Context: an optimization exercise on an open-source flow, tuned for small area, a short achievable clock period and few clock cycles. The choices shown serve that exercise and are no tape-out recipe.
RTL that was checked went through simulation tests only; none was proved equivalent to the original.
Not every run is shown, and edits may drop behaviour that the tests do not exercise.
Function not checked in runs 3 to 5: the RTL went through the layout flow alone.

## flow/design.v in outline (module list and top-level ports)
// module csa_fa: 10 lines
// module csa_ha: 9 lines
// module add_sk: 32 lines
// module sub16: 41 lines
// module complex_adder_subtractor: 18 lines
// module pp_nor: 7 lines
// module complex_multiplier: 1897 lines
// module complex_mean_square: 92 lines
module complex_mean_square (
    input wire i_clk,
    input wire i_arst,
    input wire i_en,
    input wire [2:0] i_log2_samples,
    input wire        i_valid,
    input wire [31:0] i_y,
    input wire [31:0] i_y_hat,
    output reg        o_valid,
    output reg [63:0] o_data
);
  // ...
==> flow/flow/run.sh <==
#!/bin/bash
# The standard layout, with timing repair aimed at a shorter period than the
# clock's: the constraints are unchanged, repair_timing gets a setup margin
# and may resize cells to other footprints; the ports get plain buffers.
set -euo pipefail
bash standard.sh SETUP_SLACK_MARGIN=9.5 MATCH_CELL_FOOTPRINT=0 \
  "BUFFER_PORTS_ARGS=-buffer_cell sky130_fd_sc_hd__buf_2" finish > standard_flow.log 2>&1
==> flow/standard.sh <==
#!/bin/bash
# synth_recipe.tcl (not shown) runs the flow's synth.tcl, then flattens the netlist and writes it again
# the make line also repeats each setting of config.mk as NAME=value (left out here)
make -C /OpenROAD-flow-scripts/flow DESIGN_CONFIG=/design/flow/config.mk WORK_HOME=/design/flow/orfs CLKGATE_MAP_FILE= SYNTH_SCRIPT=/design/flow/synth_recipe.tcl "${@:-finish}"
==> flow/config.mk <==
export PLATFORM = sky130hd
export DESIGN_NAME = complex_mean_square
export DESIGN_NICKNAME = complex_mean_square
export VERILOG_FILES = /design/flow/design.v
export SDC_FILE = /design/flow/constraint.sdc
export NUM_CORES = 4
export LEC_CHECK = 0
export CAP_MARGIN = 20
export CORE_MARGIN = 2
export CORE_UTILIZATION = 60
export SLEW_MARGIN = 20
export SYNTH_HIERARCHICAL = 1
export SYNTH_MINIMUM_KEEP_SIZE = 0
==> flow/constraint.sdc <==
create_clock -name core_clock -period 13.5 [get_ports {i_clk}]
set_input_delay 2.7000 -clock core_clock [delete_from_list [all_inputs] [get_ports {i_clk}]]
set_output_delay 2.7000 -clock core_clock [all_outputs]
set_load 0.01 [all_outputs]
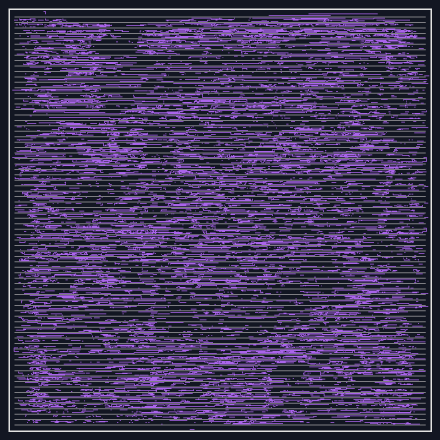
**Above:** run 1 (metal 1).
Drawn at 2 px/um. Supply wires on this layer in grey.
The longest straight run is 80.5 um. The layer holds 40% of the routed length.

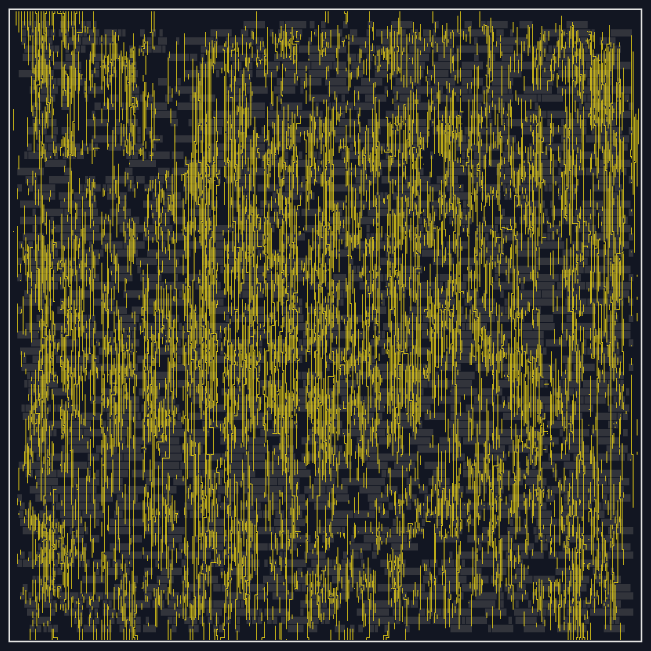
**Above:** run 1 (signal wires on met2).
Drawn at 3 px/um. Cells faint in the background.
The wires run mostly vertical. The longest straight run is 69.7 um. The layer carries 32.2 mm of wire.
met2 Resource Use GR: 51.6%
via count: 18.1k
final wirelength: 64.2 mm

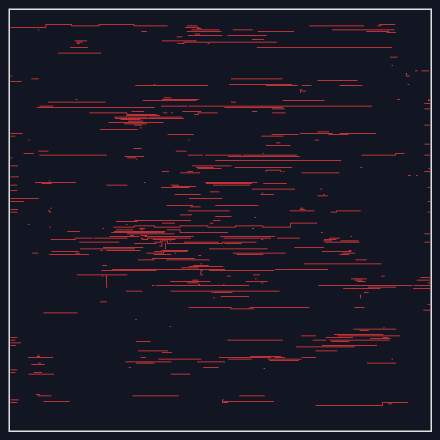
**Above:** run 1 (signal wires on met3).
Drawn at 2 px/um.
The layer holds 6.7% of the routed length. The wires run mostly horizontal.
fraction of met3 tracks used by global routing: 4.11%

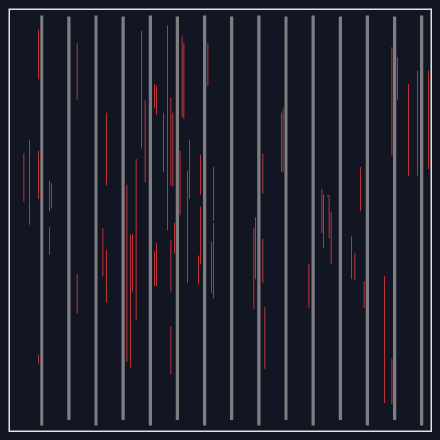
**Above:** run 1 (metal 4).
Drawn at 2 px/um. Supply wires on this layer in grey.
The wires run mostly vertical. 46 nets have wire on it. The longest straight run is 102 um. The layer carries 2060 um of wire. The layer holds 3.2% of the routed length.

==> summary.txt, run 1 <==
### Layout
* share of layout cells above drive strength 1: 15.5%
* number of flip-flops and latches: 240
* number of nets at the end of the flow: 3257
* Clock buffer cells: 33
* Layout fillers: 3399
* largest contributor to cell area by class: multi-input gates
* flip-flop count of the largest register after layout: 64
* register area: 4930 um^2
* comb_multi_in: 1839
* multi-input gate share of total cell area: 68.2%
* Area growth syn-to-layout: 8.91%
* Non-Clock Buffer Area Fraction: 4.42%
* fraction of area in registers: 17.7%
* Non-clock buffers: 176
* Clock-cell share: 3.26%

### STA
* post-route clock period utilization: 29.0%
* slew at the pin with the worst max-slew slack: 0.886 ns
* final setup skew: 0.0126 ns
* count of endpoints failing setup in the final report: 0
* Slew Limit Fails: 0
* Max Fclk: 255 MHz
* Worst Setup Slack, final: 9.58 ns
* post-route minimum period: 3.92 ns
* RSZ-0062 raised after global routing: true
* endpoints failing hold: 0
* setup total negative slack: 0 ns

### Synth
* Post-synth ARST share: 2.50%
* Synth warnings: 8
* most numerous cell in the Yosys netlist: sky130_fd_sc_hd__nor2_1
* cells after synthesis: 2509
* list of most frequent post-synthesis cells: 544 x sky130_fd_sc_hd__nor2_1, 487 x sky130_fd_sc_hd__fa_1, 288 x sky130_fd_sc_hd__inv_1, 231 x sky130_fd_sc_hd__dfxtp_1, 195 x sky130_fd_sc_hd__nand2_1
* Seq/Total Area, Yosys: 19.1%
* fraction of the mapped netlist area in compound gates: 7.20%
* area share of the largest cell type after synthesis: 38.2%
* synthesized area divided by synthesized cell count: 10.2 um^2
* Unique masters post-synth: 66
* post-synthesis share of cell area spent on full adders, half adders and majority gates: 44.4%
* multiplexer share of the synthesized area: 5.40%
* leading cell types by total area after synthesis: sky130_fd_sc_hd__fa_1 38%, sky130_fd_sc_hd__dfxtp_1 18%, sky130_fd_sc_hd__nor2_1 8.0%
* Post-synth EDFFs: 3
* largest family of logic cells by synthesized area: adder cells

### Global routing
* gr ovfl total: 0
* global-route wire length before repair: 102 mm
* overall fraction of global-route tracks in use: 29.8%
* vias in the first global route: 19.8k
* pin count of the biggest net entering global routing: 66
* met1 Usage GRT: 39.1%
* initial antenna violation count: 0
* global route hottest layer: met2

### Min path
* worst hold-check path type: reg2reg

### Place
* RD Place Congestion: 0.838
* post-DP HPWL: 44.2 mm

### Worst setup path
* Crit path buffers/inverters: 2
* slowest stage delay, CP: 0.37 ns
* Worst setup SP type: input pin
* required arrival time at the worst endpoint: 13.92 ns
* worst-path cell with the longest stage delay: sky130_fd_sc_hd__fa_2
* setup slack, reg-to-reg: 9.59 ns
* CP top delay family: compound AO/OA/AOI/OAI gates
* chain of cells forming the critical path: buf_2 > inv_8 > ha_4 > fa_2 > nor2b_2 > o2111ai_2 > a21boi_2 > a211oi_2 > xnor2_1 > nand2_1
* Worst Setup Path Type: in2reg
* logic depth of the worst register-to-register path: 10
* total number of cells along the worst setup path: 10
* CP endpoint kind: flop

### Drt
* wire length on met3: 4.27 mm
* number of nets still failing antenna checks after routing: 0
* Residual DRC: 0
* number of vias per cell after detailed routing: 5.79
* wire length on met2: 32.2 mm
* met1 wire length: 25.7 mm
* First-pass DRT Iterations: 6
* number of violations reported at the end of detailed-routing iteration 0: 1172

### Job
* max capacitance violation total: 0

### Clock network
* Post-CTS Hold Fix Bufs: 0
* clock tree from TritonCTS: done
* CTS sink cnt: 240
* CTS HTree Levels: 1
* clock latency of the later-clocked register in the worst-skew pair: 0.56 ns
* number of buffers between clock root and the deepest sink: 3
* number of buffers added by the clock tree synthesis step: 27
* clk root buf: sky130_fd_sc_hd__clkbuf_16
* clock transition time at the flip-flop clock pins of the worst setup and hold paths: 0.07 ns

### Outcome
* status: finished clean

### Floorplan
* number of placement rows: 75
* starting utilization of the core area: 60.8%
* count of inserted tapcells: 539
* I/O pin total: 136
* placeable core region: 41900 um^2
* Die H: 210 um

Testbench counts for the RTL of run 1, summed over its fixed seeds: cycles 15,043.
run 1: placed cells by master, fill, tap and decap left out, types with 6 or more instances in the layout:
cell,count
sky130_fd_sc_hd__a21boi_0,37
sky130_fd_sc_hd__clkinv_2,8
sky130_fd_sc_hd__a211oi_2,12
sky130_fd_sc_hd__a21boi_2,7
sky130_fd_sc_hd__nor3_1,13
sky130_fd_sc_hd__dfxtp_4,16
sky130_fd_sc_hd__a21oi_1,44
sky130_fd_sc_hd__nor2_1,543
sky130_fd_sc_hd__buf_4,20
sky130_fd_sc_hd__o21ai_1,11
sky130_fd_sc_hd__dfxtp_1,209
sky130_fd_sc_hd__xnor2_1,45
sky130_fd_sc_hd__dfxtp_2,6
sky130_fd_sc_hd__nand3_1,14
sky130_fd_sc_hd__ha_4,6
sky130_fd_sc_hd__inv_1,284
sky130_fd_sc_hd__clkbuf_16,31
sky130_fd_sc_hd__o211ai_1,6
sky130_fd_sc_hd__a21o_1,22
sky130_fd_sc_hd__buf_2,135
sky130_fd_sc_hd__nand2b_1,8
sky130_fd_sc_hd__a21boi_1,24
sky130_fd_sc_hd__xor2_1,24
sky130_fd_sc_hd__and3_1,13
sky130_fd_sc_hd__a21oi_2,10
sky130_fd_sc_hd__o21ai_0,22
sky130_fd_sc_hd__ha_1,118
sky130_fd_sc_hd__fa_1,482
sky130_fd_sc_hd__nand2_1,191
sky130_fd_sc_hd__xnor2_2,6
sky130_fd_sc_hd__conb_1,8
sky130_fd_sc_hd__mux4_2,58
run 1: repair_timing:
| action | 4_1_cts | 5_1_grt |
|---|---|---|
| pin swaps | 2 | 28 |
| cloned | 0 | 3 |
| endpoints found under the setup margin | 39 | 58 |
| resized for setup | 21 | 61 |
| setup buffers | 2 | 12 |
run 1: metrics by stage:
stage	cell area, um^2	util, %	hold slack [ns]	instances
after floorplan	25700	-	0.331	2514
after global placement	26300	62.7	0.333	3065
after detailed placement	26300	62.7	0.349	3065
final	27800	66.3	0.359	3131
after global routing	27800	66.3	0.391	3131
after CTS	27300	65.1	0.363	3116
**Run 1: track usage over the die**

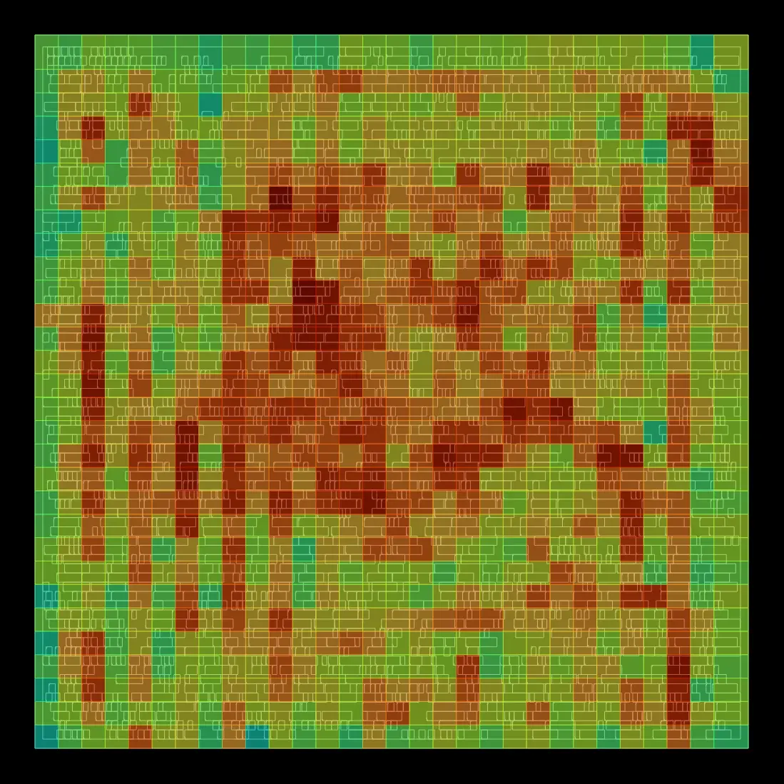

## Run 2: what changed since run 1
--- a/flow/config.mk
+++ b/flow/config.mk
@@ -10,2 +10,4 @@
 export CORE_UTILIZATION = 60
+export CTS_CLUSTER_DIAMETER = 60
+export CTS_CLUSTER_SIZE = 40
 export SLEW_MARGIN = 20
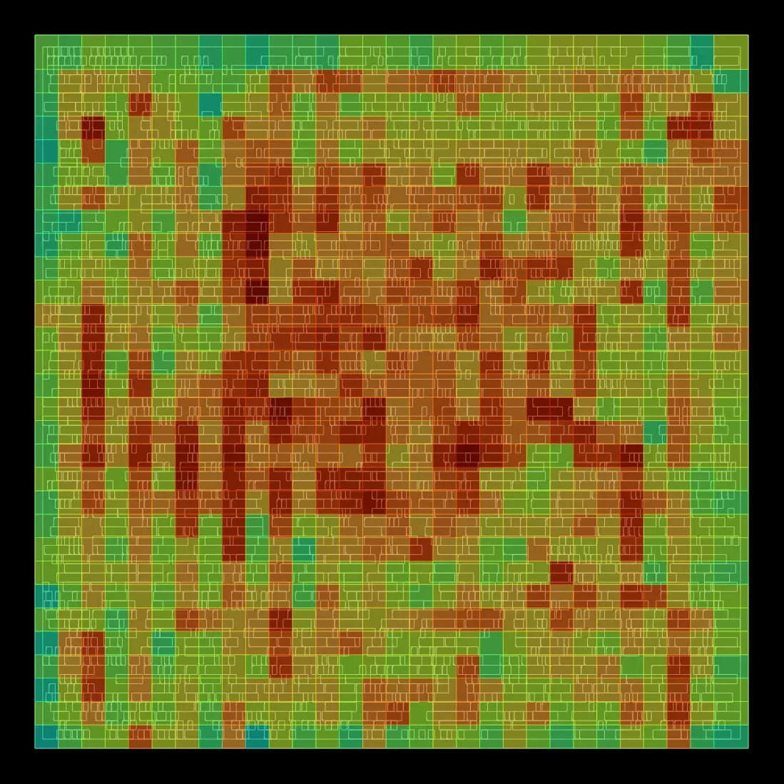
**Above:** run 2 (track usage over the die).
overall fraction of global-route tracks in use: 29.8%
final core area utilization: 66.4%

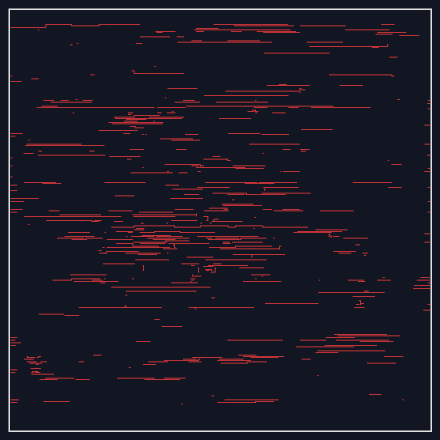
**Above:** run 2 (signal wires on met3).
Drawn at 2 px/um.
192 nets have wire on it. The layer carries 4320 um of wire.

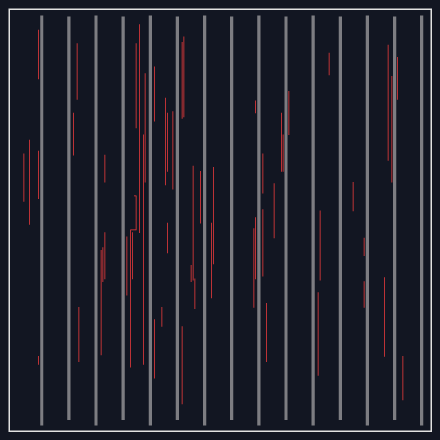
**Above:** run 2 (metal 4).
Drawn at 2 px/um. Supply wires on this layer in grey.
The longest straight run is 115 um. The wires run mostly vertical. 38 nets have wire on it. The layer carries 1830 um of wire. The layer holds 2.8% of the routed length.

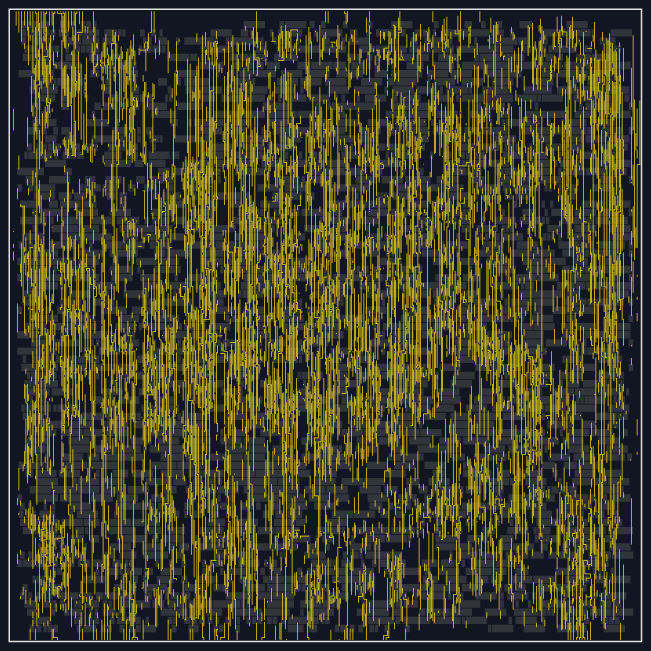
**Above:** run 2 (signal wires on met2).
Drawn at 3 px/um. Cells faint in the background.
The wires run mostly vertical. The longest straight run is 84.1 um.

==> summary.txt, run 2 <==
### STA
* final setup skew: 0.0156 ns
* slew at the pin with the worst max-slew slack: 0.926 ns
* endpoints failing hold: 0
* count of endpoints failing setup in the final report: 0
* Max Fclk: 254 MHz
* post-route minimum period: 3.93 ns
* post-route clock period utilization: 29.1%
* setup total negative slack: 0 ns

### Layout
* Layout fillers: 3392
* total non-filler cell area in the finished layout: 27800 um^2
* number of nets at the end of the flow: 3259
* top library cells by usage in the layout, fill and taps aside: 544 x sky130_fd_sc_hd__nor2_1, 482 x sky130_fd_sc_hd__fa_1, 284 x sky130_fd_sc_hd__inv_1
* share of layout cells above drive strength 1: 15.5%
* leading cell type in the layout, fill and taps excluded: sky130_fd_sc_hd__nor2_1
* non-filler instance count after layout: 3133

### Clock network
* number of buffers between clock root and the deepest sink: 3
* CTS HTree Levels: 1
* number of buffers added by the clock tree synthesis step: 27
* clock tree from TritonCTS: done
* Post-CTS Hold Fix Bufs: 0
* CTS sink cnt: 240
* clk root buf: sky130_fd_sc_hd__clkbuf_16
* clock latency of the later-clocked register in the worst-skew pair: 0.56 ns
* clock transition time at the flip-flop clock pins of the worst setup and hold paths: 0.07 ns

### Place
* Area after DPL: 26300 um^2
* RD Place Congestion: 0.838
* post-DP HPWL: 44.2 mm
* number of cells in the design after placement: 3065

### Synth
* area share of the largest cell type after synthesis: 38.2%
* Post-synth EDFFs: 3
* flip-flop and latch count after synthesis: 240
* most numerous cell in the Yosys netlist: sky130_fd_sc_hd__nor2_1
* leading cell types by total area after synthesis: sky130_fd_sc_hd__fa_1 38%, sky130_fd_sc_hd__dfxtp_1 18%, sky130_fd_sc_hd__nor2_1 8.0%
* synthesized area divided by synthesized cell count: 10.2 um^2
* Post-synth ARST share: 2.50%
* Synth warnings: 8
* list of most frequent post-synthesis cells: 544 x sky130_fd_sc_hd__nor2_1, 487 x sky130_fd_sc_hd__fa_1, 288 x sky130_fd_sc_hd__inv_1, 231 x sky130_fd_sc_hd__dfxtp_1, 195 x sky130_fd_sc_hd__nand2_1
* Unique masters post-synth: 66
* Seq/Total Area, Yosys: 19.1%

### Drt
* number of violations reported at the end of detailed-routing iteration 0: 1334
* Residual DRC: 0
* number of vias per cell after detailed routing: 5.82
* number of nets still failing antenna checks after routing: 0
* final wirelength: 64.5 mm
* via count: 18.2k
* First-pass DRT Iterations: 6

### Global routing
* global-route wire length before repair: 102 mm
* global route hottest layer: met2
* fraction of met3 tracks used by global routing: 3.62%
* vias in the first global route: 19.8k
* pin count of the biggest net entering global routing: 66
* met1 Usage GRT: 39.5%
* met2 Resource Use GR: 51.7%
* gr ovfl total: 0
* initial antenna violation count: 0

### Job
* max capacitance violation total: 0

### Worst setup path
* CP top delay family: compound AO/OA/AOI/OAI gates
* chain of cells forming the critical path: fa_1 > ha_1 > o21ai_1 > a2111oi_4 > a32oi_2 > o21ai_4 > and4_1 > o21a_2 > o21ai_2 > a221oi_2 > mux4_2 > nand2_1 > a21boi_0
* CP endpoint kind: flop
* setup slack, reg-to-reg: 9.57 ns
* Worst Setup Path Type: reg2reg
* required arrival time at the worst endpoint: 13.96 ns
* Worst setup SP type: flop
* slowest stage delay, CP: 0.49 ns
* logic depth of the worst register-to-register path: 13
* Crit path buffers/inverters: 0
* total number of cells along the worst setup path: 13
* worst-path cell with the longest stage delay: sky130_fd_sc_hd__fa_1

### Floorplan
* Die H: 210 um
* I/O pin total: 136
* starting utilization of the core area: 60.8%
* number of placement rows: 75
* placeable core region: 41900 um^2

### Min path
* worst hold-check path type: reg2reg

### Outcome
* status: finished clean

[run 2: metrics by stage]
step           utilization, %  setup slack, ns  hold slack, ns
2_1_floorplan               -             9.34           0.331
3_3_place_gp             62.7             9.04           0.333
3_5_place_dp             62.7             9.00           0.349
4_1_cts                  65.1             9.43           0.364
5_1_grt                  66.4             9.44           0.392
6_report                 66.4             9.57           0.360
[run 2: timing repair]
item                       in CTS  in global routing
pin swaps                       2                 23
cloned                          0                  4
setup endpoints to repair      40                 58
buffers inserted                2                 13
resized for setup              22                 56
[run 2: cell type report]
type / instances / area (um^2) / share of cell area (%)
clock inverter: 19 / 224 / 0.805
sequential: 240 / 4940 / 17.8
tap: 539 / 674 / 2.42
clock buffer: 30 / 707 / 2.54
timing repair buffer: 178 / 1260 / 4.52
multi-input combinational: 1839 / 18900 / 68.0
inverter: 288 / 1110 / 3.97
[run 2: cells by family after synthesis]
family          after synthesis  share of synthesized area (%)
simple gates                830                           13.1
fa+ha+maj                   614                           44.4
buf+inv                     435                           8.14
compound gates              246                           7.20
flops                       240                           19.1
xor+xnor                     76                           2.61
mux                          65                           5.40
other cells                   3                         0.0441
[run 2: metal layers]
layer  share of wire, %  wire [um]
met5                  0          0
met4                2.8       1830
met3                6.7       4320
met2                 50      32600
met1                 40      25800
**Run 2: metal 1**

Drawn at 2 px/um. Supply wires on this layer in grey.
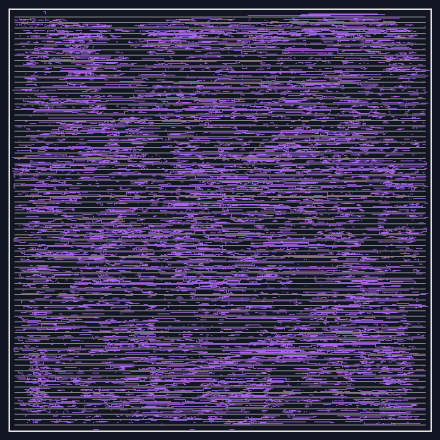

## Run 3: what changed since run 2
--- a/flow/design.v
+++ b/flow/design.v
@@ -20,4 +20,3 @@
 module add_sk #(
-    parameter W = 32,
-    parameter L = 5         
+    parameter W = 32
 ) (
@@ -28,2 +27,3 @@
 );
+    localparam L = $clog2(W);
     wire [W-1:0] p = a ^ b;
@@ -51,43 +51,2 @@
 endmodule
-module sub16 (
-    input  [15:0] a,
-    input  [15:0] b,
-    output [15:0] d
-);
-    wire [15:0] nb = ~b;
-    wire [15:0] p  = a ^ nb;
-    wire [15:0] g  = {a[15:1] & nb[15:1], a[0] | nb[0]};
-    wire [15:0] g1, p1, g2, p2, g3, p3, g4;
-    genvar i;
-    generate
-        for (i = 0; i < 16; i = i + 1) begin : l
-            if (i >= 1) begin
-                assign g1[i] = g[i] | p[i] & g[i-1];
-                assign p1[i] = p[i] & p[i-1];
-            end else begin
-                assign g1[i] = g[i];
-                assign p1[i] = p[i];
-            end
-            if (i >= 2) begin
-                assign g2[i] = g1[i] | p1[i] & g1[i-2];
-                assign p2[i] = p1[i] & p1[i-2];
-            end else begin
-                assign g2[i] = g1[i];
-                assign p2[i] = p1[i];
-            end
-            if (i >= 4) begin
-                assign g3[i] = g2[i] | p2[i] & g2[i-4];
-                assign p3[i] = p2[i] & p2[i-4];
-            end else begin
-                assign g3[i] = g2[i];
-                assign p3[i] = p2[i];
-            end
-            if (i >= 8)
-                assign g4[i] = g3[i] | p3[i] & g3[i-8];
-            else
-                assign g4[i] = g3[i];
-        end
-    endgenerate
-    assign d = p ^ {g4[14:0], 1'b1};
-endmodule
 module complex_adder_subtractor #(
@@ -117,2 +76,12 @@
 endmodule
+module pp_booth (
+    input  a,
+    input  b,
+    input  c,
+    input  d,
+    input  e,
+    output y
+);
+    assign y = ((a & ~d) | (b & ~e)) ^ c;
+endmodule
 module complex_multiplier (
@@ -2070,4 +2039,4 @@
     wire [15:0] diff_re, diff_im;
-    sub16 sub_re (.a(i_y[15:0]),  .b(i_y_hat[15:0]),  .d(diff_re));
-    sub16 sub_im (.a(i_y[31:16]), .b(i_y_hat[31:16]), .d(diff_im));
+    add_sk #(.W(16)) sub_re (.a(i_y[15:0]),  .b(~i_y_hat[15:0]),  .ci(1'b1), .s(diff_re));
+    add_sk #(.W(16)) sub_im (.a(i_y[31:16]), .b(~i_y_hat[31:16]), .ci(1'b1), .s(diff_im));
     reg [31:0] nd1_r;
--- a/flow/config.mk
+++ b/flow/config.mk
@@ -9,5 +9,3 @@
 export CORE_MARGIN = 2
-export CORE_UTILIZATION = 60
-export CTS_CLUSTER_DIAMETER = 60
-export CTS_CLUSTER_SIZE = 40
+export CORE_UTILIZATION = 40
 export SLEW_MARGIN = 20
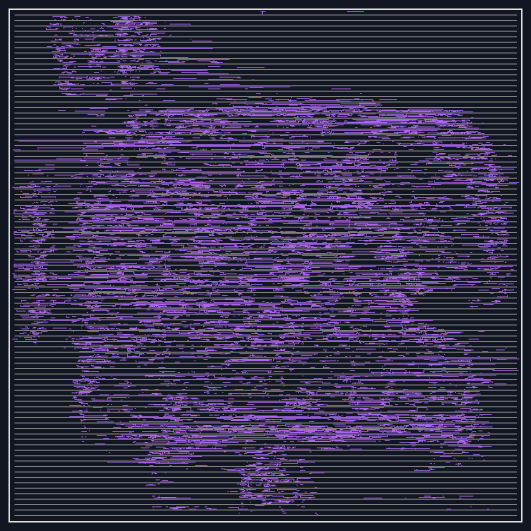
**Above:** run 3 (metal 1).
Drawn at 2 px/um. Supply wires on this layer in grey.
The layer carries 25.5 mm of wire. 2916 nets have wire on it. The wires run mostly horizontal. The layer holds 40% of the routed length. The longest straight run is 69.5 um.

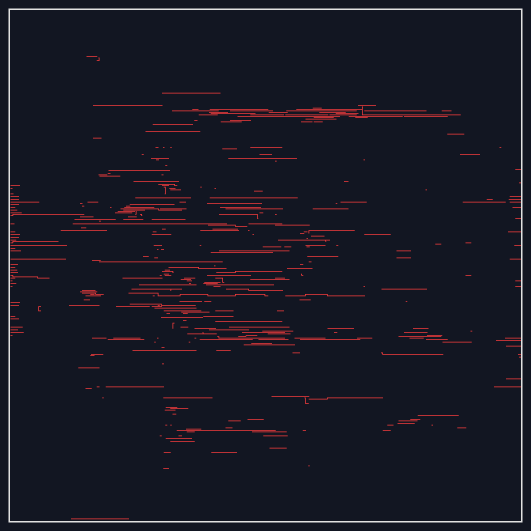
**Above:** run 3 (signal wires on met3).
Drawn at 2 px/um.
The wires run mostly horizontal. The layer carries 3710 um of wire. 186 nets have wire on it. The layer holds 5.8% of the routed length.

==> summary.txt, run 3 <==
### Synth
* multiplexer share of the synthesized area: 5.28%
* Post-synth EDFFs: 3
* largest family of logic cells by synthesized area: adder cells
* post-synth top area cell: sky130_fd_sc_hd__fa_1
* Unique masters post-synth: 62
* area share of the largest cell type after synthesis: 39.2%
* post-synthesis share of cell area spent on full adders, half adders and majority gates: 45.3%
* Synth warnings: 9
* leading cell types by total area after synthesis: sky130_fd_sc_hd__fa_1 39%, sky130_fd_sc_hd__dfxtp_1 18%, sky130_fd_sc_hd__nor2_1 7.9%
* Seq/Total Area, Yosys: 19.2%
* xor and xnor area share after synthesis: 2.56%
* flip-flop and latch count after synthesis: 240
* list of most frequent post-synthesis cells: 532 x sky130_fd_sc_hd__nor2_1, 495 x sky130_fd_sc_hd__fa_1, 308 x sky130_fd_sc_hd__inv_1, 231 x sky130_fd_sc_hd__dfxtp_1, 177 x sky130_fd_sc_hd__nand2_1
* dominant register cell in the synthesized netlist: sky130_fd_sc_hd__dfxtp_1
* Post-synth ARST share: 2.50%
* cells after synthesis: 2464
* most numerous cell in the Yosys netlist: sky130_fd_sc_hd__nor2_1
* synthesized area divided by synthesized cell count: 10.3 um^2
* fraction of the mapped netlist area in compound gates: 6.63%
* simple-gate area share of the yosys netlist: 12.6%

### STA
* post-route minimum period: 4.31 ns
* RSZ-0062 raised after global routing: true
* setup total negative slack: 0 ns
* count of endpoints failing setup in the final report: 0
* Max Fclk: 232 MHz
* final setup skew: 0.00960 ns
* post-route clock period utilization: 31.9%
* Slew Limit Fails: 0
* slew at the pin with the worst max-slew slack: 0.980 ns
* endpoints failing hold: 0

### Min path
* WHS Path Cells: 0
* worst hold-check path type: reg2reg

### Worst setup path
* logic depth of the worst register-to-register path: 10
* setup slack, reg-to-reg: 9.31 ns
* worst-path cell with the longest stage delay: sky130_fd_sc_hd__or4_1
* CP top delay family: simple AND/OR/NAND/NOR gates
* CP endpoint kind: flop
* Worst setup SP type: input pin
* total number of cells along the worst setup path: 14
* slowest stage delay, CP: 0.50 ns
* required arrival time at the worst endpoint: 13.95 ns
* Crit path buffers/inverters: 6
* chain of cells forming the critical path: buf_8 > clkinv_8 > clkinv_4 > fa_2 > inv_2 > fa_2 > a211oi_2 > buf_4 > buf_6 > nor3_4 > or4_1 > a21oi_2 > xnor2_1 > nand2_1
* Worst Setup Path Type: in2reg

### Drt
* number of vias per cell after detailed routing: 5.19
* First-pass DRT Iterations: 5
* average wire length per cell after detail routing: 18.8 um
* number of violations reported at the end of detailed-routing iteration 0: 1195
* number of nets still failing antenna checks after routing: 0
* Residual DRC: 0

### Layout
* number of nets at the end of the flow: 3230
* flip-flop count of the largest register after layout: 64
* top library cells by usage in the layout, fill and taps aside: 524 x sky130_fd_sc_hd__nor2_1, 484 x sky130_fd_sc_hd__fa_1, 299 x sky130_fd_sc_hd__inv_1
* non-filler instance count after layout: 3407
* Area growth syn-to-layout: 10.4%
* register area: 4940 um^2
* area occupied by multi-input gates: 18600 um^2
* Layout fillers: 5986
* leading cell type in the layout, fill and taps excluded: sky130_fd_sc_hd__nor2_1
* share of layout cells above drive strength 1: 16.0%

### Floorplan
* I/O pin total: 136
* overall die width: 255 um
* placeable core region: 62900 um^2
* starting utilization of the core area: 40.2%
* number of placement rows: 92
* Die H: 255 um

### Global routing
* vias in the first global route: 19.9k
* overall fraction of global-route tracks in use: 19.9%
* initial antenna violation count: 0
* gr ovfl total: 0
* global-route wire length before repair: 104 mm
* pin count of the biggest net entering global routing: 66

### Clock network
* clock transition time at the flip-flop clock pins of the worst setup and hold paths: 0.06 ns
* CTS HTree Levels: 1
* clock latency of the later-clocked register in the worst-skew pair: 0.57 ns
* CTS sink cnt: 240
* Post-CTS Hold Fix Bufs: 0
* number of buffers added by the clock tree synthesis step: 29
* number of buffers between clock root and the deepest sink: 3
* clock tree from TritonCTS: done
* clk root buf: sky130_fd_sc_hd__clkbuf_16

### Place
* post-DP HPWL: 44.4 mm
* RD Place Congestion: 0.806
* number of cells in the design after placement: 3325

### Outcome
* status: finished clean

### Job
* max capacitance violation total: 0

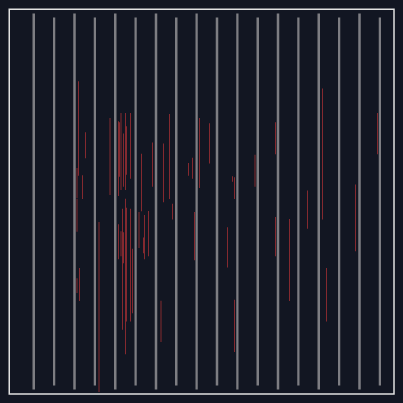
**Above:** run 3 (metal 4).
Drawn at 1.5 px/um. Supply wires on this layer in grey.
The wires run mostly vertical. The longest straight run is 113 um. The layer carries 1910 um of wire. 36 nets have wire on it. The layer holds 3.0% of the routed length.
final wirelength: 64.0 mm
via count: 17.7k

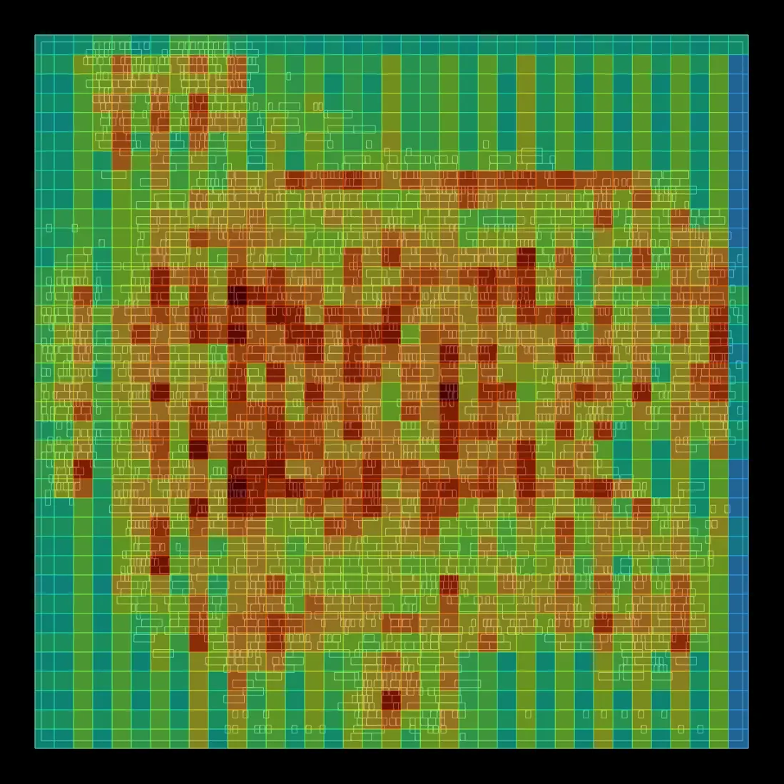
**Above:** run 3 (track usage over the die).
met1 Usage GRT: 25.1%
met2 Resource Use GR: 35.7%
final core area utilization: 44.4%

==> run 3: cell types whose count changed after synthesis, sizes merged, moves of 6 or more <==
cell	before	now
buf	131	124
nand2	195	177
xnor2	51	45
nor3	15	9
nor2	544	532
inv	288	310
fa	487	495
a21oi	56	46
==> run 3: through the flow <==
step / setup WS (ns) / cell area [um^2] / hold WS [ns] / util [%]
final: 9.19 / 27900 / 0.350 / 44.4
after CTS: 9.06 / 27700 / 0.352 / 44.1
after global routing: 9.09 / 27900 / 0.370 / 44.4
after global placement: 8.46 / 26300 / 0.335 / 41.9
after floorplan: 8.82 / 25400 / 0.331 / -
after detailed placement: 8.44 / 26300 / 0.343 / 41.9
==> run 3: final cells by class <==
| type | instances | share of cell area, % |
|---|---|---|
| well taps | 846 | 3.79 |
| clock buffers | 34 | 2.81 |
| multi-input cells | 1779 | 66.5 |
| clock inverters | 17 | 0.694 |
| flip-flops and latches | 240 | 17.7 |
| repair buffers | 181 | 4.22 |
| inverters | 310 | 4.30 |
==> run 3: cells by family after synthesis <==
family / Yosys count
simple gates: 792
fa+ha+maj: 618
buf+inv: 451
flops: 240
compound gates: 224
xor+xnor: 74
mux: 61
other cells: 4
==> run 3: layer usage <==
layer | wire length (um) | global-route usage (%) | vias to the layer above
met5 | 0 | 0 | -
met2 | 33000 | 35.7 | 601
met3 | 3710 | 2.75 | 115
met4 | 1910 | 5.82 | 0
li1 | - | - | 7791
met1 | 25500 | 25.1 | 9173
==> run 3: what timing repair did <==
| item | 4_1_cts | 5_1_grt |
|---|---|---|
| endpoints found under the hold margin | 0 | 0 |
| gates resized for setup | 48 | 31 |
| pin swaps | 28 | 31 |
| setup buffers | 20 | 11 |
| setup endpoints to repair | 59 | 88 |
**Run 3: signal wires on met2**

Drawn at 2 px/um. Cells faint in the background.
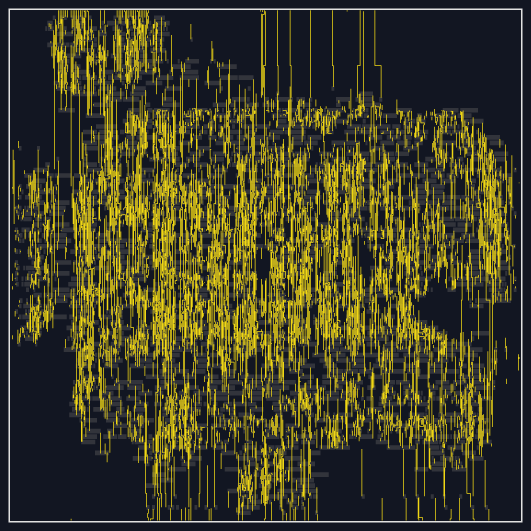

## Run 4: what changed since run 3
--- a/flow/flow/run.sh
+++ b/flow/flow/run.sh
@@ -5,3 +5,3 @@
 set -euo pipefail
-bash standard.sh SETUP_SLACK_MARGIN=9.5 MATCH_CELL_FOOTPRINT=0 \
+bash standard.sh SETUP_SLACK_MARGIN=9.7 MATCH_CELL_FOOTPRINT=0 \
   "BUFFER_PORTS_ARGS=-buffer_cell sky130_fd_sc_hd__buf_2" finish > standard_flow.log 2>&1
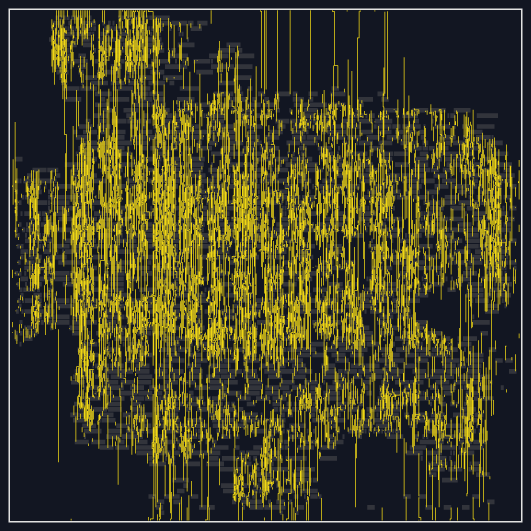
**Above:** run 4 (signal wires on met2).
Drawn at 2 px/um. Cells faint in the background.
2953 nets have wire on it. The longest straight run is 92.0 um.
via count: 18.4k
met2 Resource Use GR: 37.2%
final wirelength: 70.0 mm

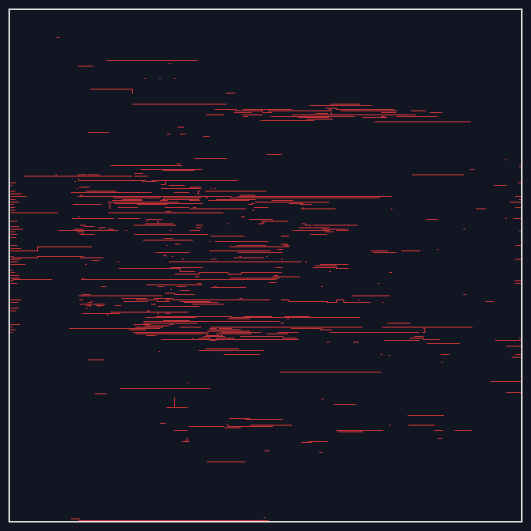
**Above:** run 4 (signal wires on met3).
Drawn at 2 px/um.
The layer holds 7.1% of the routed length. The layer carries 4950 um of wire.

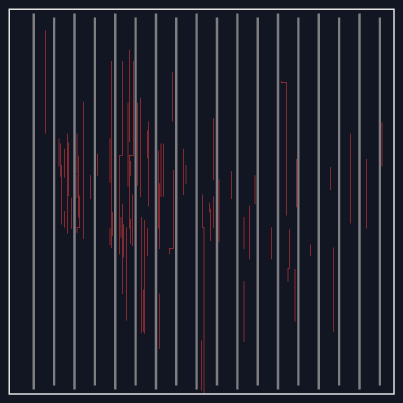
**Above:** run 4 (metal 4).
Drawn at 1.5 px/um. Supply wires on this layer in grey.
The wires run mostly vertical. The layer holds 4.1% of the routed length. 50 nets have wire on it.

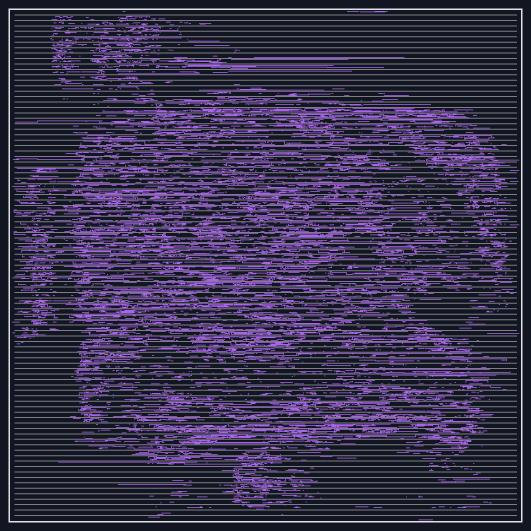
**Above:** run 4 (metal 1).
Drawn at 2 px/um. Supply wires on this layer in grey.
The layer carries 26.7 mm of wire. 3008 nets have wire on it.

==> summary.txt, run 4 <==
### Outcome
* status: finished clean

### Synth
* area share of the largest cell type after synthesis: 39.2%
* Post-synth EDFFs: 3
* dominant register cell in the synthesized netlist: sky130_fd_sc_hd__dfxtp_1
* cells after synthesis: 2464
* synthesized area divided by synthesized cell count: 10.3 um^2
* post-synth top area cell: sky130_fd_sc_hd__fa_1
* leading cell types by total area after synthesis: sky130_fd_sc_hd__fa_1 39%, sky130_fd_sc_hd__dfxtp_1 18%, sky130_fd_sc_hd__nor2_1 7.9%
* flip-flop and latch count after synthesis: 240
* Seq/Total Area, Yosys: 19.2%
* Synth warnings: 9
* Unique masters post-synth: 62
* Post-synth ARST share: 2.50%
* list of most frequent post-synthesis cells: 532 x sky130_fd_sc_hd__nor2_1, 495 x sky130_fd_sc_hd__fa_1, 308 x sky130_fd_sc_hd__inv_1, 231 x sky130_fd_sc_hd__dfxtp_1, 177 x sky130_fd_sc_hd__nand2_1
* area of the mapped netlist: 25300 um^2
* most numerous cell in the Yosys netlist: sky130_fd_sc_hd__nor2_1

### Job
* max capacitance violation total: 0

### STA
* RSZ-0062 raised after global routing: true
* post-route clock period utilization: 32.4%
* headroom to the max-slew limit: 36.1%
* slew at the pin with the worst max-slew slack: 0.959 ns
* count of endpoints failing setup in the final report: 0
* post-route minimum period: 4.38 ns
* Slew Limit Fails: 0
* setup total negative slack: 0 ns
* final setup skew: 0.0125 ns
* Max Fclk: 229 MHz
* endpoints failing hold: 0

### Clock network
* clock latency of the later-clocked register in the worst-skew pair: 0.59 ns
* CTS sink cnt: 240
* clock transition time at the flip-flop clock pins of the worst setup and hold paths: 0.06 ns
* clk root buf: sky130_fd_sc_hd__clkbuf_16
* CTS HTree Levels: 1
* number of buffers between clock root and the deepest sink: 3
* clock tree from TritonCTS: done
* number of buffers added by the clock tree synthesis step: 30

### Place
* post-DP HPWL: 44.6 mm
* Port-buffer cells: 135
* RD Place Congestion: 0.809
* Area after DPL: 26400 um^2
* number of cells in the design after placement: 3327

### Layout
* top library cells by usage in the layout, fill and taps aside: 519 x sky130_fd_sc_hd__nor2_1, 479 x sky130_fd_sc_hd__fa_1, 298 x sky130_fd_sc_hd__inv_1
* number of antenna repair diodes: 0
* total non-filler cell area in the finished layout: 30100 um^2
* Area growth syn-to-layout: 19.0%
* flip-flop count of the largest register after layout: 64
* Layout fillers: 5774
* non-filler instance count after layout: 3508
* final core area utilization: 47.9%
* leading cell type in the layout, fill and taps excluded: sky130_fd_sc_hd__nor2_1
* share of layout cells above drive strength 1: 23.7%
* number of nets at the end of the flow: 3329

### Worst setup path
* setup slack, reg-to-reg: 9.71 ns
* CP endpoint kind: flop
* required arrival time at the worst endpoint: 13.96 ns
* Worst Setup Path Type: in2reg
* Worst setup SP type: input pin
* logic depth of the worst register-to-register path: 15
* critical-path maximum fanout: 2
* Worst EP arrival: 4.83 ns

### Drt
* Residual DRC: 0
* number of violations reported at the end of detailed-routing iteration 0: 1438
* number of nets still failing antenna checks after routing: 0
* First-pass DRT Iterations: 5
* average wire length per cell after detail routing: 20.0 um
* number of vias per cell after detailed routing: 5.24

### Floorplan
* starting utilization of the core area: 40.2%
* placeable core region: 62900 um^2
* area of the die: 65300 um^2
* I/O pin total: 136
* overall die width: 255 um
* Die H: 255 um
* number of placement rows: 92

### Global routing
* initial antenna violation count: 0
* pin count of the biggest net entering global routing: 66
* vias in the first global route: 20.1k
* global-route wire length before repair: 109 mm
* overall fraction of global-route tracks in use: 21.1%
* gr ovfl total: 0

### Min path
* WHS Path Cells: 0
* worst hold-check path type: reg2reg

run 4: cell counts after synthesis:
No cell type changed its count.
run 4: cells by family after synthesis:
group | count (synthesis) | synth area share, %
xor gates and xnor gates | 74 | 2.56
other | 4 | 0.0593
DFF | 240 | 19.2
AOI/OAI and AO/OA | 224 | 6.63
buffers and inverters | 451 | 8.36
and+or+nand+nor | 792 | 12.6
adders and majority gates | 618 | 45.3
muxes | 61 | 5.28
run 4: layer usage:
layer	share of wire [%]	GRT usage, %	wire, um	vias to the layer above
met1	38	26.1	26700	9555
li1	-	-	-	8017
met5	0	0	0	-
met2	51	37.2	35500	656
met4	4.1	7.62	2880	0
met3	7.1	3.59	4950	163
run 4: final cells by class:
| class | count | area, um^2 | share of cell area, % |
|---|---|---|---|
| Inverter | 310 | 1200 | 3.99 |
| Sequential cell | 240 | 5140 | 17.1 |
| Tap cell | 846 | 1060 | 3.52 |
| Clock inverter | 9 | 104 | 0.345 |
| Multi-Input combinational cell | 1779 | 19000 | 63.0 |
| Timing Repair Buffer | 279 | 2730 | 9.07 |
| Clock buffer | 45 | 898 | 2.98 |
run 4: critical path, stage by stage:
cell,delay [ns]
sky130_fd_sc_hd__buf_8,0.09
sky130_fd_sc_hd__clkinv_8,0.04
sky130_fd_sc_hd__clkinv_4,0.03
sky130_fd_sc_hd__fa_2,0.18
sky130_fd_sc_hd__inv_2,0.04
sky130_fd_sc_hd__fa_2,0.39
sky130_fd_sc_hd__a211oi_4,0.27
sky130_fd_sc_hd__o21ai_2,0.09
sky130_fd_sc_hd__and2_4,0.15
sky130_fd_sc_hd__o21a_1,0.19
sky130_fd_sc_hd__nor2_2,0.11
sky130_fd_sc_hd__fa_2,0.44
sky130_fd_sc_hd__inv_1,0.06
sky130_fd_sc_hd__nand2_1,0.04
run 4: stage by stage:
stage | hold WS [ns] | setup slack, ns
final | 0.359 | 9.12
after global routing | 0.365 | 9.05
after CTS | 0.360 | 9.03
after detailed placement | 0.346 | 8.40
after floorplan | 0.331 | 8.82
after global placement | 0.333 | 8.46
run 4: repair_timing:
action / 4_1_cts / 5_1_grt
setup endpoints to repair: 161 / 142
hold buffers: 0 / 0
resized for setup: 240 / 118
pin swaps: 49 / 70
buffers inserted: 70 / 52
cloned: 3 / 2
**Run 4: track usage over the die**

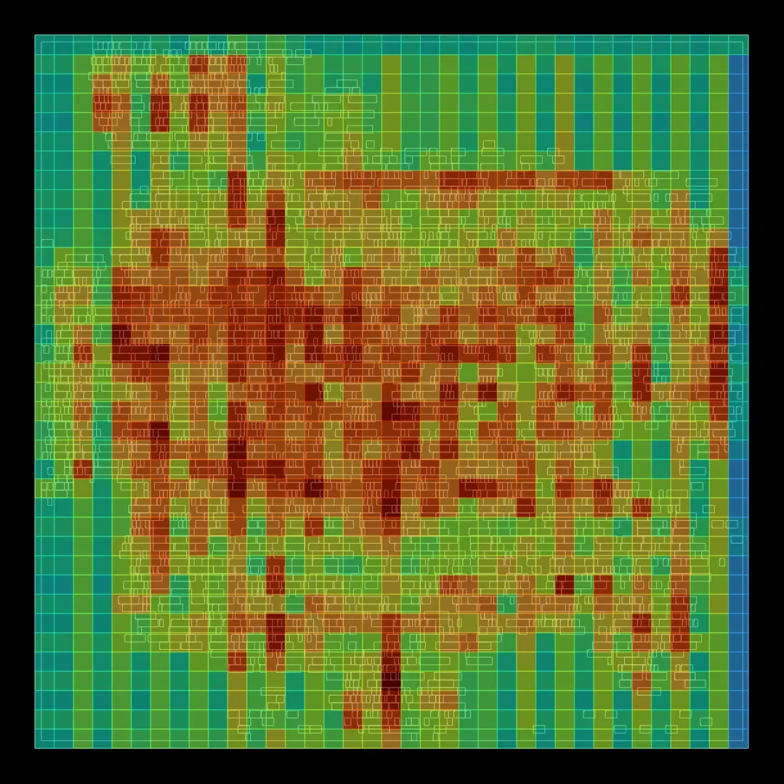

## Run 5: large edit since run 4, in outline
flow/design.v: 2075 -> 1974 lines; modules unchanged: 4
  add_sk: edited, 32 -> 32 lines
  sub16: new, 41 lines
  pp_sel: new, 9 lines
  pp_xnor: new, 7 lines
  complex_multiplier: edited, 1897 -> 1749 lines
  complex_mean_square: edited, 92 -> 92 lines
  removed: pp_booth
==> module sub16 as of run 5 <==
module sub16 (
    input  [15:0] a,
    input  [15:0] b,
    output [15:0] d
);
    wire [15:0] nb = ~b;
    wire [15:0] p  = a ^ nb;
    wire [15:0] g  = {a[15:1] & nb[15:1], a[0] | nb[0]};
    wire [15:0] g1, p1, g2, p2, g3, p3, g4;
    genvar i;
    generate
        for (i = 0; i < 16; i = i + 1) begin : l
            if (i >= 1) begin
                assign g1[i] = g[i] | p[i] & g[i-1];
                assign p1[i] = p[i] & p[i-1];
            end else begin
                assign g1[i] = g[i];
                assign p1[i] = p[i];
            end
            if (i >= 2) begin
                assign g2[i] = g1[i] | p1[i] & g1[i-2];
                assign p2[i] = p1[i] & p1[i-2];
            end else begin
                assign g2[i] = g1[i];
                assign p2[i] = p1[i];
            end
            if (i >= 4) begin
                assign g3[i] = g2[i] | p2[i] & g2[i-4];
                assign p3[i] = p2[i] & p2[i-4];
            end else begin
                assign g3[i] = g2[i];
                assign p3[i] = p2[i];
            end
            if (i >= 8)
                assign g4[i] = g3[i] | p3[i] & g3[i-8];
            else
                assign g4[i] = g3[i];
        end
    endgenerate
    assign d = p ^ {g4[14:0], 1'b1};
endmodule
==> module pp_xnor as of run 5 <==
module pp_xnor (
    input  a,
    input  b,
    output y
);
    assign y = ~(a ^ b);
endmodule
==> module add_sk as of run 5 <==
module add_sk #(
    parameter W = 32,
    parameter L = 5         
) (
    input  [W-1:0] a,
    input  [W-1:0] b,
    input          ci,
    output [W-1:0] s
);
    wire [W-1:0] p = a ^ b;
    wire [W-1:0] g = a & b;
    wire [W-1:0] gg [0:L];
    wire [W-1:0] pp [0:L];
    assign gg[0] = {g[W-1:1], g[0] | p[0] & ci};
    assign pp[0] = p;
    genvar l, i;
    generate
        for (l = 0; l < L; l = l + 1) begin : lv
            for (i = 0; i < W; i = i + 1) begin : bt
                if ((i >> l) & 1) begin
                    localparam integer J = ((i >> l) << l) - 1;
                    assign gg[l+1][i] = gg[l][i] | pp[l][i] & gg[l][J];
                    assign pp[l+1][i] = pp[l][i] & pp[l][J];
                end else begin
                    assign gg[l+1][i] = gg[l][i];
                    assign pp[l+1][i] = pp[l][i];
                end
            end
        end
    endgenerate
    assign s = p ^ {gg[L][W-2:0], ci};
endmodule
==> module complex_mean_square as of run 5 <==
module complex_mean_square (
    input wire i_clk,
    input wire i_arst,
    input wire i_en,
    input wire [2:0] i_log2_samples,
    input wire        i_valid,
    input wire [31:0] i_y,
    input wire [31:0] i_y_hat,
    output reg        o_valid,
    output reg [63:0] o_data
);
    reg        busy_r;       
    reg        skip_r;       
    reg        take_en_r;    
    reg  [6:0] cnt_r;        
    reg  [2:0] k_r;          
    reg        last1_r, last2_r;
    wire       start = ~busy_r & i_en;
    wire       take  = take_en_r & i_valid;
    wire [6:0] n_m1  = ~(7'h7f << k_r);
    wire       last  = take & (cnt_r == n_m1);
    always @(posedge i_clk or posedge i_arst) begin
        if (i_arst) begin
            busy_r    <= 1'b0;
            skip_r    <= 1'b0;
            take_en_r <= 1'b0;
            last1_r   <= 1'b0;
            last2_r   <= 1'b0;
            o_valid   <= 1'b0;
        end else begin
            if (start) begin
                busy_r <= 1'b1;
                skip_r <= 1'b1;
            end
            if (skip_r) begin
                skip_r    <= 1'b0;
                take_en_r <= 1'b1;
            end
            if (last)
                take_en_r <= 1'b0;
            last1_r <= last;
            last2_r <= last1_r;
            o_valid <= last2_r;
            if (last2_r)
                busy_r <= 1'b0;
        end
    end
    always @(posedge i_clk) begin
        if (start) begin
            k_r   <= i_log2_samples;
            cnt_r <= 7'd0;
        end else if (take) begin
            cnt_r <= cnt_r + 7'd1;
        end
    end
    wire [15:0] diff_re, diff_im;
    sub16 sub_re (.a(i_y[15:0]),  .b(i_y_hat[15:0]),  .d(diff_re));
    sub16 sub_im (.a(i_y[31:16]), .b(i_y_hat[31:16]), .d(diff_im));
    reg [31:0] nd1_r;
    always @(posedge i_clk)
        nd1_r <= take ? ~{diff_im, diff_re} : 32'hffffffff;
    wire [31:0] re_s, re_c, im_s, im_c;
    complex_multiplier cpow_calculator (
        .na(nd1_r),
        .re_s(re_s), .re_c(re_c), .im_s(im_s), .im_c(im_c)
    );
    reg [31:0] re_s2_r, re_c2_r, im_s2_r, im_c2_r;
    always @(posedge i_clk) begin
        re_s2_r <= re_s;
        re_c2_r <= re_c;
        im_s2_r <= im_s;
        im_c2_r <= im_c;
    end
    wire [31:0] cs_re_s, cs_re_c, cs_im_s, cs_im_c;
    genvar gi;
    generate
        for (gi = 0; gi < 32; gi = gi + 1) begin : g_csa
            csa_fa fa_re (.a(o_data[gi]), .b(re_s2_r[gi]), .c(re_c2_r[gi]),
                          .s(cs_re_s[gi]), .co(cs_re_c[gi]));
            csa_fa fa_im (.a(o_data[32+gi]), .b(im_s2_r[gi]), .c(im_c2_r[gi]),
                          .s(cs_im_s[gi]), .co(cs_im_c[gi]));
        end
    endgenerate
    wire [31:0] sum_re, sum_im;
    add_sk #(.W(32)) add_re (.a(cs_re_s), .b({cs_re_c[30:0], 1'b0}), .ci(1'b0), .s(sum_re));
    add_sk #(.W(32)) add_im (.a(cs_im_s), .b({cs_im_c[30:0], 1'b0}), .ci(1'b0), .s(sum_im));
    wire [2:0]  sh     = last2_r ? k_r : 3'd0;
    wire [31:0] res_re = $signed(sum_re) >>> sh;
    wire [31:0] res_im = $signed(sum_im) >>> sh;
    always @(posedge i_clk)
        o_data <= busy_r ? {res_im, res_re} : 64'd0;
endmodule
==> module pp_sel as of run 5 <==
module pp_sel (
    input  a,
    input  b,
    input  c,
    input  d,
    output y
);
    assign y = (a | b) & (c | d);
endmodule
--- a/flow/flow/run.sh
+++ b/flow/flow/run.sh
@@ -4,4 +4,4 @@
 # and may resize cells to other footprints; the ports get plain buffers.
 set -euo pipefail
-bash standard.sh SETUP_SLACK_MARGIN=9.7 MATCH_CELL_FOOTPRINT=0 \
+bash standard.sh SETUP_SLACK_MARGIN=9.5 MATCH_CELL_FOOTPRINT=0 \
   "BUFFER_PORTS_ARGS=-buffer_cell sky130_fd_sc_hd__buf_2" finish > standard_flow.log 2>&1
--- a/flow/config.mk
+++ b/flow/config.mk
@@ -8,5 +8,5 @@
 export CAP_MARGIN = 20
 export CORE_MARGIN = 2
-export CORE_UTILIZATION = 40
+export CORE_UTILIZATION = 60
 export SLEW_MARGIN = 20
 export SYNTH_HIERARCHICAL = 1
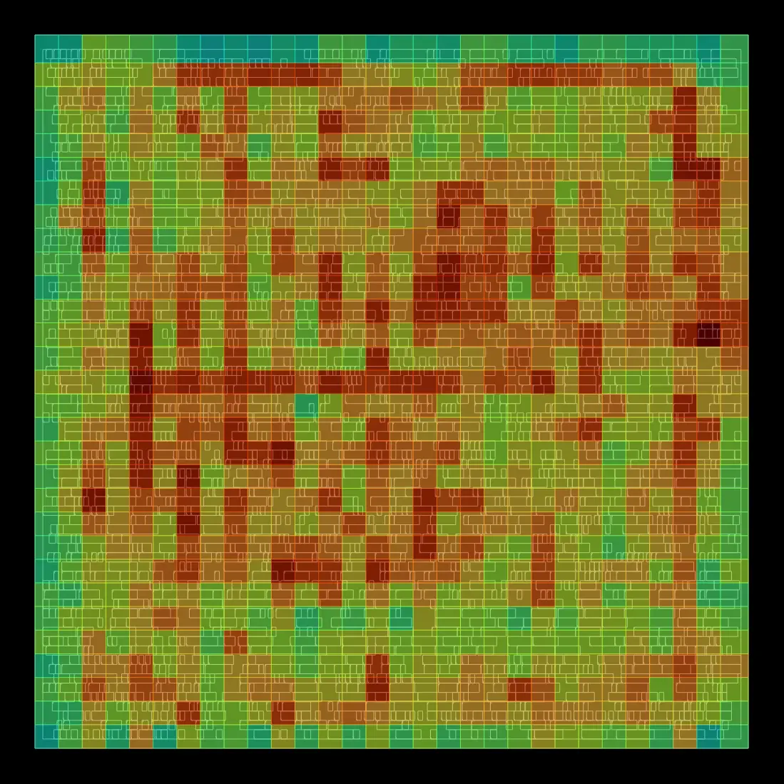
**Above:** run 5 (track usage over the die).
met1 Usage GRT: 38.1%
final core area utilization: 67.3%
average wire length per cell after detail routing: 20.1 um
overall fraction of global-route tracks in use: 28.9%
met2 Resource Use GR: 50.3%

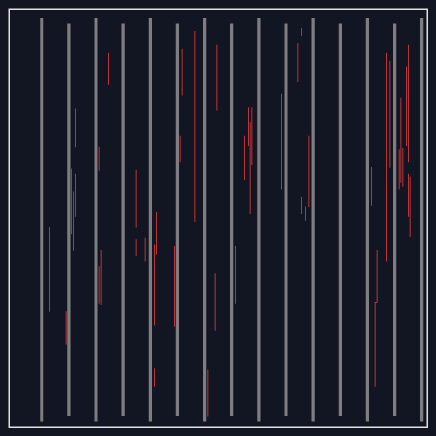
**Above:** run 5 (metal 4).
Drawn at 2 px/um. Supply wires on this layer in grey.
The longest straight run is 104 um. The wires run mostly vertical. The layer carries 1350 um of wire. The layer holds 2.2% of the routed length. 33 nets have wire on it.

==> summary.txt, run 5 <==
### Synth
* list of most frequent post-synthesis cells: 379 x sky130_fd_sc_hd__fa_1, 290 x sky130_fd_sc_hd__nor2_1, 281 x sky130_fd_sc_hd__inv_1, 231 x sky130_fd_sc_hd__dfxtp_1, 196 x sky130_fd_sc_hd__nand2_1
* area share of the largest cell type after synthesis: 30.3%
* area of the mapped netlist: 25000 um^2
* post-synth top area cell: sky130_fd_sc_hd__fa_1
* most numerous cell in the Yosys netlist: sky130_fd_sc_hd__fa_1
* Post-synth ARST share: 2.50%
* flip-flop and latch count after synthesis: 240
* cells after synthesis: 2445
* synthesized area divided by synthesized cell count: 10.2 um^2
* dominant register cell in the synthesized netlist: sky130_fd_sc_hd__dfxtp_1
* Seq/Total Area, Yosys: 19.4%
* Post-synth EDFFs: 3
* Unique masters post-synth: 67
* leading cell types by total area after synthesis: sky130_fd_sc_hd__fa_1 30%, sky130_fd_sc_hd__dfxtp_1 18%, sky130_fd_sc_hd__xnor2_1 6.8%
* Synth warnings: 8

### Place
* Port-buffer cells: 135
* number of cells in the design after placement: 3026
* post-DP HPWL: 43.5 mm
* RD Place Congestion: 0.856

### Worst setup path
* Worst Setup Path Type: in2reg
* setup slack, reg-to-reg: 9.58 ns
* required arrival time at the worst endpoint: 13.93 ns
* Worst setup SP type: input pin
* Worst EP arrival: 4.40 ns
* logic depth of the worst register-to-register path: 10
* CP endpoint kind: flop
* critical-path maximum fanout: 4

### Floorplan
* number of placement rows: 74
* starting utilization of the core area: 61.0%
* area of the die: 43400 um^2
* overall die width: 208 um
* Die H: 208 um
* I/O pin total: 136
* placeable core region: 41000 um^2

### Job
* max capacitance violation total: 0

### STA
* post-route clock period utilization: 29.3%
* count of endpoints failing setup in the final report: 0
* endpoints failing hold: 0
* Max Fclk: 252 MHz
* headroom to the max-slew limit: 26.0%
* slew at the pin with the worst max-slew slack: 1.11 ns
* Slew Limit Fails: 0
* setup total negative slack: 0 ns
* post-route minimum period: 3.96 ns
* RSZ-0062 raised after global routing: true
* final setup skew: 0.0109 ns

### Min path
* worst hold-check path type: reg2reg
* WHS Path Cells: 0

### Clock network
* clk root buf: sky130_fd_sc_hd__clkbuf_16
* clock tree from TritonCTS: done
* number of buffers between clock root and the deepest sink: 3
* number of buffers added by the clock tree synthesis step: 28
* clock transition time at the flip-flop clock pins of the worst setup and hold paths: 0.06 ns
* CTS HTree Levels: 1
* CTS sink cnt: 240
* clock latency of the later-clocked register in the worst-skew pair: 0.56 ns

### Layout
* flip-flop count of the largest register after layout: 64
* leading cell type in the layout, fill and taps excluded: sky130_fd_sc_hd__fa_1
* Area growth syn-to-layout: 10.3%
* non-filler instance count after layout: 3100
* top library cells by usage in the layout, fill and taps aside: 375 x sky130_fd_sc_hd__fa_1, 289 x sky130_fd_sc_hd__nor2_1, 276 x sky130_fd_sc_hd__inv_1
* share of layout cells above drive strength 1: 16.0%
* number of nets at the end of the flow: 3128

### Global routing
* global route hottest layer: met2
* pin count of the biggest net entering global routing: 67
* gr ovfl total: 0
* global-route wire length before repair: 100 mm
* initial antenna violation count: 1
* vias in the first global route: 19.1k

### Outcome
* status: finished clean

### Drt
* met1 wire length: 25.6 mm
* wire length on met3: 3.53 mm
* number of nets still failing antenna checks after routing: 0
* number of vias per cell after detailed routing: 5.86
* number of violations reported at the end of detailed-routing iteration 0: 1285
* Residual DRC: 0
* First-pass DRT Iterations: 7
* top routing layer used: met4
* wire length on met2: 31.7 mm

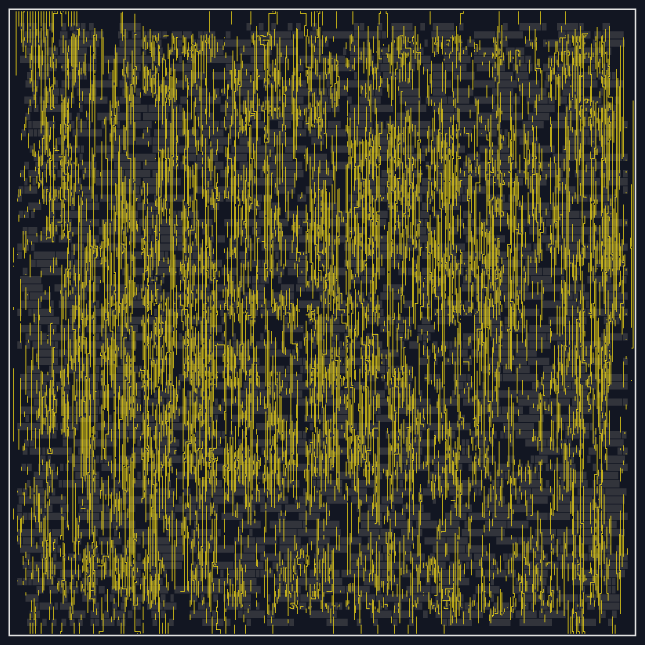
**Above:** run 5 (signal wires on met2).
Drawn at 3 px/um. Cells faint in the background.
The layer carries 31.7 mm of wire. The wires run mostly vertical. The layer holds 51% of the routed length.
final wirelength: 62.2 mm
via count: 18.2k

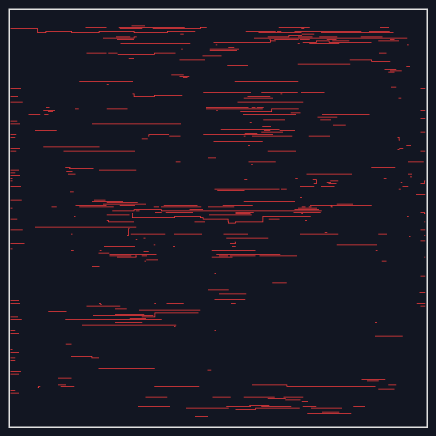
**Above:** run 5 (signal wires on met3).
Drawn at 2 px/um.
The layer holds 5.7% of the routed length. The longest straight run is 80.0 um.
fraction of met3 tracks used by global routing: 3.86%

-- run 5: cell types whose count changed in the layout (fill, tap and decap cells not counted), moves of 63 or more --
| cell | change |
|---|---|
| sky130_fd_sc_hd__nor2_1 | -230 |
| sky130_fd_sc_hd__xnor2_1 | +153 |
| sky130_fd_sc_hd__o22a_1 | +136 |
| sky130_fd_sc_hd__fa_1 | -104 |
| sky130_fd_sc_hd__dfxtp_1 | +78 |
| sky130_fd_sc_hd__buf_4 | -63 |
-- run 5: timing repair --
action / 4_1_cts / 5_1_grt
cloned: 0 / 3
hold buffers: 0 / 0
setup endpoints to repair: 53 / 47
gates resized for setup: 29 / 46
setup buffers: 5 / 13
pin swaps: 9 / 20
-- run 5: cell families (layout without fill, tap and decap cells) --
family / after synthesis / in the layout / share of synthesized area [%]
AND/OR/NAND/NOR: 589 / 589 / 9.94
adder cells (fa/ha/maj): 512 / 512 / 37.0
buffers and inverters: 428 / 529 / 8.19
AO/OA/AOI/OAI: 389 / 389 / 12.2
flip-flops: 240 / 240 / 19.4
XOR/XNOR: 219 / 219 / 7.66
multiplexers: 65 / 65 / 5.51
other: 3 / 25 / 0.0450
-- run 5: layout make-up --
| class | instances | area, um^2 |
|---|---|---|
| clock buffers | 39 | 823 |
| diodes | 1 | 2.50 |
| well taps | 532 | 666 |
| fillers | 3269 | 13400 |
| multi-input cells | 1798 | 18600 |
| flip-flops and latches | 240 | 4920 |
| inverters | 281 | 1080 |
| clock inverters | 13 | 228 |
| repair buffers | 196 | 1340 |
-- run 5: critical path, stage by stage --
cell and delay (ns):
sky130_fd_sc_hd__buf_2 0.13, sky130_fd_sc_hd__inv_8 0.03, sky130_fd_sc_hd__ha_4 0.25, sky130_fd_sc_hd__a21o_1 0.21, sky130_fd_sc_hd__a21oi_1 0.38, sky130_fd_sc_hd__a21oi_2 0.12
sky130_fd_sc_hd__o41ai_1 0.35, sky130_fd_sc_hd__xnor2_1 0.16, sky130_fd_sc_hd__nand2_1 0.06
-- run 5: stage by stage --
step	setup WS [ns]	hold slack, ns	area [um^2]
2_1_floorplan	9.34	0.331	25300
3_3_place_gp	9.04	0.338	26000
3_5_place_dp	9.00	0.335	26000
4_1_cts	9.51	0.348	27200
5_1_grt	9.49	0.354	27600
6_report	9.54	0.346	27600
**Run 5: metal 1**

Drawn at 2 px/um. Supply wires on this layer in grey.
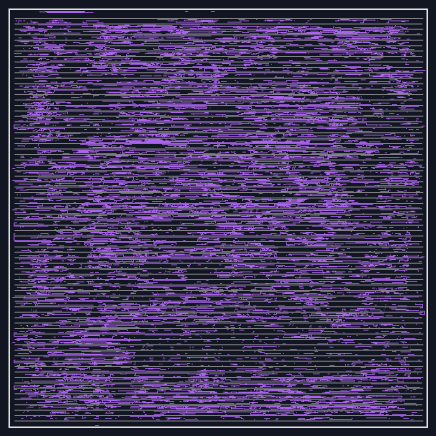

--- run 6: outline of the changes from run 5 ---
flow/design.v: 1974 -> 1983 lines; modules unchanged: 8
  pp_nand: new, 7 lines
  complex_multiplier: edited, 1749 -> 1751 lines
  complex_mean_square: edited, 92 -> 92 lines
==> module pp_nand as of run 6 <==
module pp_nand (
    input  a,
    input  b,
    output y
);
    assign y = ~(a & b);
endmodule
==> module complex_mean_square as of run 6 <==
module complex_mean_square (
    input wire i_clk,
    input wire i_arst,
    input wire i_en,
    input wire [2:0] i_log2_samples,
    input wire        i_valid,
    input wire [31:0] i_y,
    input wire [31:0] i_y_hat,
    output reg        o_valid,
    output reg [63:0] o_data
);
    reg        busy_r;       
    reg        skip_r;       
    reg        take_en_r;    
    reg  [6:0] cnt_r;        
    reg  [2:0] k_r;          
    reg        last1_r, last2_r;
    wire       start = ~busy_r & i_en;
    wire       take  = take_en_r & i_valid;
    wire [6:0] n_m1  = ~(7'h7f << k_r);
    wire       last  = take & (cnt_r == n_m1);
    always @(posedge i_clk or posedge i_arst) begin
        if (i_arst) begin
            busy_r    <= 1'b0;
            skip_r    <= 1'b0;
            take_en_r <= 1'b0;
            last1_r   <= 1'b0;
            last2_r   <= 1'b0;
            o_valid   <= 1'b0;
        end else begin
            if (start) begin
                busy_r <= 1'b1;
                skip_r <= 1'b1;
            end
            if (skip_r) begin
                skip_r    <= 1'b0;
                take_en_r <= 1'b1;
            end
            if (last)
                take_en_r <= 1'b0;
            last1_r <= last;
            last2_r <= last1_r;
            o_valid <= last2_r;
            if (last2_r)
                busy_r <= 1'b0;
        end
    end
    always @(posedge i_clk) begin
        if (start) begin
            k_r   <= i_log2_samples;
            cnt_r <= 7'd0;
        end else if (take) begin
            cnt_r <= cnt_r + 7'd1;
        end
    end
    wire [15:0] diff_re, diff_im;
    sub16 sub_re (.a(i_y[15:0]),  .b(i_y_hat[15:0]),  .d(diff_re));
    sub16 sub_im (.a(i_y[31:16]), .b(i_y_hat[31:16]), .d(diff_im));
    reg [31:0] nd1_r;
    always @(posedge i_clk)
        nd1_r <= take ? {diff_im, ~diff_re} : 32'h0000ffff;
    wire [31:0] re_s, re_c, im_s, im_c;
    complex_multiplier cpow_calculator (
        .na(nd1_r),
        .re_s(re_s), .re_c(re_c), .im_s(im_s), .im_c(im_c)
    );
    reg [31:0] re_s2_r, re_c2_r, im_s2_r, im_c2_r;
    always @(posedge i_clk) begin
        re_s2_r <= re_s;
        re_c2_r <= re_c;
        im_s2_r <= im_s;
        im_c2_r <= im_c;
    end
    wire [31:0] cs_re_s, cs_re_c, cs_im_s, cs_im_c;
    genvar gi;
    generate
        for (gi = 0; gi < 32; gi = gi + 1) begin : g_csa
            csa_fa fa_re (.a(o_data[gi]), .b(re_s2_r[gi]), .c(re_c2_r[gi]),
                          .s(cs_re_s[gi]), .co(cs_re_c[gi]));
            csa_fa fa_im (.a(o_data[32+gi]), .b(im_s2_r[gi]), .c(im_c2_r[gi]),
                          .s(cs_im_s[gi]), .co(cs_im_c[gi]));
        end
    endgenerate
    wire [31:0] sum_re, sum_im;
    add_sk #(.W(32)) add_re (.a(cs_re_s), .b({cs_re_c[30:0], 1'b0}), .ci(1'b0), .s(sum_re));
    add_sk #(.W(32)) add_im (.a(cs_im_s), .b({cs_im_c[30:0], 1'b0}), .ci(1'b0), .s(sum_im));
    wire [2:0]  sh     = last2_r ? k_r : 3'd0;
    wire [31:0] res_re = $signed(sum_re) >>> sh;
    wire [31:0] res_im = $signed(sum_im) >>> sh;
    always @(posedge i_clk)
        o_data <= busy_r ? {res_im, res_re} : 64'd0;
endmodule
--- a/flow/flow/run.sh
+++ b/flow/flow/run.sh
@@ -4,4 +4,4 @@
 # and may resize cells to other footprints; the ports get plain buffers.
 set -euo pipefail
-bash standard.sh SETUP_SLACK_MARGIN=9.5 MATCH_CELL_FOOTPRINT=0 \
+bash standard.sh SETUP_SLACK_MARGIN=9.3 MATCH_CELL_FOOTPRINT=0 \
   "BUFFER_PORTS_ARGS=-buffer_cell sky130_fd_sc_hd__buf_2" finish > standard_flow.log 2>&1
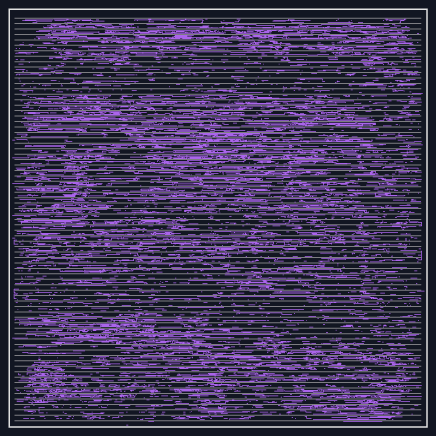
**Above:** run 6 (metal 1).
Drawn at 2 px/um. Supply wires on this layer in grey.
The longest straight run is 66.2 um. The wires run mostly horizontal. 2720 nets have wire on it. The layer holds 41% of the routed length. The layer carries 24.2 mm of wire.
via count: 17.8k
final wirelength: 58.5 mm
met1 Usage GRT: 37.5%

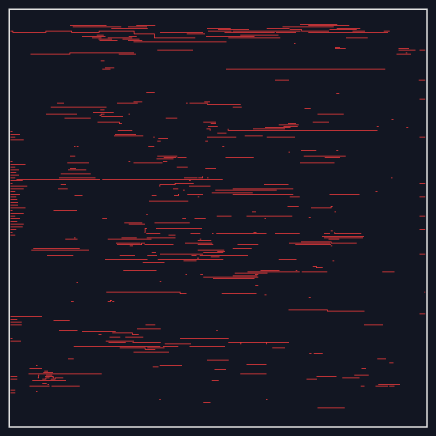
**Above:** run 6 (signal wires on met3).
Drawn at 2 px/um.
The layer holds 5.9% of the routed length. The wires run mostly horizontal. The layer carries 3470 um of wire. 205 nets have wire on it. The longest straight run is 79.4 um.

==> summary.txt, run 6 <==
### Outcome
* status: finished clean

### Layout
* flip-flop count of the largest register after layout: 64
* Area growth syn-to-layout: 7.35%
* number of nets at the end of the flow: 3056
* number of antenna repair diodes: 0
* share of layout cells above drive strength 1: 14.7%
* top library cells by usage in the layout, fill and taps aside: 376 x sky130_fd_sc_hd__fa_1, 296 x sky130_fd_sc_hd__nand2_1, 219 x sky130_fd_sc_hd__inv_1, 219 x sky130_fd_sc_hd__dfxtp_1, 187 x sky130_fd_sc_hd__xnor2_1

### Synth
* dominant register cell in the synthesized netlist: sky130_fd_sc_hd__dfxtp_1
* synthesized area divided by synthesized cell count: 10.4 um^2
* flip-flop and latch count after synthesis: 240
* area of the mapped netlist: 25000 um^2
* area share of the largest cell type after synthesis: 30.4%
* post-synth top area cell: sky130_fd_sc_hd__fa_1
* list of most frequent post-synthesis cells: 379 x sky130_fd_sc_hd__fa_1, 300 x sky130_fd_sc_hd__nand2_1, 231 x sky130_fd_sc_hd__dfxtp_1, 222 x sky130_fd_sc_hd__inv_1, 194 x sky130_fd_sc_hd__xnor2_1
* cells after synthesis: 2405
* Post-synth ARST share: 2.50%
* Synth warnings: 8

### Floorplan
* overall die width: 208 um
* Die H: 208 um
* area of the die: 43300 um^2
* placeable core region: 40900 um^2
* number of placement rows: 74
* I/O pin total: 136

### Worst setup path
* Worst EP arrival: 4.50 ns
* Critical Path Most Common Cell: sky130_fd_sc_hd__fa_1
* required arrival time at the worst endpoint: 13.95 ns
* Worst Setup Path Type: reg2reg
* CP top delay family: adder cells
* Worst setup SP type: flop
* CP endpoint kind: flop
* chain of cells forming the critical path: nor2_1 > fa_1 > fa_1 > fa_1 > fa_1 > fa_1 > fa_1
* Crit path buffers/inverters: 0

### Place
* post-DP HPWL: 42.5 mm
* number of cells in the design after placement: 2974
* Area after DPL: 25800 um^2

### STA
* endpoints failing hold: 0
* post-route clock period utilization: 30.0%
* slew at the pin with the worst max-slew slack: 1.14 ns
* Max Fclk: 247 MHz
* headroom to the max-slew limit: 24.2%
* Worst Setup Slack, final: 9.44 ns
* Slew Limit Fails: 0
* RSZ-0062 raised after global routing: true

### Global routing
* gr ovfl total: 0
* global-route wire length before repair: 97.2 mm
* initial antenna violation count: 0
* vias in the first global route: 19.0k

### Drt
* Residual DRC: 0
* number of vias per cell after detailed routing: 5.87
* number of nets still failing antenna checks after routing: 0

### Clock network
* CTS HTree Levels: 1
* clock tree from TritonCTS: done
* number of buffers added by the clock tree synthesis step: 28
* CTS sink cnt: 240
* number of buffers between clock root and the deepest sink: 3
* clock transition time at the flip-flop clock pins of the worst setup and hold paths: 0.06 ns

### Min path
* WHS Path Cells: 0
* worst hold-check path type: reg2reg

### Job
* max capacitance violation total: 0

Testbench counts for the RTL of run 6, summed over its fixed seeds: cycles 15,043.
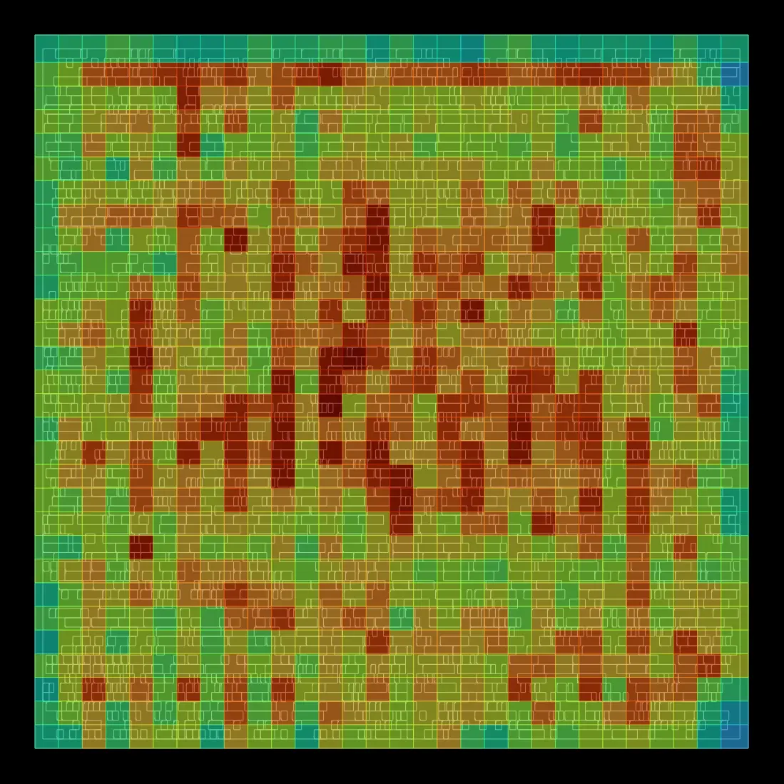
**Above:** run 6 (track usage over the die).
final core area utilization: 65.5%
met2 Resource Use GR: 47.2%
average wire length per cell after detail routing: 19.3 um
fraction of met3 tracks used by global routing: 2.97%
overall fraction of global-route tracks in use: 27.7%

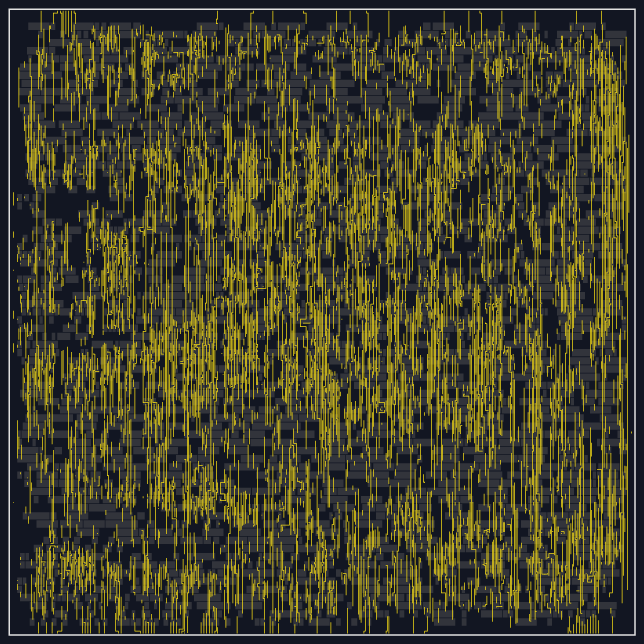
**Above:** run 6 (signal wires on met2).
Drawn at 3 px/um. Cells faint in the background.
The longest straight run is 154 um. 2635 nets have wire on it. The layer holds 49% of the routed length.

[run 6: cell types whose count changed after synthesis, moves of 16 or more]
cell	before	now
sky130_fd_sc_hd__nor2_1	290	174
sky130_fd_sc_hd__nand2_1	196	300
sky130_fd_sc_hd__inv_1	281	222
sky130_fd_sc_hd__buf_4	111	129
sky130_fd_sc_hd__and3_1	13	29
[run 6: worst register-to-register path, cell delays in order, from the launching register on]
cell                      delay (ns)
sky130_fd_sc_hd__dfxtp_2        0.90
sky130_fd_sc_hd__nor2_1         0.17
sky130_fd_sc_hd__fa_1           0.47
sky130_fd_sc_hd__fa_1           0.54
sky130_fd_sc_hd__fa_1           0.43
sky130_fd_sc_hd__fa_1           0.49
sky130_fd_sc_hd__fa_1           0.52
sky130_fd_sc_hd__fa_1           0.42
[run 6: per-layer routing]
layer  share of wire (%)  wire length, um  GRT usage (%)  vias to the layer above
met1                  41            24200           37.5                     8964
met2                  49            28900           47.2                      639
met4                 3.2             1850           8.80                        0
met3                 5.9             3470           2.97                      118
li1                    -                -              -                     8036
met5                   0                0              0                        -
[run 6: kinds of logic (layout without fill, tap and decap cells)]
logic type / after synthesis / after routing / synth area share [%]
and+or+nand+nor: 589 / 589 / 10.1
adders and majority gates: 513 / 513 / 37.1
AOI/OAI and AO/OA: 389 / 389 / 12.3
buffers and inverters: 387 / 453 / 7.86
DFF: 240 / 240 / 19.5
xor gates and xnor gates: 219 / 219 / 7.68
muxes: 65 / 65 / 5.52
other: 3 / 25 / 0.0451
[run 6: what timing repair did]
action	in CTS	in global routing
endpoints found under the setup margin	12	18
resized for setup	2	11
pin swaps	0	3
hold buffers	0	0
setup buffers	0	0
[run 6: area by class of cell]
class                           count  area (um^2)  share of cell area, %
Multi-Input combinational cell   1800        18400                   68.7
Inverter                          222          852                   3.18
Timing Repair Buffer              180         1010                   3.78
Sequential cell                   240         4880                   18.2
Tap cell                          532          666                   2.48
Clock buffer                       43          857                   3.20
Clock inverter                      8          126                  0.471
**Run 6: metal 4**

Drawn at 2 px/um. Supply wires on this layer in grey.
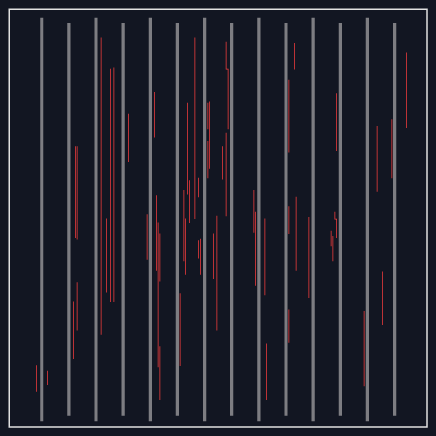

## Run 7: what changed since run 6
--- a/flow/flow/run.sh
+++ b/flow/flow/run.sh
@@ -5,3 +5,3 @@
 set -euo pipefail
-bash standard.sh SETUP_SLACK_MARGIN=9.3 MATCH_CELL_FOOTPRINT=0 \
+bash standard.sh SETUP_SLACK_MARGIN=9.7 MATCH_CELL_FOOTPRINT=0 \
   "BUFFER_PORTS_ARGS=-buffer_cell sky130_fd_sc_hd__buf_2" finish > standard_flow.log 2>&1
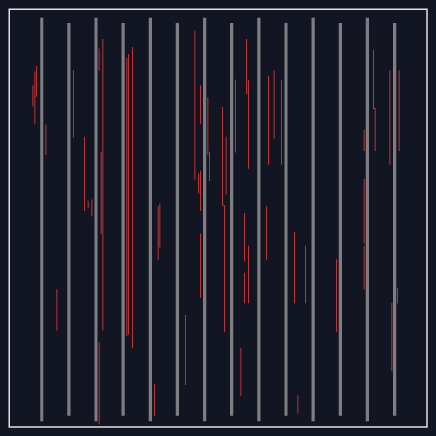
**Above:** run 7 (metal 4).
Drawn at 2 px/um. Supply wires on this layer in grey.
40 nets have wire on it. The wires run mostly vertical. The layer holds 3.1% of the routed length.

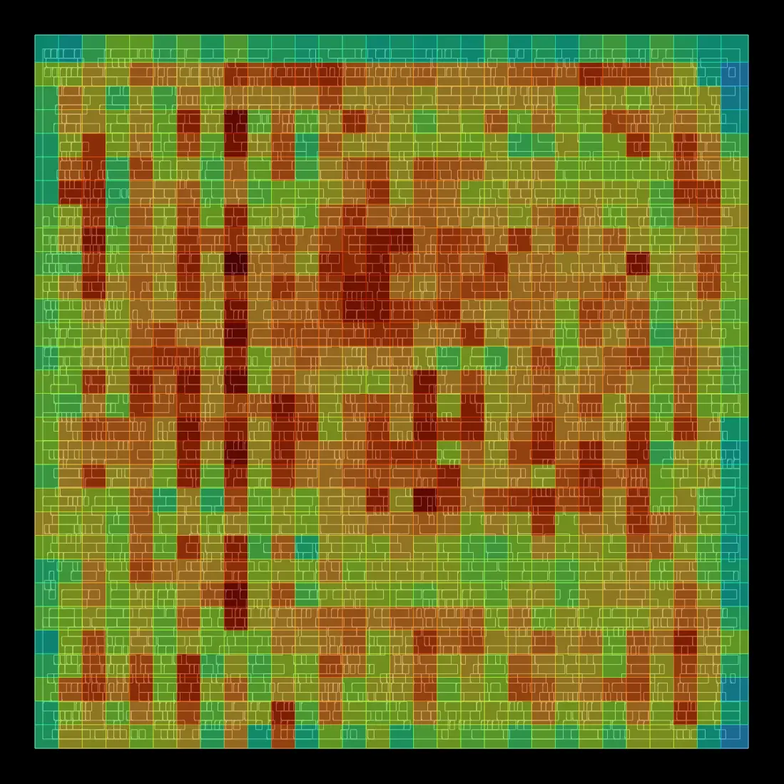
**Above:** run 7 (track usage over the die).
average wire length per cell after detail routing: 20.3 um
met1 Usage GRT: 36.5%
met2 Resource Use GR: 50.2%
final core area utilization: 69.9%
fraction of met3 tracks used by global routing: 3.55%

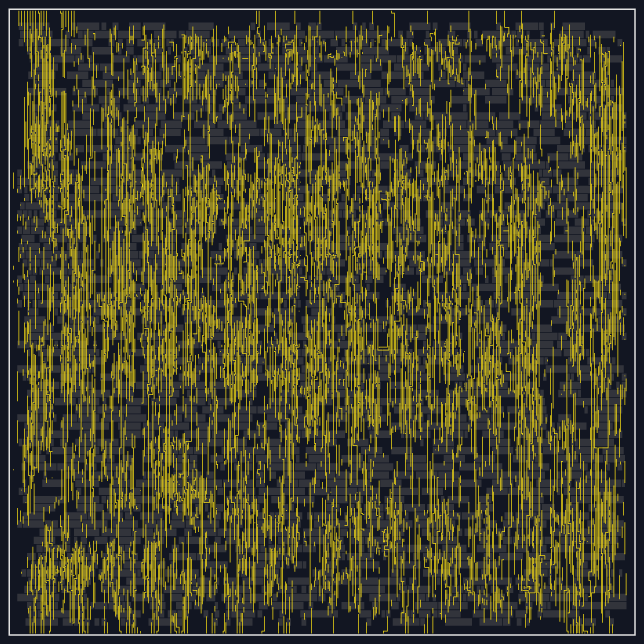
**Above:** run 7 (signal wires on met2).
Drawn at 3 px/um. Cells faint in the background.
The layer carries 32.1 mm of wire. The wires run mostly vertical.
via count: 18.3k
final wirelength: 62.8 mm

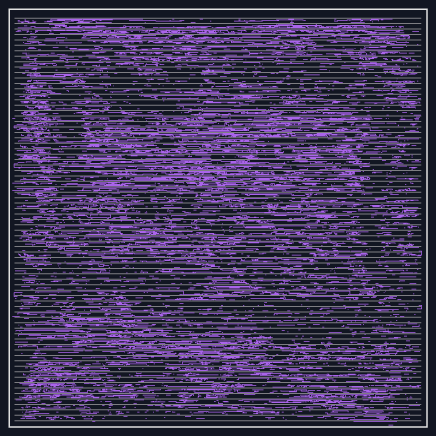
**Above:** run 7 (metal 1).
Drawn at 2 px/um. Supply wires on this layer in grey.
The layer carries 24.7 mm of wire. The wires run mostly horizontal.

==> summary.txt, run 7 <==
### Synth
* fraction of the mapped netlist area in compound gates: 12.3%
* area share of the largest cell type after synthesis: 30.4%
* flip-flop and latch count after synthesis: 240
* xor and xnor area share after synthesis: 7.68%
* cells after synthesis: 2405
* post-synthesis share of cell area spent on full adders, half adders and majority gates: 37.1%
* Seq/Total Area, Yosys: 19.5%
* list of most frequent post-synthesis cells: 379 x sky130_fd_sc_hd__fa_1, 300 x sky130_fd_sc_hd__nand2_1, 231 x sky130_fd_sc_hd__dfxtp_1, 222 x sky130_fd_sc_hd__inv_1, 194 x sky130_fd_sc_hd__xnor2_1
* simple-gate area share of the yosys netlist: 10.1%
* most numerous cell in the Yosys netlist: sky130_fd_sc_hd__fa_1
* dominant register cell in the synthesized netlist: sky130_fd_sc_hd__dfxtp_1
* Post-synth ARST share: 2.50%
* multiplexer share of the synthesized area: 5.52%
* Unique masters post-synth: 67
* leading cell types by total area after synthesis: sky130_fd_sc_hd__fa_1 30%, sky130_fd_sc_hd__dfxtp_1 19%, sky130_fd_sc_hd__xnor2_1 6.8%
* largest family of logic cells by synthesized area: adder cells
* Synth warnings: 8
* area of the mapped netlist: 25000 um^2
* synthesized area divided by synthesized cell count: 10.4 um^2
* Post-synth EDFFs: 3
* post-synth top area cell: sky130_fd_sc_hd__fa_1

### STA
* slew at the pin with the worst max-slew slack: 1.13 ns
* setup total negative slack: 0 ns
* Worst Setup Slack, final: 9.51 ns
* Slew Limit Fails: 0
* endpoints failing hold: 0
* headroom to the max-slew limit: 23.6%
* Max Fclk: 251 MHz
* post-route minimum period: 3.99 ns
* count of endpoints failing setup in the final report: 0
* post-route clock period utilization: 29.5%
* RSZ-0062 raised after global routing: true
* final setup skew: 0.0338 ns
* post-route worst hold slack: 0.348 ns

### Floorplan
* I/O pin total: 136
* starting utilization of the core area: 61.1%
* area of the die: 43300 um^2
* Die H: 208 um
* placeable core region: 40900 um^2
* number of placement rows: 74
* overall die width: 208 um

### Min path
* WHS Path Cells: 0
* worst hold-check path type: reg2reg

### Clock network
* clock transition time at the flip-flop clock pins of the worst setup and hold paths: 0.06 ns
* number of buffers between clock root and the deepest sink: 3
* number of buffers added by the clock tree synthesis step: 28
* clock tree from TritonCTS: done
* clk root buf: sky130_fd_sc_hd__clkbuf_16
* clock latency of the later-clocked register in the worst-skew pair: 0.57 ns
* CTS HTree Levels: 1
* CTS sink cnt: 240

### Layout
* top library cells by usage in the layout, fill and taps aside: 374 x sky130_fd_sc_hd__fa_1, 285 x sky130_fd_sc_hd__nand2_1, 214 x sky130_fd_sc_hd__inv_1
* number of antenna repair diodes: 0
* register area: 5010 um^2
* total non-filler cell area in the finished layout: 28600 um^2
* number of nets at the end of the flow: 3130
* leading cell type in the layout, fill and taps excluded: sky130_fd_sc_hd__fa_1
* non-filler instance count after layout: 3099
* Area growth syn-to-layout: 14.5%
* area occupied by multi-input gates: 19100 um^2
* Layout fillers: 3113
* share of layout cells above drive strength 1: 23.0%
* flip-flop count of the largest register after layout: 64

### Global routing
* global-route wire length before repair: 100 mm
* vias in the first global route: 19.7k
* gr ovfl total: 0
* initial antenna violation count: 1
* pin count of the biggest net entering global routing: 66
* overall fraction of global-route tracks in use: 28.7%

### Worst setup path
* total number of cells along the worst setup path: 9
* CP top delay family: simple AND/OR/NAND/NOR gates
* critical-path maximum fanout: 6
* Worst Setup Path Type: in2reg
* slowest stage delay, CP: 0.34 ns
* logic depth of the worst register-to-register path: 13
* chain of cells forming the critical path: buf_2 > inv_1 > ha_4 > nand4_1 > nor3_2 > a211oi_2 > a221oi_2 > o311ai_2 > and3_1
* CP endpoint kind: flop
* setup slack, reg-to-reg: 9.76 ns
* required arrival time at the worst endpoint: 13.97 ns
* Worst setup SP type: input pin
* worst-path cell with the longest stage delay: sky130_fd_sc_hd__nor3_2
* Crit path buffers/inverters: 2
* Worst EP arrival: 4.45 ns

### Place
* Area after DPL: 25800 um^2
* RD Place Congestion: 0.865
* number of cells in the design after placement: 2959
* Port-buffer cells: 135
* post-DP HPWL: 42.3 mm
* pre-CTS setup slack: 8.86 ns

### Job
* max capacitance violation total: 0

### Drt
* Residual DRC: 0
* number of violations reported at the end of detailed-routing iteration 0: 1444
* First-pass DRT Iterations: 5
* number of nets still failing antenna checks after routing: 0
* number of vias per cell after detailed routing: 5.90

### Outcome
* status: finished clean

## run 7: cell counts after synthesis
Identical to the previous run, type by type.
## run 7: cell type report
type,count,share of cell area (%)
inverters,222,3.01
clock buffers,37,2.75
repair buffers,254,7.04
flip-flops and latches,240,17.5
clock inverters,14,0.652
well taps,532,2.33
multi-input cells,1800,66.7
## run 7: timing repair
action	CTS	global route
endpoints found under the setup margin	147	99
hold buffers	0	0
gates cloned	0	2
gates resized for setup	127	125
pin swaps	45	71
setup buffers	37	50
## run 7: cell families after synthesis
logic type / count (synthesis)
adders and majority gates: 513
other: 3
buffers and inverters: 387
and+or+nand+nor: 589
AOI/OAI and AO/OA: 389
DFF: 240
xor gates and xnor gates: 219
muxes: 65
## run 7: routing by layer
metal | vias up | global-route usage (%) | share of wire [%]
met2 | 674 | 50.2 | 51
met3 | 112 | 3.55 | 6.3
met1 | 9316 | 36.5 | 39
met4 | 0 | 11.0 | 3.1
li1 | 8195 | - | -
met5 | - | 0 | 0
## run 7: worst register-to-register path, stage by stage (launching register included)
cell                       delay [ns]
sky130_fd_sc_hd__dfxtp_2         0.33
sky130_fd_sc_hd__fa_1            0.49
sky130_fd_sc_hd__fa_2            0.37
sky130_fd_sc_hd__a211oi_2        0.29
sky130_fd_sc_hd__o211ai_1        0.23
sky130_fd_sc_hd__a32oi_1         0.27
sky130_fd_sc_hd__o21ai_2         0.15
sky130_fd_sc_hd__a21boi_2        0.25
sky130_fd_sc_hd__o21ai_2         0.12
sky130_fd_sc_hd__a211oi_2        0.30
sky130_fd_sc_hd__xnor2_2         0.15
sky130_fd_sc_hd__mux4_2          0.51
sky130_fd_sc_hd__nand2_2         0.10
sky130_fd_sc_hd__a21boi_2        0.07
**Run 7: signal wires on met3**

Drawn at 2 px/um.
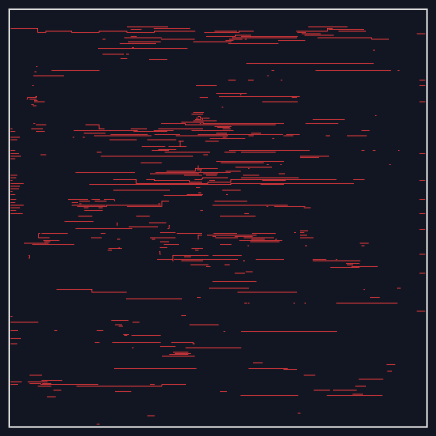

## Run 8: what changed since run 7
--- a/flow/flow/run.sh
+++ b/flow/flow/run.sh
@@ -5,3 +5,3 @@
 set -euo pipefail
-bash standard.sh SETUP_SLACK_MARGIN=9.7 MATCH_CELL_FOOTPRINT=0 \
+bash standard.sh SETUP_SLACK_MARGIN=9.5 MATCH_CELL_FOOTPRINT=0 REMOVE_ABC_BUFFERS=1 \
   "BUFFER_PORTS_ARGS=-buffer_cell sky130_fd_sc_hd__buf_2" finish > standard_flow.log 2>&1
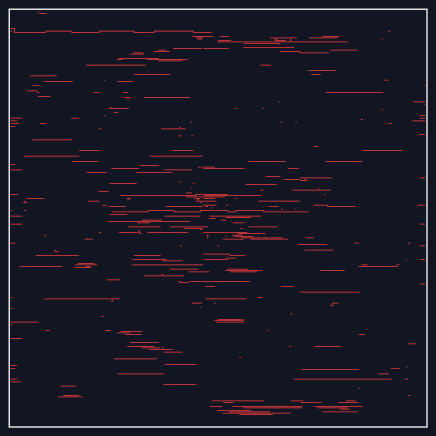
**Above:** run 8 (signal wires on met3).
Drawn at 2 px/um.
The layer holds 4.8% of the routed length. 157 nets have wire on it.

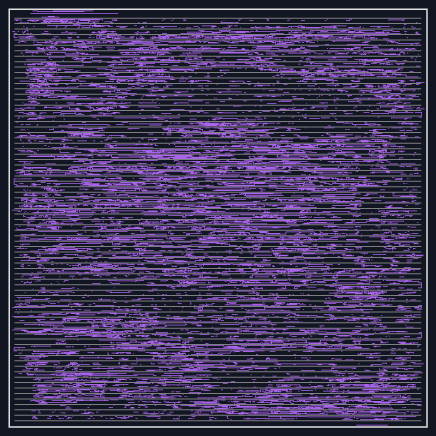
**Above:** run 8 (metal 1).
Drawn at 2 px/um. Supply wires on this layer in grey.
The longest straight run is 48.3 um. The layer carries 23.9 mm of wire. The wires run mostly horizontal.
via count: 17.9k
final wirelength: 59.9 mm

==> summary.txt, run 8 <==
### Synth
* Seq/Total Area, Yosys: 19.5%
* synthesized area divided by synthesized cell count: 10.4 um^2
* leading cell types by total area after synthesis: sky130_fd_sc_hd__fa_1 30%, sky130_fd_sc_hd__dfxtp_1 19%, sky130_fd_sc_hd__xnor2_1 6.8%
* Post-synth EDFFs: 3
* area share of the largest cell type after synthesis: 30.4%
* Synth warnings: 8
* Unique masters post-synth: 67
* most numerous cell in the Yosys netlist: sky130_fd_sc_hd__fa_1
* post-synth top area cell: sky130_fd_sc_hd__fa_1
* dominant register cell in the synthesized netlist: sky130_fd_sc_hd__dfxtp_1
* area of the mapped netlist: 25000 um^2
* Post-synth ARST share: 2.50%
* list of most frequent post-synthesis cells: 379 x sky130_fd_sc_hd__fa_1, 300 x sky130_fd_sc_hd__nand2_1, 231 x sky130_fd_sc_hd__dfxtp_1, 222 x sky130_fd_sc_hd__inv_1, 194 x sky130_fd_sc_hd__xnor2_1
* flip-flop and latch count after synthesis: 240
* cells after synthesis: 2405

### Min path
* WHS Path Cells: 0
* worst hold-check path type: reg2reg

### Clock network
* Post-CTS Hold Fix Bufs: 0
* clock tree from TritonCTS: done
* clock latency of the later-clocked register in the worst-skew pair: 0.58 ns
* clk root buf: sky130_fd_sc_hd__clkbuf_16
* number of buffers between clock root and the deepest sink: 3
* CTS HTree Levels: 1
* number of buffers added by the clock tree synthesis step: 30
* CTS sink cnt: 240
* clock transition time at the flip-flop clock pins of the worst setup and hold paths: 0.07 ns

### Worst setup path
* critical-path maximum fanout: 3
* CP endpoint kind: flop
* logic depth of the worst register-to-register path: 10
* setup slack, reg-to-reg: 9.58 ns
* Worst Setup Path Type: in2reg
* Worst EP arrival: 4.42 ns
* required arrival time at the worst endpoint: 13.96 ns
* Worst setup SP type: input pin

### Layout
* Area growth syn-to-layout: 8.78%
* number of nets at the end of the flow: 3068
* area occupied by multi-input gates: 18600 um^2
* flip-flop count of the largest register after layout: 64
* share of layout cells above drive strength 1: 16.1%
* top library cells by usage in the layout, fill and taps aside: 376 x sky130_fd_sc_hd__fa_1, 296 x sky130_fd_sc_hd__nand2_1, 219 x sky130_fd_sc_hd__inv_1
* leading cell type in the layout, fill and taps excluded: sky130_fd_sc_hd__fa_1
* non-filler instance count after layout: 3039
* Layout fillers: 3328
* number of antenna repair diodes: 0
* register area: 4880 um^2

### Outcome
* status: finished clean

### STA
* setup total negative slack: 0 ns
* slew at the pin with the worst max-slew slack: 1.12 ns
* post-route minimum period: 3.96 ns
* Slew Limit Fails: 0
* Max Fclk: 253 MHz
* RSZ-0062 raised after global routing: true
* final setup skew: 0.0183 ns
* count of endpoints failing setup in the final report: 0
* headroom to the max-slew limit: 25.3%
* endpoints failing hold: 0
* post-route clock period utilization: 29.3%

### Global routing
* gr ovfl total: 0
* pin count of the biggest net entering global routing: 67
* fraction of met3 tracks used by global routing: 3.09%
* vias in the first global route: 19.4k
* met1 Usage GRT: 36.5%
* global-route wire length before repair: 99.4 mm
* initial antenna violation count: 0

### Floorplan
* area of the die: 43300 um^2
* Die H: 208 um
* overall die width: 208 um
* I/O pin total: 136
* placeable core region: 40900 um^2
* number of placement rows: 74
* starting utilization of the core area: 61.1%

### Drt
* number of vias per cell after detailed routing: 5.90
* average wire length per cell after detail routing: 19.7 um
* number of violations reported at the end of detailed-routing iteration 0: 1116
* First-pass DRT Iterations: 5
* number of nets still failing antenna checks after routing: 0
* Residual DRC: 0

### Place
* post-DP HPWL: 41.4 mm
* number of cells in the design after placement: 2971
* RD Place Congestion: 0.875
* Port-buffer cells: 135

### Job
* max capacitance violation total: 0

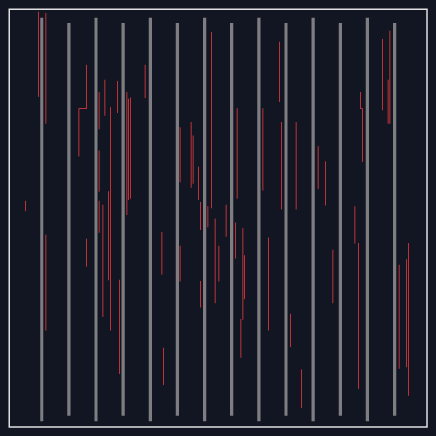
**Above:** run 8 (metal 4).
Drawn at 2 px/um. Supply wires on this layer in grey.
The layer holds 3.3% of the routed length. The longest straight run is 112 um. 40 nets have wire on it.

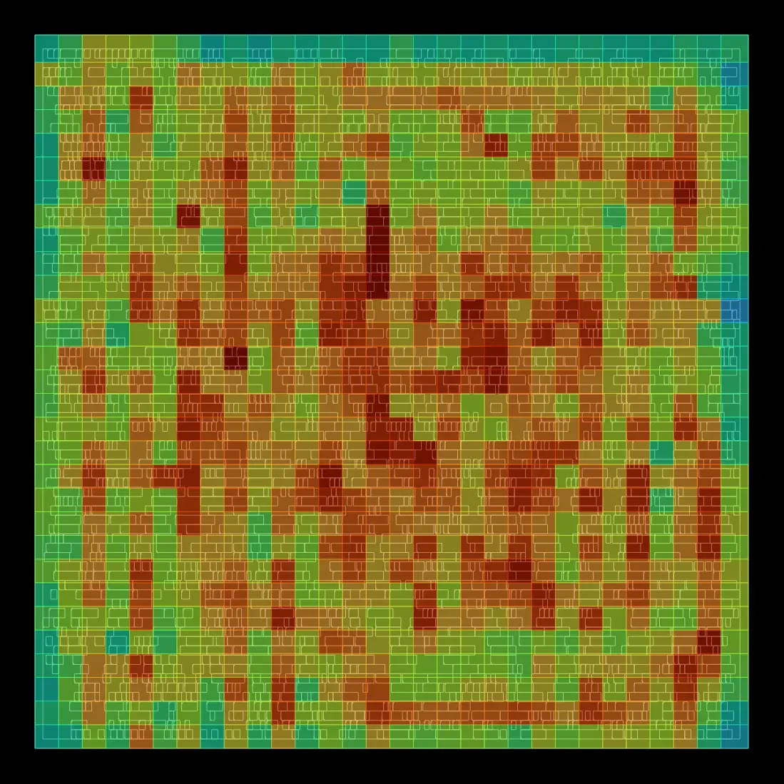
**Above:** run 8 (track usage over the die).
global route hottest layer: met2
met2 Resource Use GR: 51.2%
overall fraction of global-route tracks in use: 28.6%
final core area utilization: 66.4%

## run 8: cell counts after synthesis
No cell type changed its count.
## run 8: timing repair
| action | 4_1_cts | 5_1_grt |
|---|---|---|
| setup buffers | 5 | 8 |
| pin swaps | 8 | 32 |
| resized for setup | 12 | 68 |
| setup endpoints to repair | 43 | 73 |
## run 8: worst max-delay path: stages
cell and delay [ns]:
sky130_fd_sc_hd__buf_2 0.11, sky130_fd_sc_hd__ha_4 0.16, sky130_fd_sc_hd__fa_2 0.37, sky130_fd_sc_hd__nor2b_2 0.15, sky130_fd_sc_hd__o2111ai_2 0.19, sky130_fd_sc_hd__a21boi_2 0.30, sky130_fd_sc_hd__a211oi_2 0.12, sky130_fd_sc_hd__xnor2_1 0.13
sky130_fd_sc_hd__and3_1 0.17
## run 8: cell type report
type                       count  share of cell area, %
timing repair buffer         190                   4.24
inverter                     222                   3.09
sequential                   240                   18.0
clock inverter                14                  0.589
tap                          532                   2.45
multi-input combinational   1800                   68.6
clock buffer                  41                   3.10
## run 8: per-layer routing
layer	wire length [um]	share of wire (%)	vias up
li1	-	-	8052
met1	23900	40	9243
met2	31200	52	516
met3	2880	4.8	130
met4	1960	3.3	0
met5	0	0	-
## run 8: metrics by stage
stage                     instance area (um^2)  utilization (%)  hold slack [ns]  setup slack, ns
after floorplan                          23900                -            0.331             9.06
after global placement                   25700             62.7            0.333             8.82
after detailed placement                 25700             62.7            0.345             8.80
after CTS                                26800             65.4            0.375             9.50
after global routing                     27200             66.4            0.389             9.46
final                                    27200             66.4            0.373             9.54
## run 8: logic make-up after synthesis
logic type      synth area share (%)
compound gates                  12.3
simple gates                    10.1
buf+inv                         7.86
other cells                   0.0451
mux                             5.52
flops                           19.5
fa+ha+maj                       37.1
xor+xnor                        7.68
**Run 8: signal wires on met2**

Drawn at 3 px/um. Cells faint in the background.
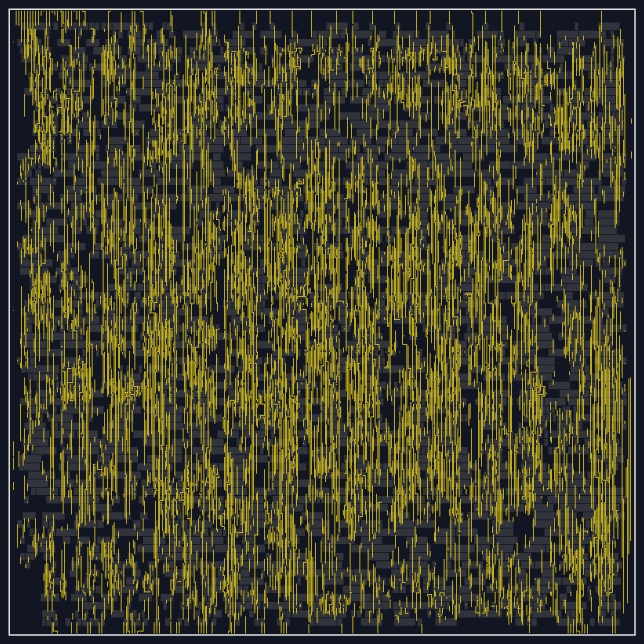

## Run 9: what changed since run 8
--- a/flow/flow/run.sh
+++ b/flow/flow/run.sh
@@ -5,3 +5,3 @@
 set -euo pipefail
-bash standard.sh SETUP_SLACK_MARGIN=9.5 MATCH_CELL_FOOTPRINT=0 REMOVE_ABC_BUFFERS=1 \
+bash standard.sh SETUP_SLACK_MARGIN=9.5 MATCH_CELL_FOOTPRINT=0 \
   "BUFFER_PORTS_ARGS=-buffer_cell sky130_fd_sc_hd__buf_2" finish > standard_flow.log 2>&1
--- a/flow/config.mk
+++ b/flow/config.mk
@@ -10,2 +10,3 @@
 export CORE_UTILIZATION = 60
+export PLACE_DENSITY = 0.8
 export SLEW_MARGIN = 20
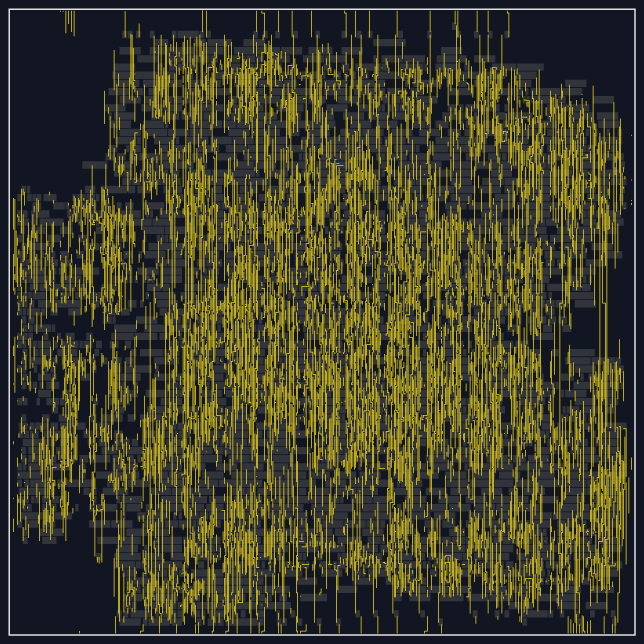
**Above:** run 9 (signal wires on met2).
Drawn at 3 px/um. Cells faint in the background.
The longest straight run is 127 um. 2706 nets have wire on it. The layer carries 30.2 mm of wire. The wires run mostly vertical. The layer holds 51% of the routed length.

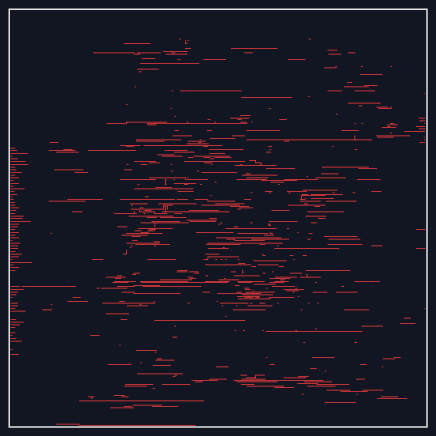
**Above:** run 9 (signal wires on met3).
Drawn at 2 px/um.
The wires run mostly horizontal. The layer holds 6.9% of the routed length. 273 nets have wire on it. The layer carries 4120 um of wire. The longest straight run is 62.3 um.
via count: 18.2k
final wirelength: 59.4 mm
fraction of met3 tracks used by global routing: 4.03%

==> summary.txt, run 9 <==
### Floorplan
* number of placement rows: 74
* I/O pin total: 136
* Die H: 208 um
* overall die width: 208 um
* area of the die: 43300 um^2
* starting utilization of the core area: 61.1%
* placeable core region: 40900 um^2

### Worst setup path
* slowest stage delay, CP: 0.44 ns
* setup slack, reg-to-reg: 9.60 ns
* Worst EP arrival: 4.42 ns
* logic depth of the worst register-to-register path: 10
* Worst Setup Path Type: in2reg
* CP top delay family: compound AO/OA/AOI/OAI gates
* total number of cells along the worst setup path: 9
* CP endpoint kind: flop
* Critical Path Most Common Cell: sky130_fd_sc_hd__a21o_1
* Worst setup SP type: input pin
* critical-path maximum fanout: 3
* chain of cells forming the critical path: buf_6 > inv_8 > ha_4 > a21o_1 > a21o_1 > a221o_1 > a221oi_2 > o311ai_1 > and3_1
* Crit path buffers/inverters: 2
* required arrival time at the worst endpoint: 13.95 ns
* worst-path cell with the longest stage delay: sky130_fd_sc_hd__a221o_1

### Synth
* list of most frequent post-synthesis cells: 379 x sky130_fd_sc_hd__fa_1, 300 x sky130_fd_sc_hd__nand2_1, 231 x sky130_fd_sc_hd__dfxtp_1, 222 x sky130_fd_sc_hd__inv_1, 194 x sky130_fd_sc_hd__xnor2_1
* Post-synth EDFFs: 3
* flip-flop and latch count after synthesis: 240
* cells after synthesis: 2405
* Synth warnings: 8
* most numerous cell in the Yosys netlist: sky130_fd_sc_hd__fa_1
* Post-synth ARST share: 2.50%
* area share of the largest cell type after synthesis: 30.4%
* post-synth top area cell: sky130_fd_sc_hd__fa_1
* leading cell types by total area after synthesis: sky130_fd_sc_hd__fa_1 30%, sky130_fd_sc_hd__dfxtp_1 19%, sky130_fd_sc_hd__xnor2_1 6.8%
* Seq/Total Area, Yosys: 19.5%
* dominant register cell in the synthesized netlist: sky130_fd_sc_hd__dfxtp_1
* area of the mapped netlist: 25000 um^2
* synthesized area divided by synthesized cell count: 10.4 um^2
* Unique masters post-synth: 67

### STA
* Slew Limit Fails: 0
* RSZ-0062 raised after global routing: true
* post-route minimum period: 3.97 ns
* headroom to the max-slew limit: 29.6%
* post-route clock period utilization: 29.4%
* count of endpoints failing setup in the final report: 0
* slew at the pin with the worst max-slew slack: 1.05 ns
* Max Fclk: 252 MHz
* endpoints failing hold: 0
* final setup skew: 0.0168 ns
* setup total negative slack: 0 ns

### Place
* number of cells in the design after placement: 2968
* post-DP HPWL: 42.5 mm
* RD Place Congestion: 0.877
* Port-buffer cells: 135

### Layout
* share of layout cells above drive strength 1: 15.9%
* top library cells by usage in the layout, fill and taps aside: 375 x sky130_fd_sc_hd__fa_1, 296 x sky130_fd_sc_hd__nand2_1, 220 x sky130_fd_sc_hd__dfxtp_1
* non-filler instance count after layout: 3029
* leading cell type in the layout, fill and taps excluded: sky130_fd_sc_hd__fa_1
* Area growth syn-to-layout: 8.30%
* number of antenna repair diodes: 0
* Layout fillers: 3166
* final core area utilization: 66.1%
* number of nets at the end of the flow: 3058
* flip-flop count of the largest register after layout: 64

### Drt
* average wire length per cell after detail routing: 19.6 um
* number of violations reported at the end of detailed-routing iteration 0: 1214
* Residual DRC: 0
* number of nets still failing antenna checks after routing: 0
* number of vias per cell after detailed routing: 6.02
* First-pass DRT Iterations: 6

### Global routing
* vias in the first global route: 20.2k
* global-route wire length before repair: 99.1 mm
* gr ovfl total: 0
* overall fraction of global-route tracks in use: 28.0%
* initial antenna violation count: 0
* pin count of the biggest net entering global routing: 66

### Clock network
* number of buffers added by the clock tree synthesis step: 29
* number of buffers between clock root and the deepest sink: 3
* clock transition time at the flip-flop clock pins of the worst setup and hold paths: 0.06 ns
* clk root buf: sky130_fd_sc_hd__clkbuf_16
* clock latency of the later-clocked register in the worst-skew pair: 0.57 ns
* clock tree from TritonCTS: done
* CTS HTree Levels: 1
* CTS sink cnt: 240

### Min path
* WHS Path Cells: 0
* worst hold-check path type: reg2reg

### Outcome
* status: finished clean

### Job
* max capacitance violation total: 0

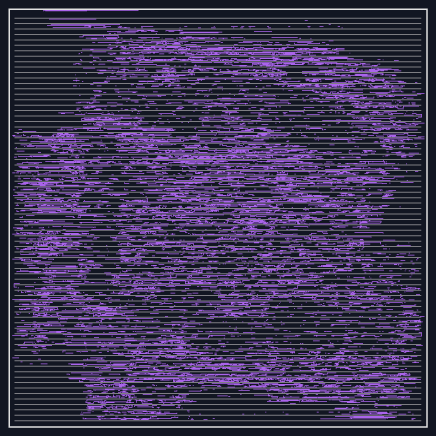
**Above:** run 9 (metal 1).
Drawn at 2 px/um. Supply wires on this layer in grey.
2742 nets have wire on it. The layer holds 37% of the routed length. The longest straight run is 62.1 um. The wires run mostly horizontal. The layer carries 22.0 mm of wire.

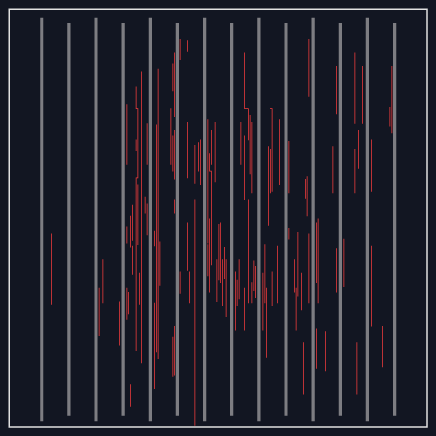
**Above:** run 9 (metal 4).
Drawn at 2 px/um. Supply wires on this layer in grey.
The layer carries 3040 um of wire. The wires run mostly vertical.

==> run 9: cell counts after synthesis <==
No cell type changed its count.
==> run 9: kinds of logic after synthesis <==
logic type	count (synthesis)	synth area share, %
adder cells (fa/ha/maj)	513	37.1
multiplexers	65	5.52
other	3	0.0451
AO/OA/AOI/OAI	389	12.3
XOR/XNOR	219	7.68
buffers and inverters	387	7.86
AND/OR/NAND/NOR	589	10.1
flip-flops	240	19.5
==> run 9: layer usage <==
metal  share of wire, %  GRT usage (%)
met1                 37           34.0
met2                 51           49.2
met3                6.9           4.03
met4                5.1           13.5
met5                  0              0
==> run 9: cell type report <==
class                   instances  area (um^2)  share of cell area, %
inverters                     222          862                   3.19
repair buffers                181         1080                   4.01
clock buffers                  40          807                   2.98
flip-flops and latches        240         4880                   18.0
clock inverters                14          116                  0.430
well taps                     532          666                   2.46
multi-input cells            1800        18600                   68.9
==> run 9: timing repair <==
action                     CTS  global route
gates resized for setup     11            48
cloned                       0             0
pin swaps                    1            23
buffers inserted             0             7
setup endpoints to repair   26            74
hold buffers                 0             0
==> run 9: metrics by stage <==
step	hold slack (ns)	setup slack (ns)	cell area (um^2)
finish	0.359	9.53	27100
global placement	0.334	8.94	25800
floorplan	0.331	9.22	25300
global route	0.379	9.47	27100
detailed placement	0.340	8.91	25800
CTS	0.354	9.49	26800

-- re-timing with driven ports --
No port has a modelled driver above. Below, the same layouts with a new extraction and two added sets of constraints. Step 1 assumes that a clkbuf_16 drives the clock port and a buf_2 every other input. Step 2 moves the port delays by t, midway between the first and last clock arrival at a register: inputs arrive t later, outputs are due t later. That takes back most of the time a late clock gives input paths. Three values: no drivers, after step 1, after step 2; two values: the first two.
run | t (ns) | setup slack, ns | worst hold slack (ns) | worst setup path after step 2 | slew at the worst register clock pin (ns)
run 1 | 0.613 | 9.578 / 9.559 / 9.006 | 0.359 / 0.359 / 0.359 | input to register | 0.07 / 0.07
run 2 | 0.615 | 9.570 / 9.551 / 9.003 | 0.360 / 0.360 / 0.360 | input to register | 0.08 / 0.08
run 3 | 0.625 | 9.188 / 9.176 / 8.550 | 0.350 / 0.350 / 0.350 | input to register | 0.06 / 0.06
run 4 | 0.639 | 9.124 / 9.124 / 8.486 | 0.359 / 0.359 / 0.359 | input to register | 0.06 / 0.06
run 5 | 0.609 | 9.538 / 9.557 / 8.965 | 0.346 / 0.346 / 0.346 | input to register | 0.06 / 0.06
run 6 | 0.625 | 9.445 / 9.445 / 8.913 | 0.353 / 0.353 / 0.353 | input to register | 0.07 / 0.07
run 7 | 0.618 | 9.514 / 9.547 / 8.929 | 0.348 / 0.348 / 0.348 | input to register | 0.07 / 0.07
run 8 | 0.623 | 9.544 / 9.576 / 8.952 | 0.373 / 0.373 / 0.373 | input to register | 0.07 / 0.07
run 9 | 0.616 | 9.531 / 9.554 / 8.938 | 0.359 / 0.359 / 0.359 | input to register | 0.06 / 0.06
After both steps setup and hold are still met in every run listed.
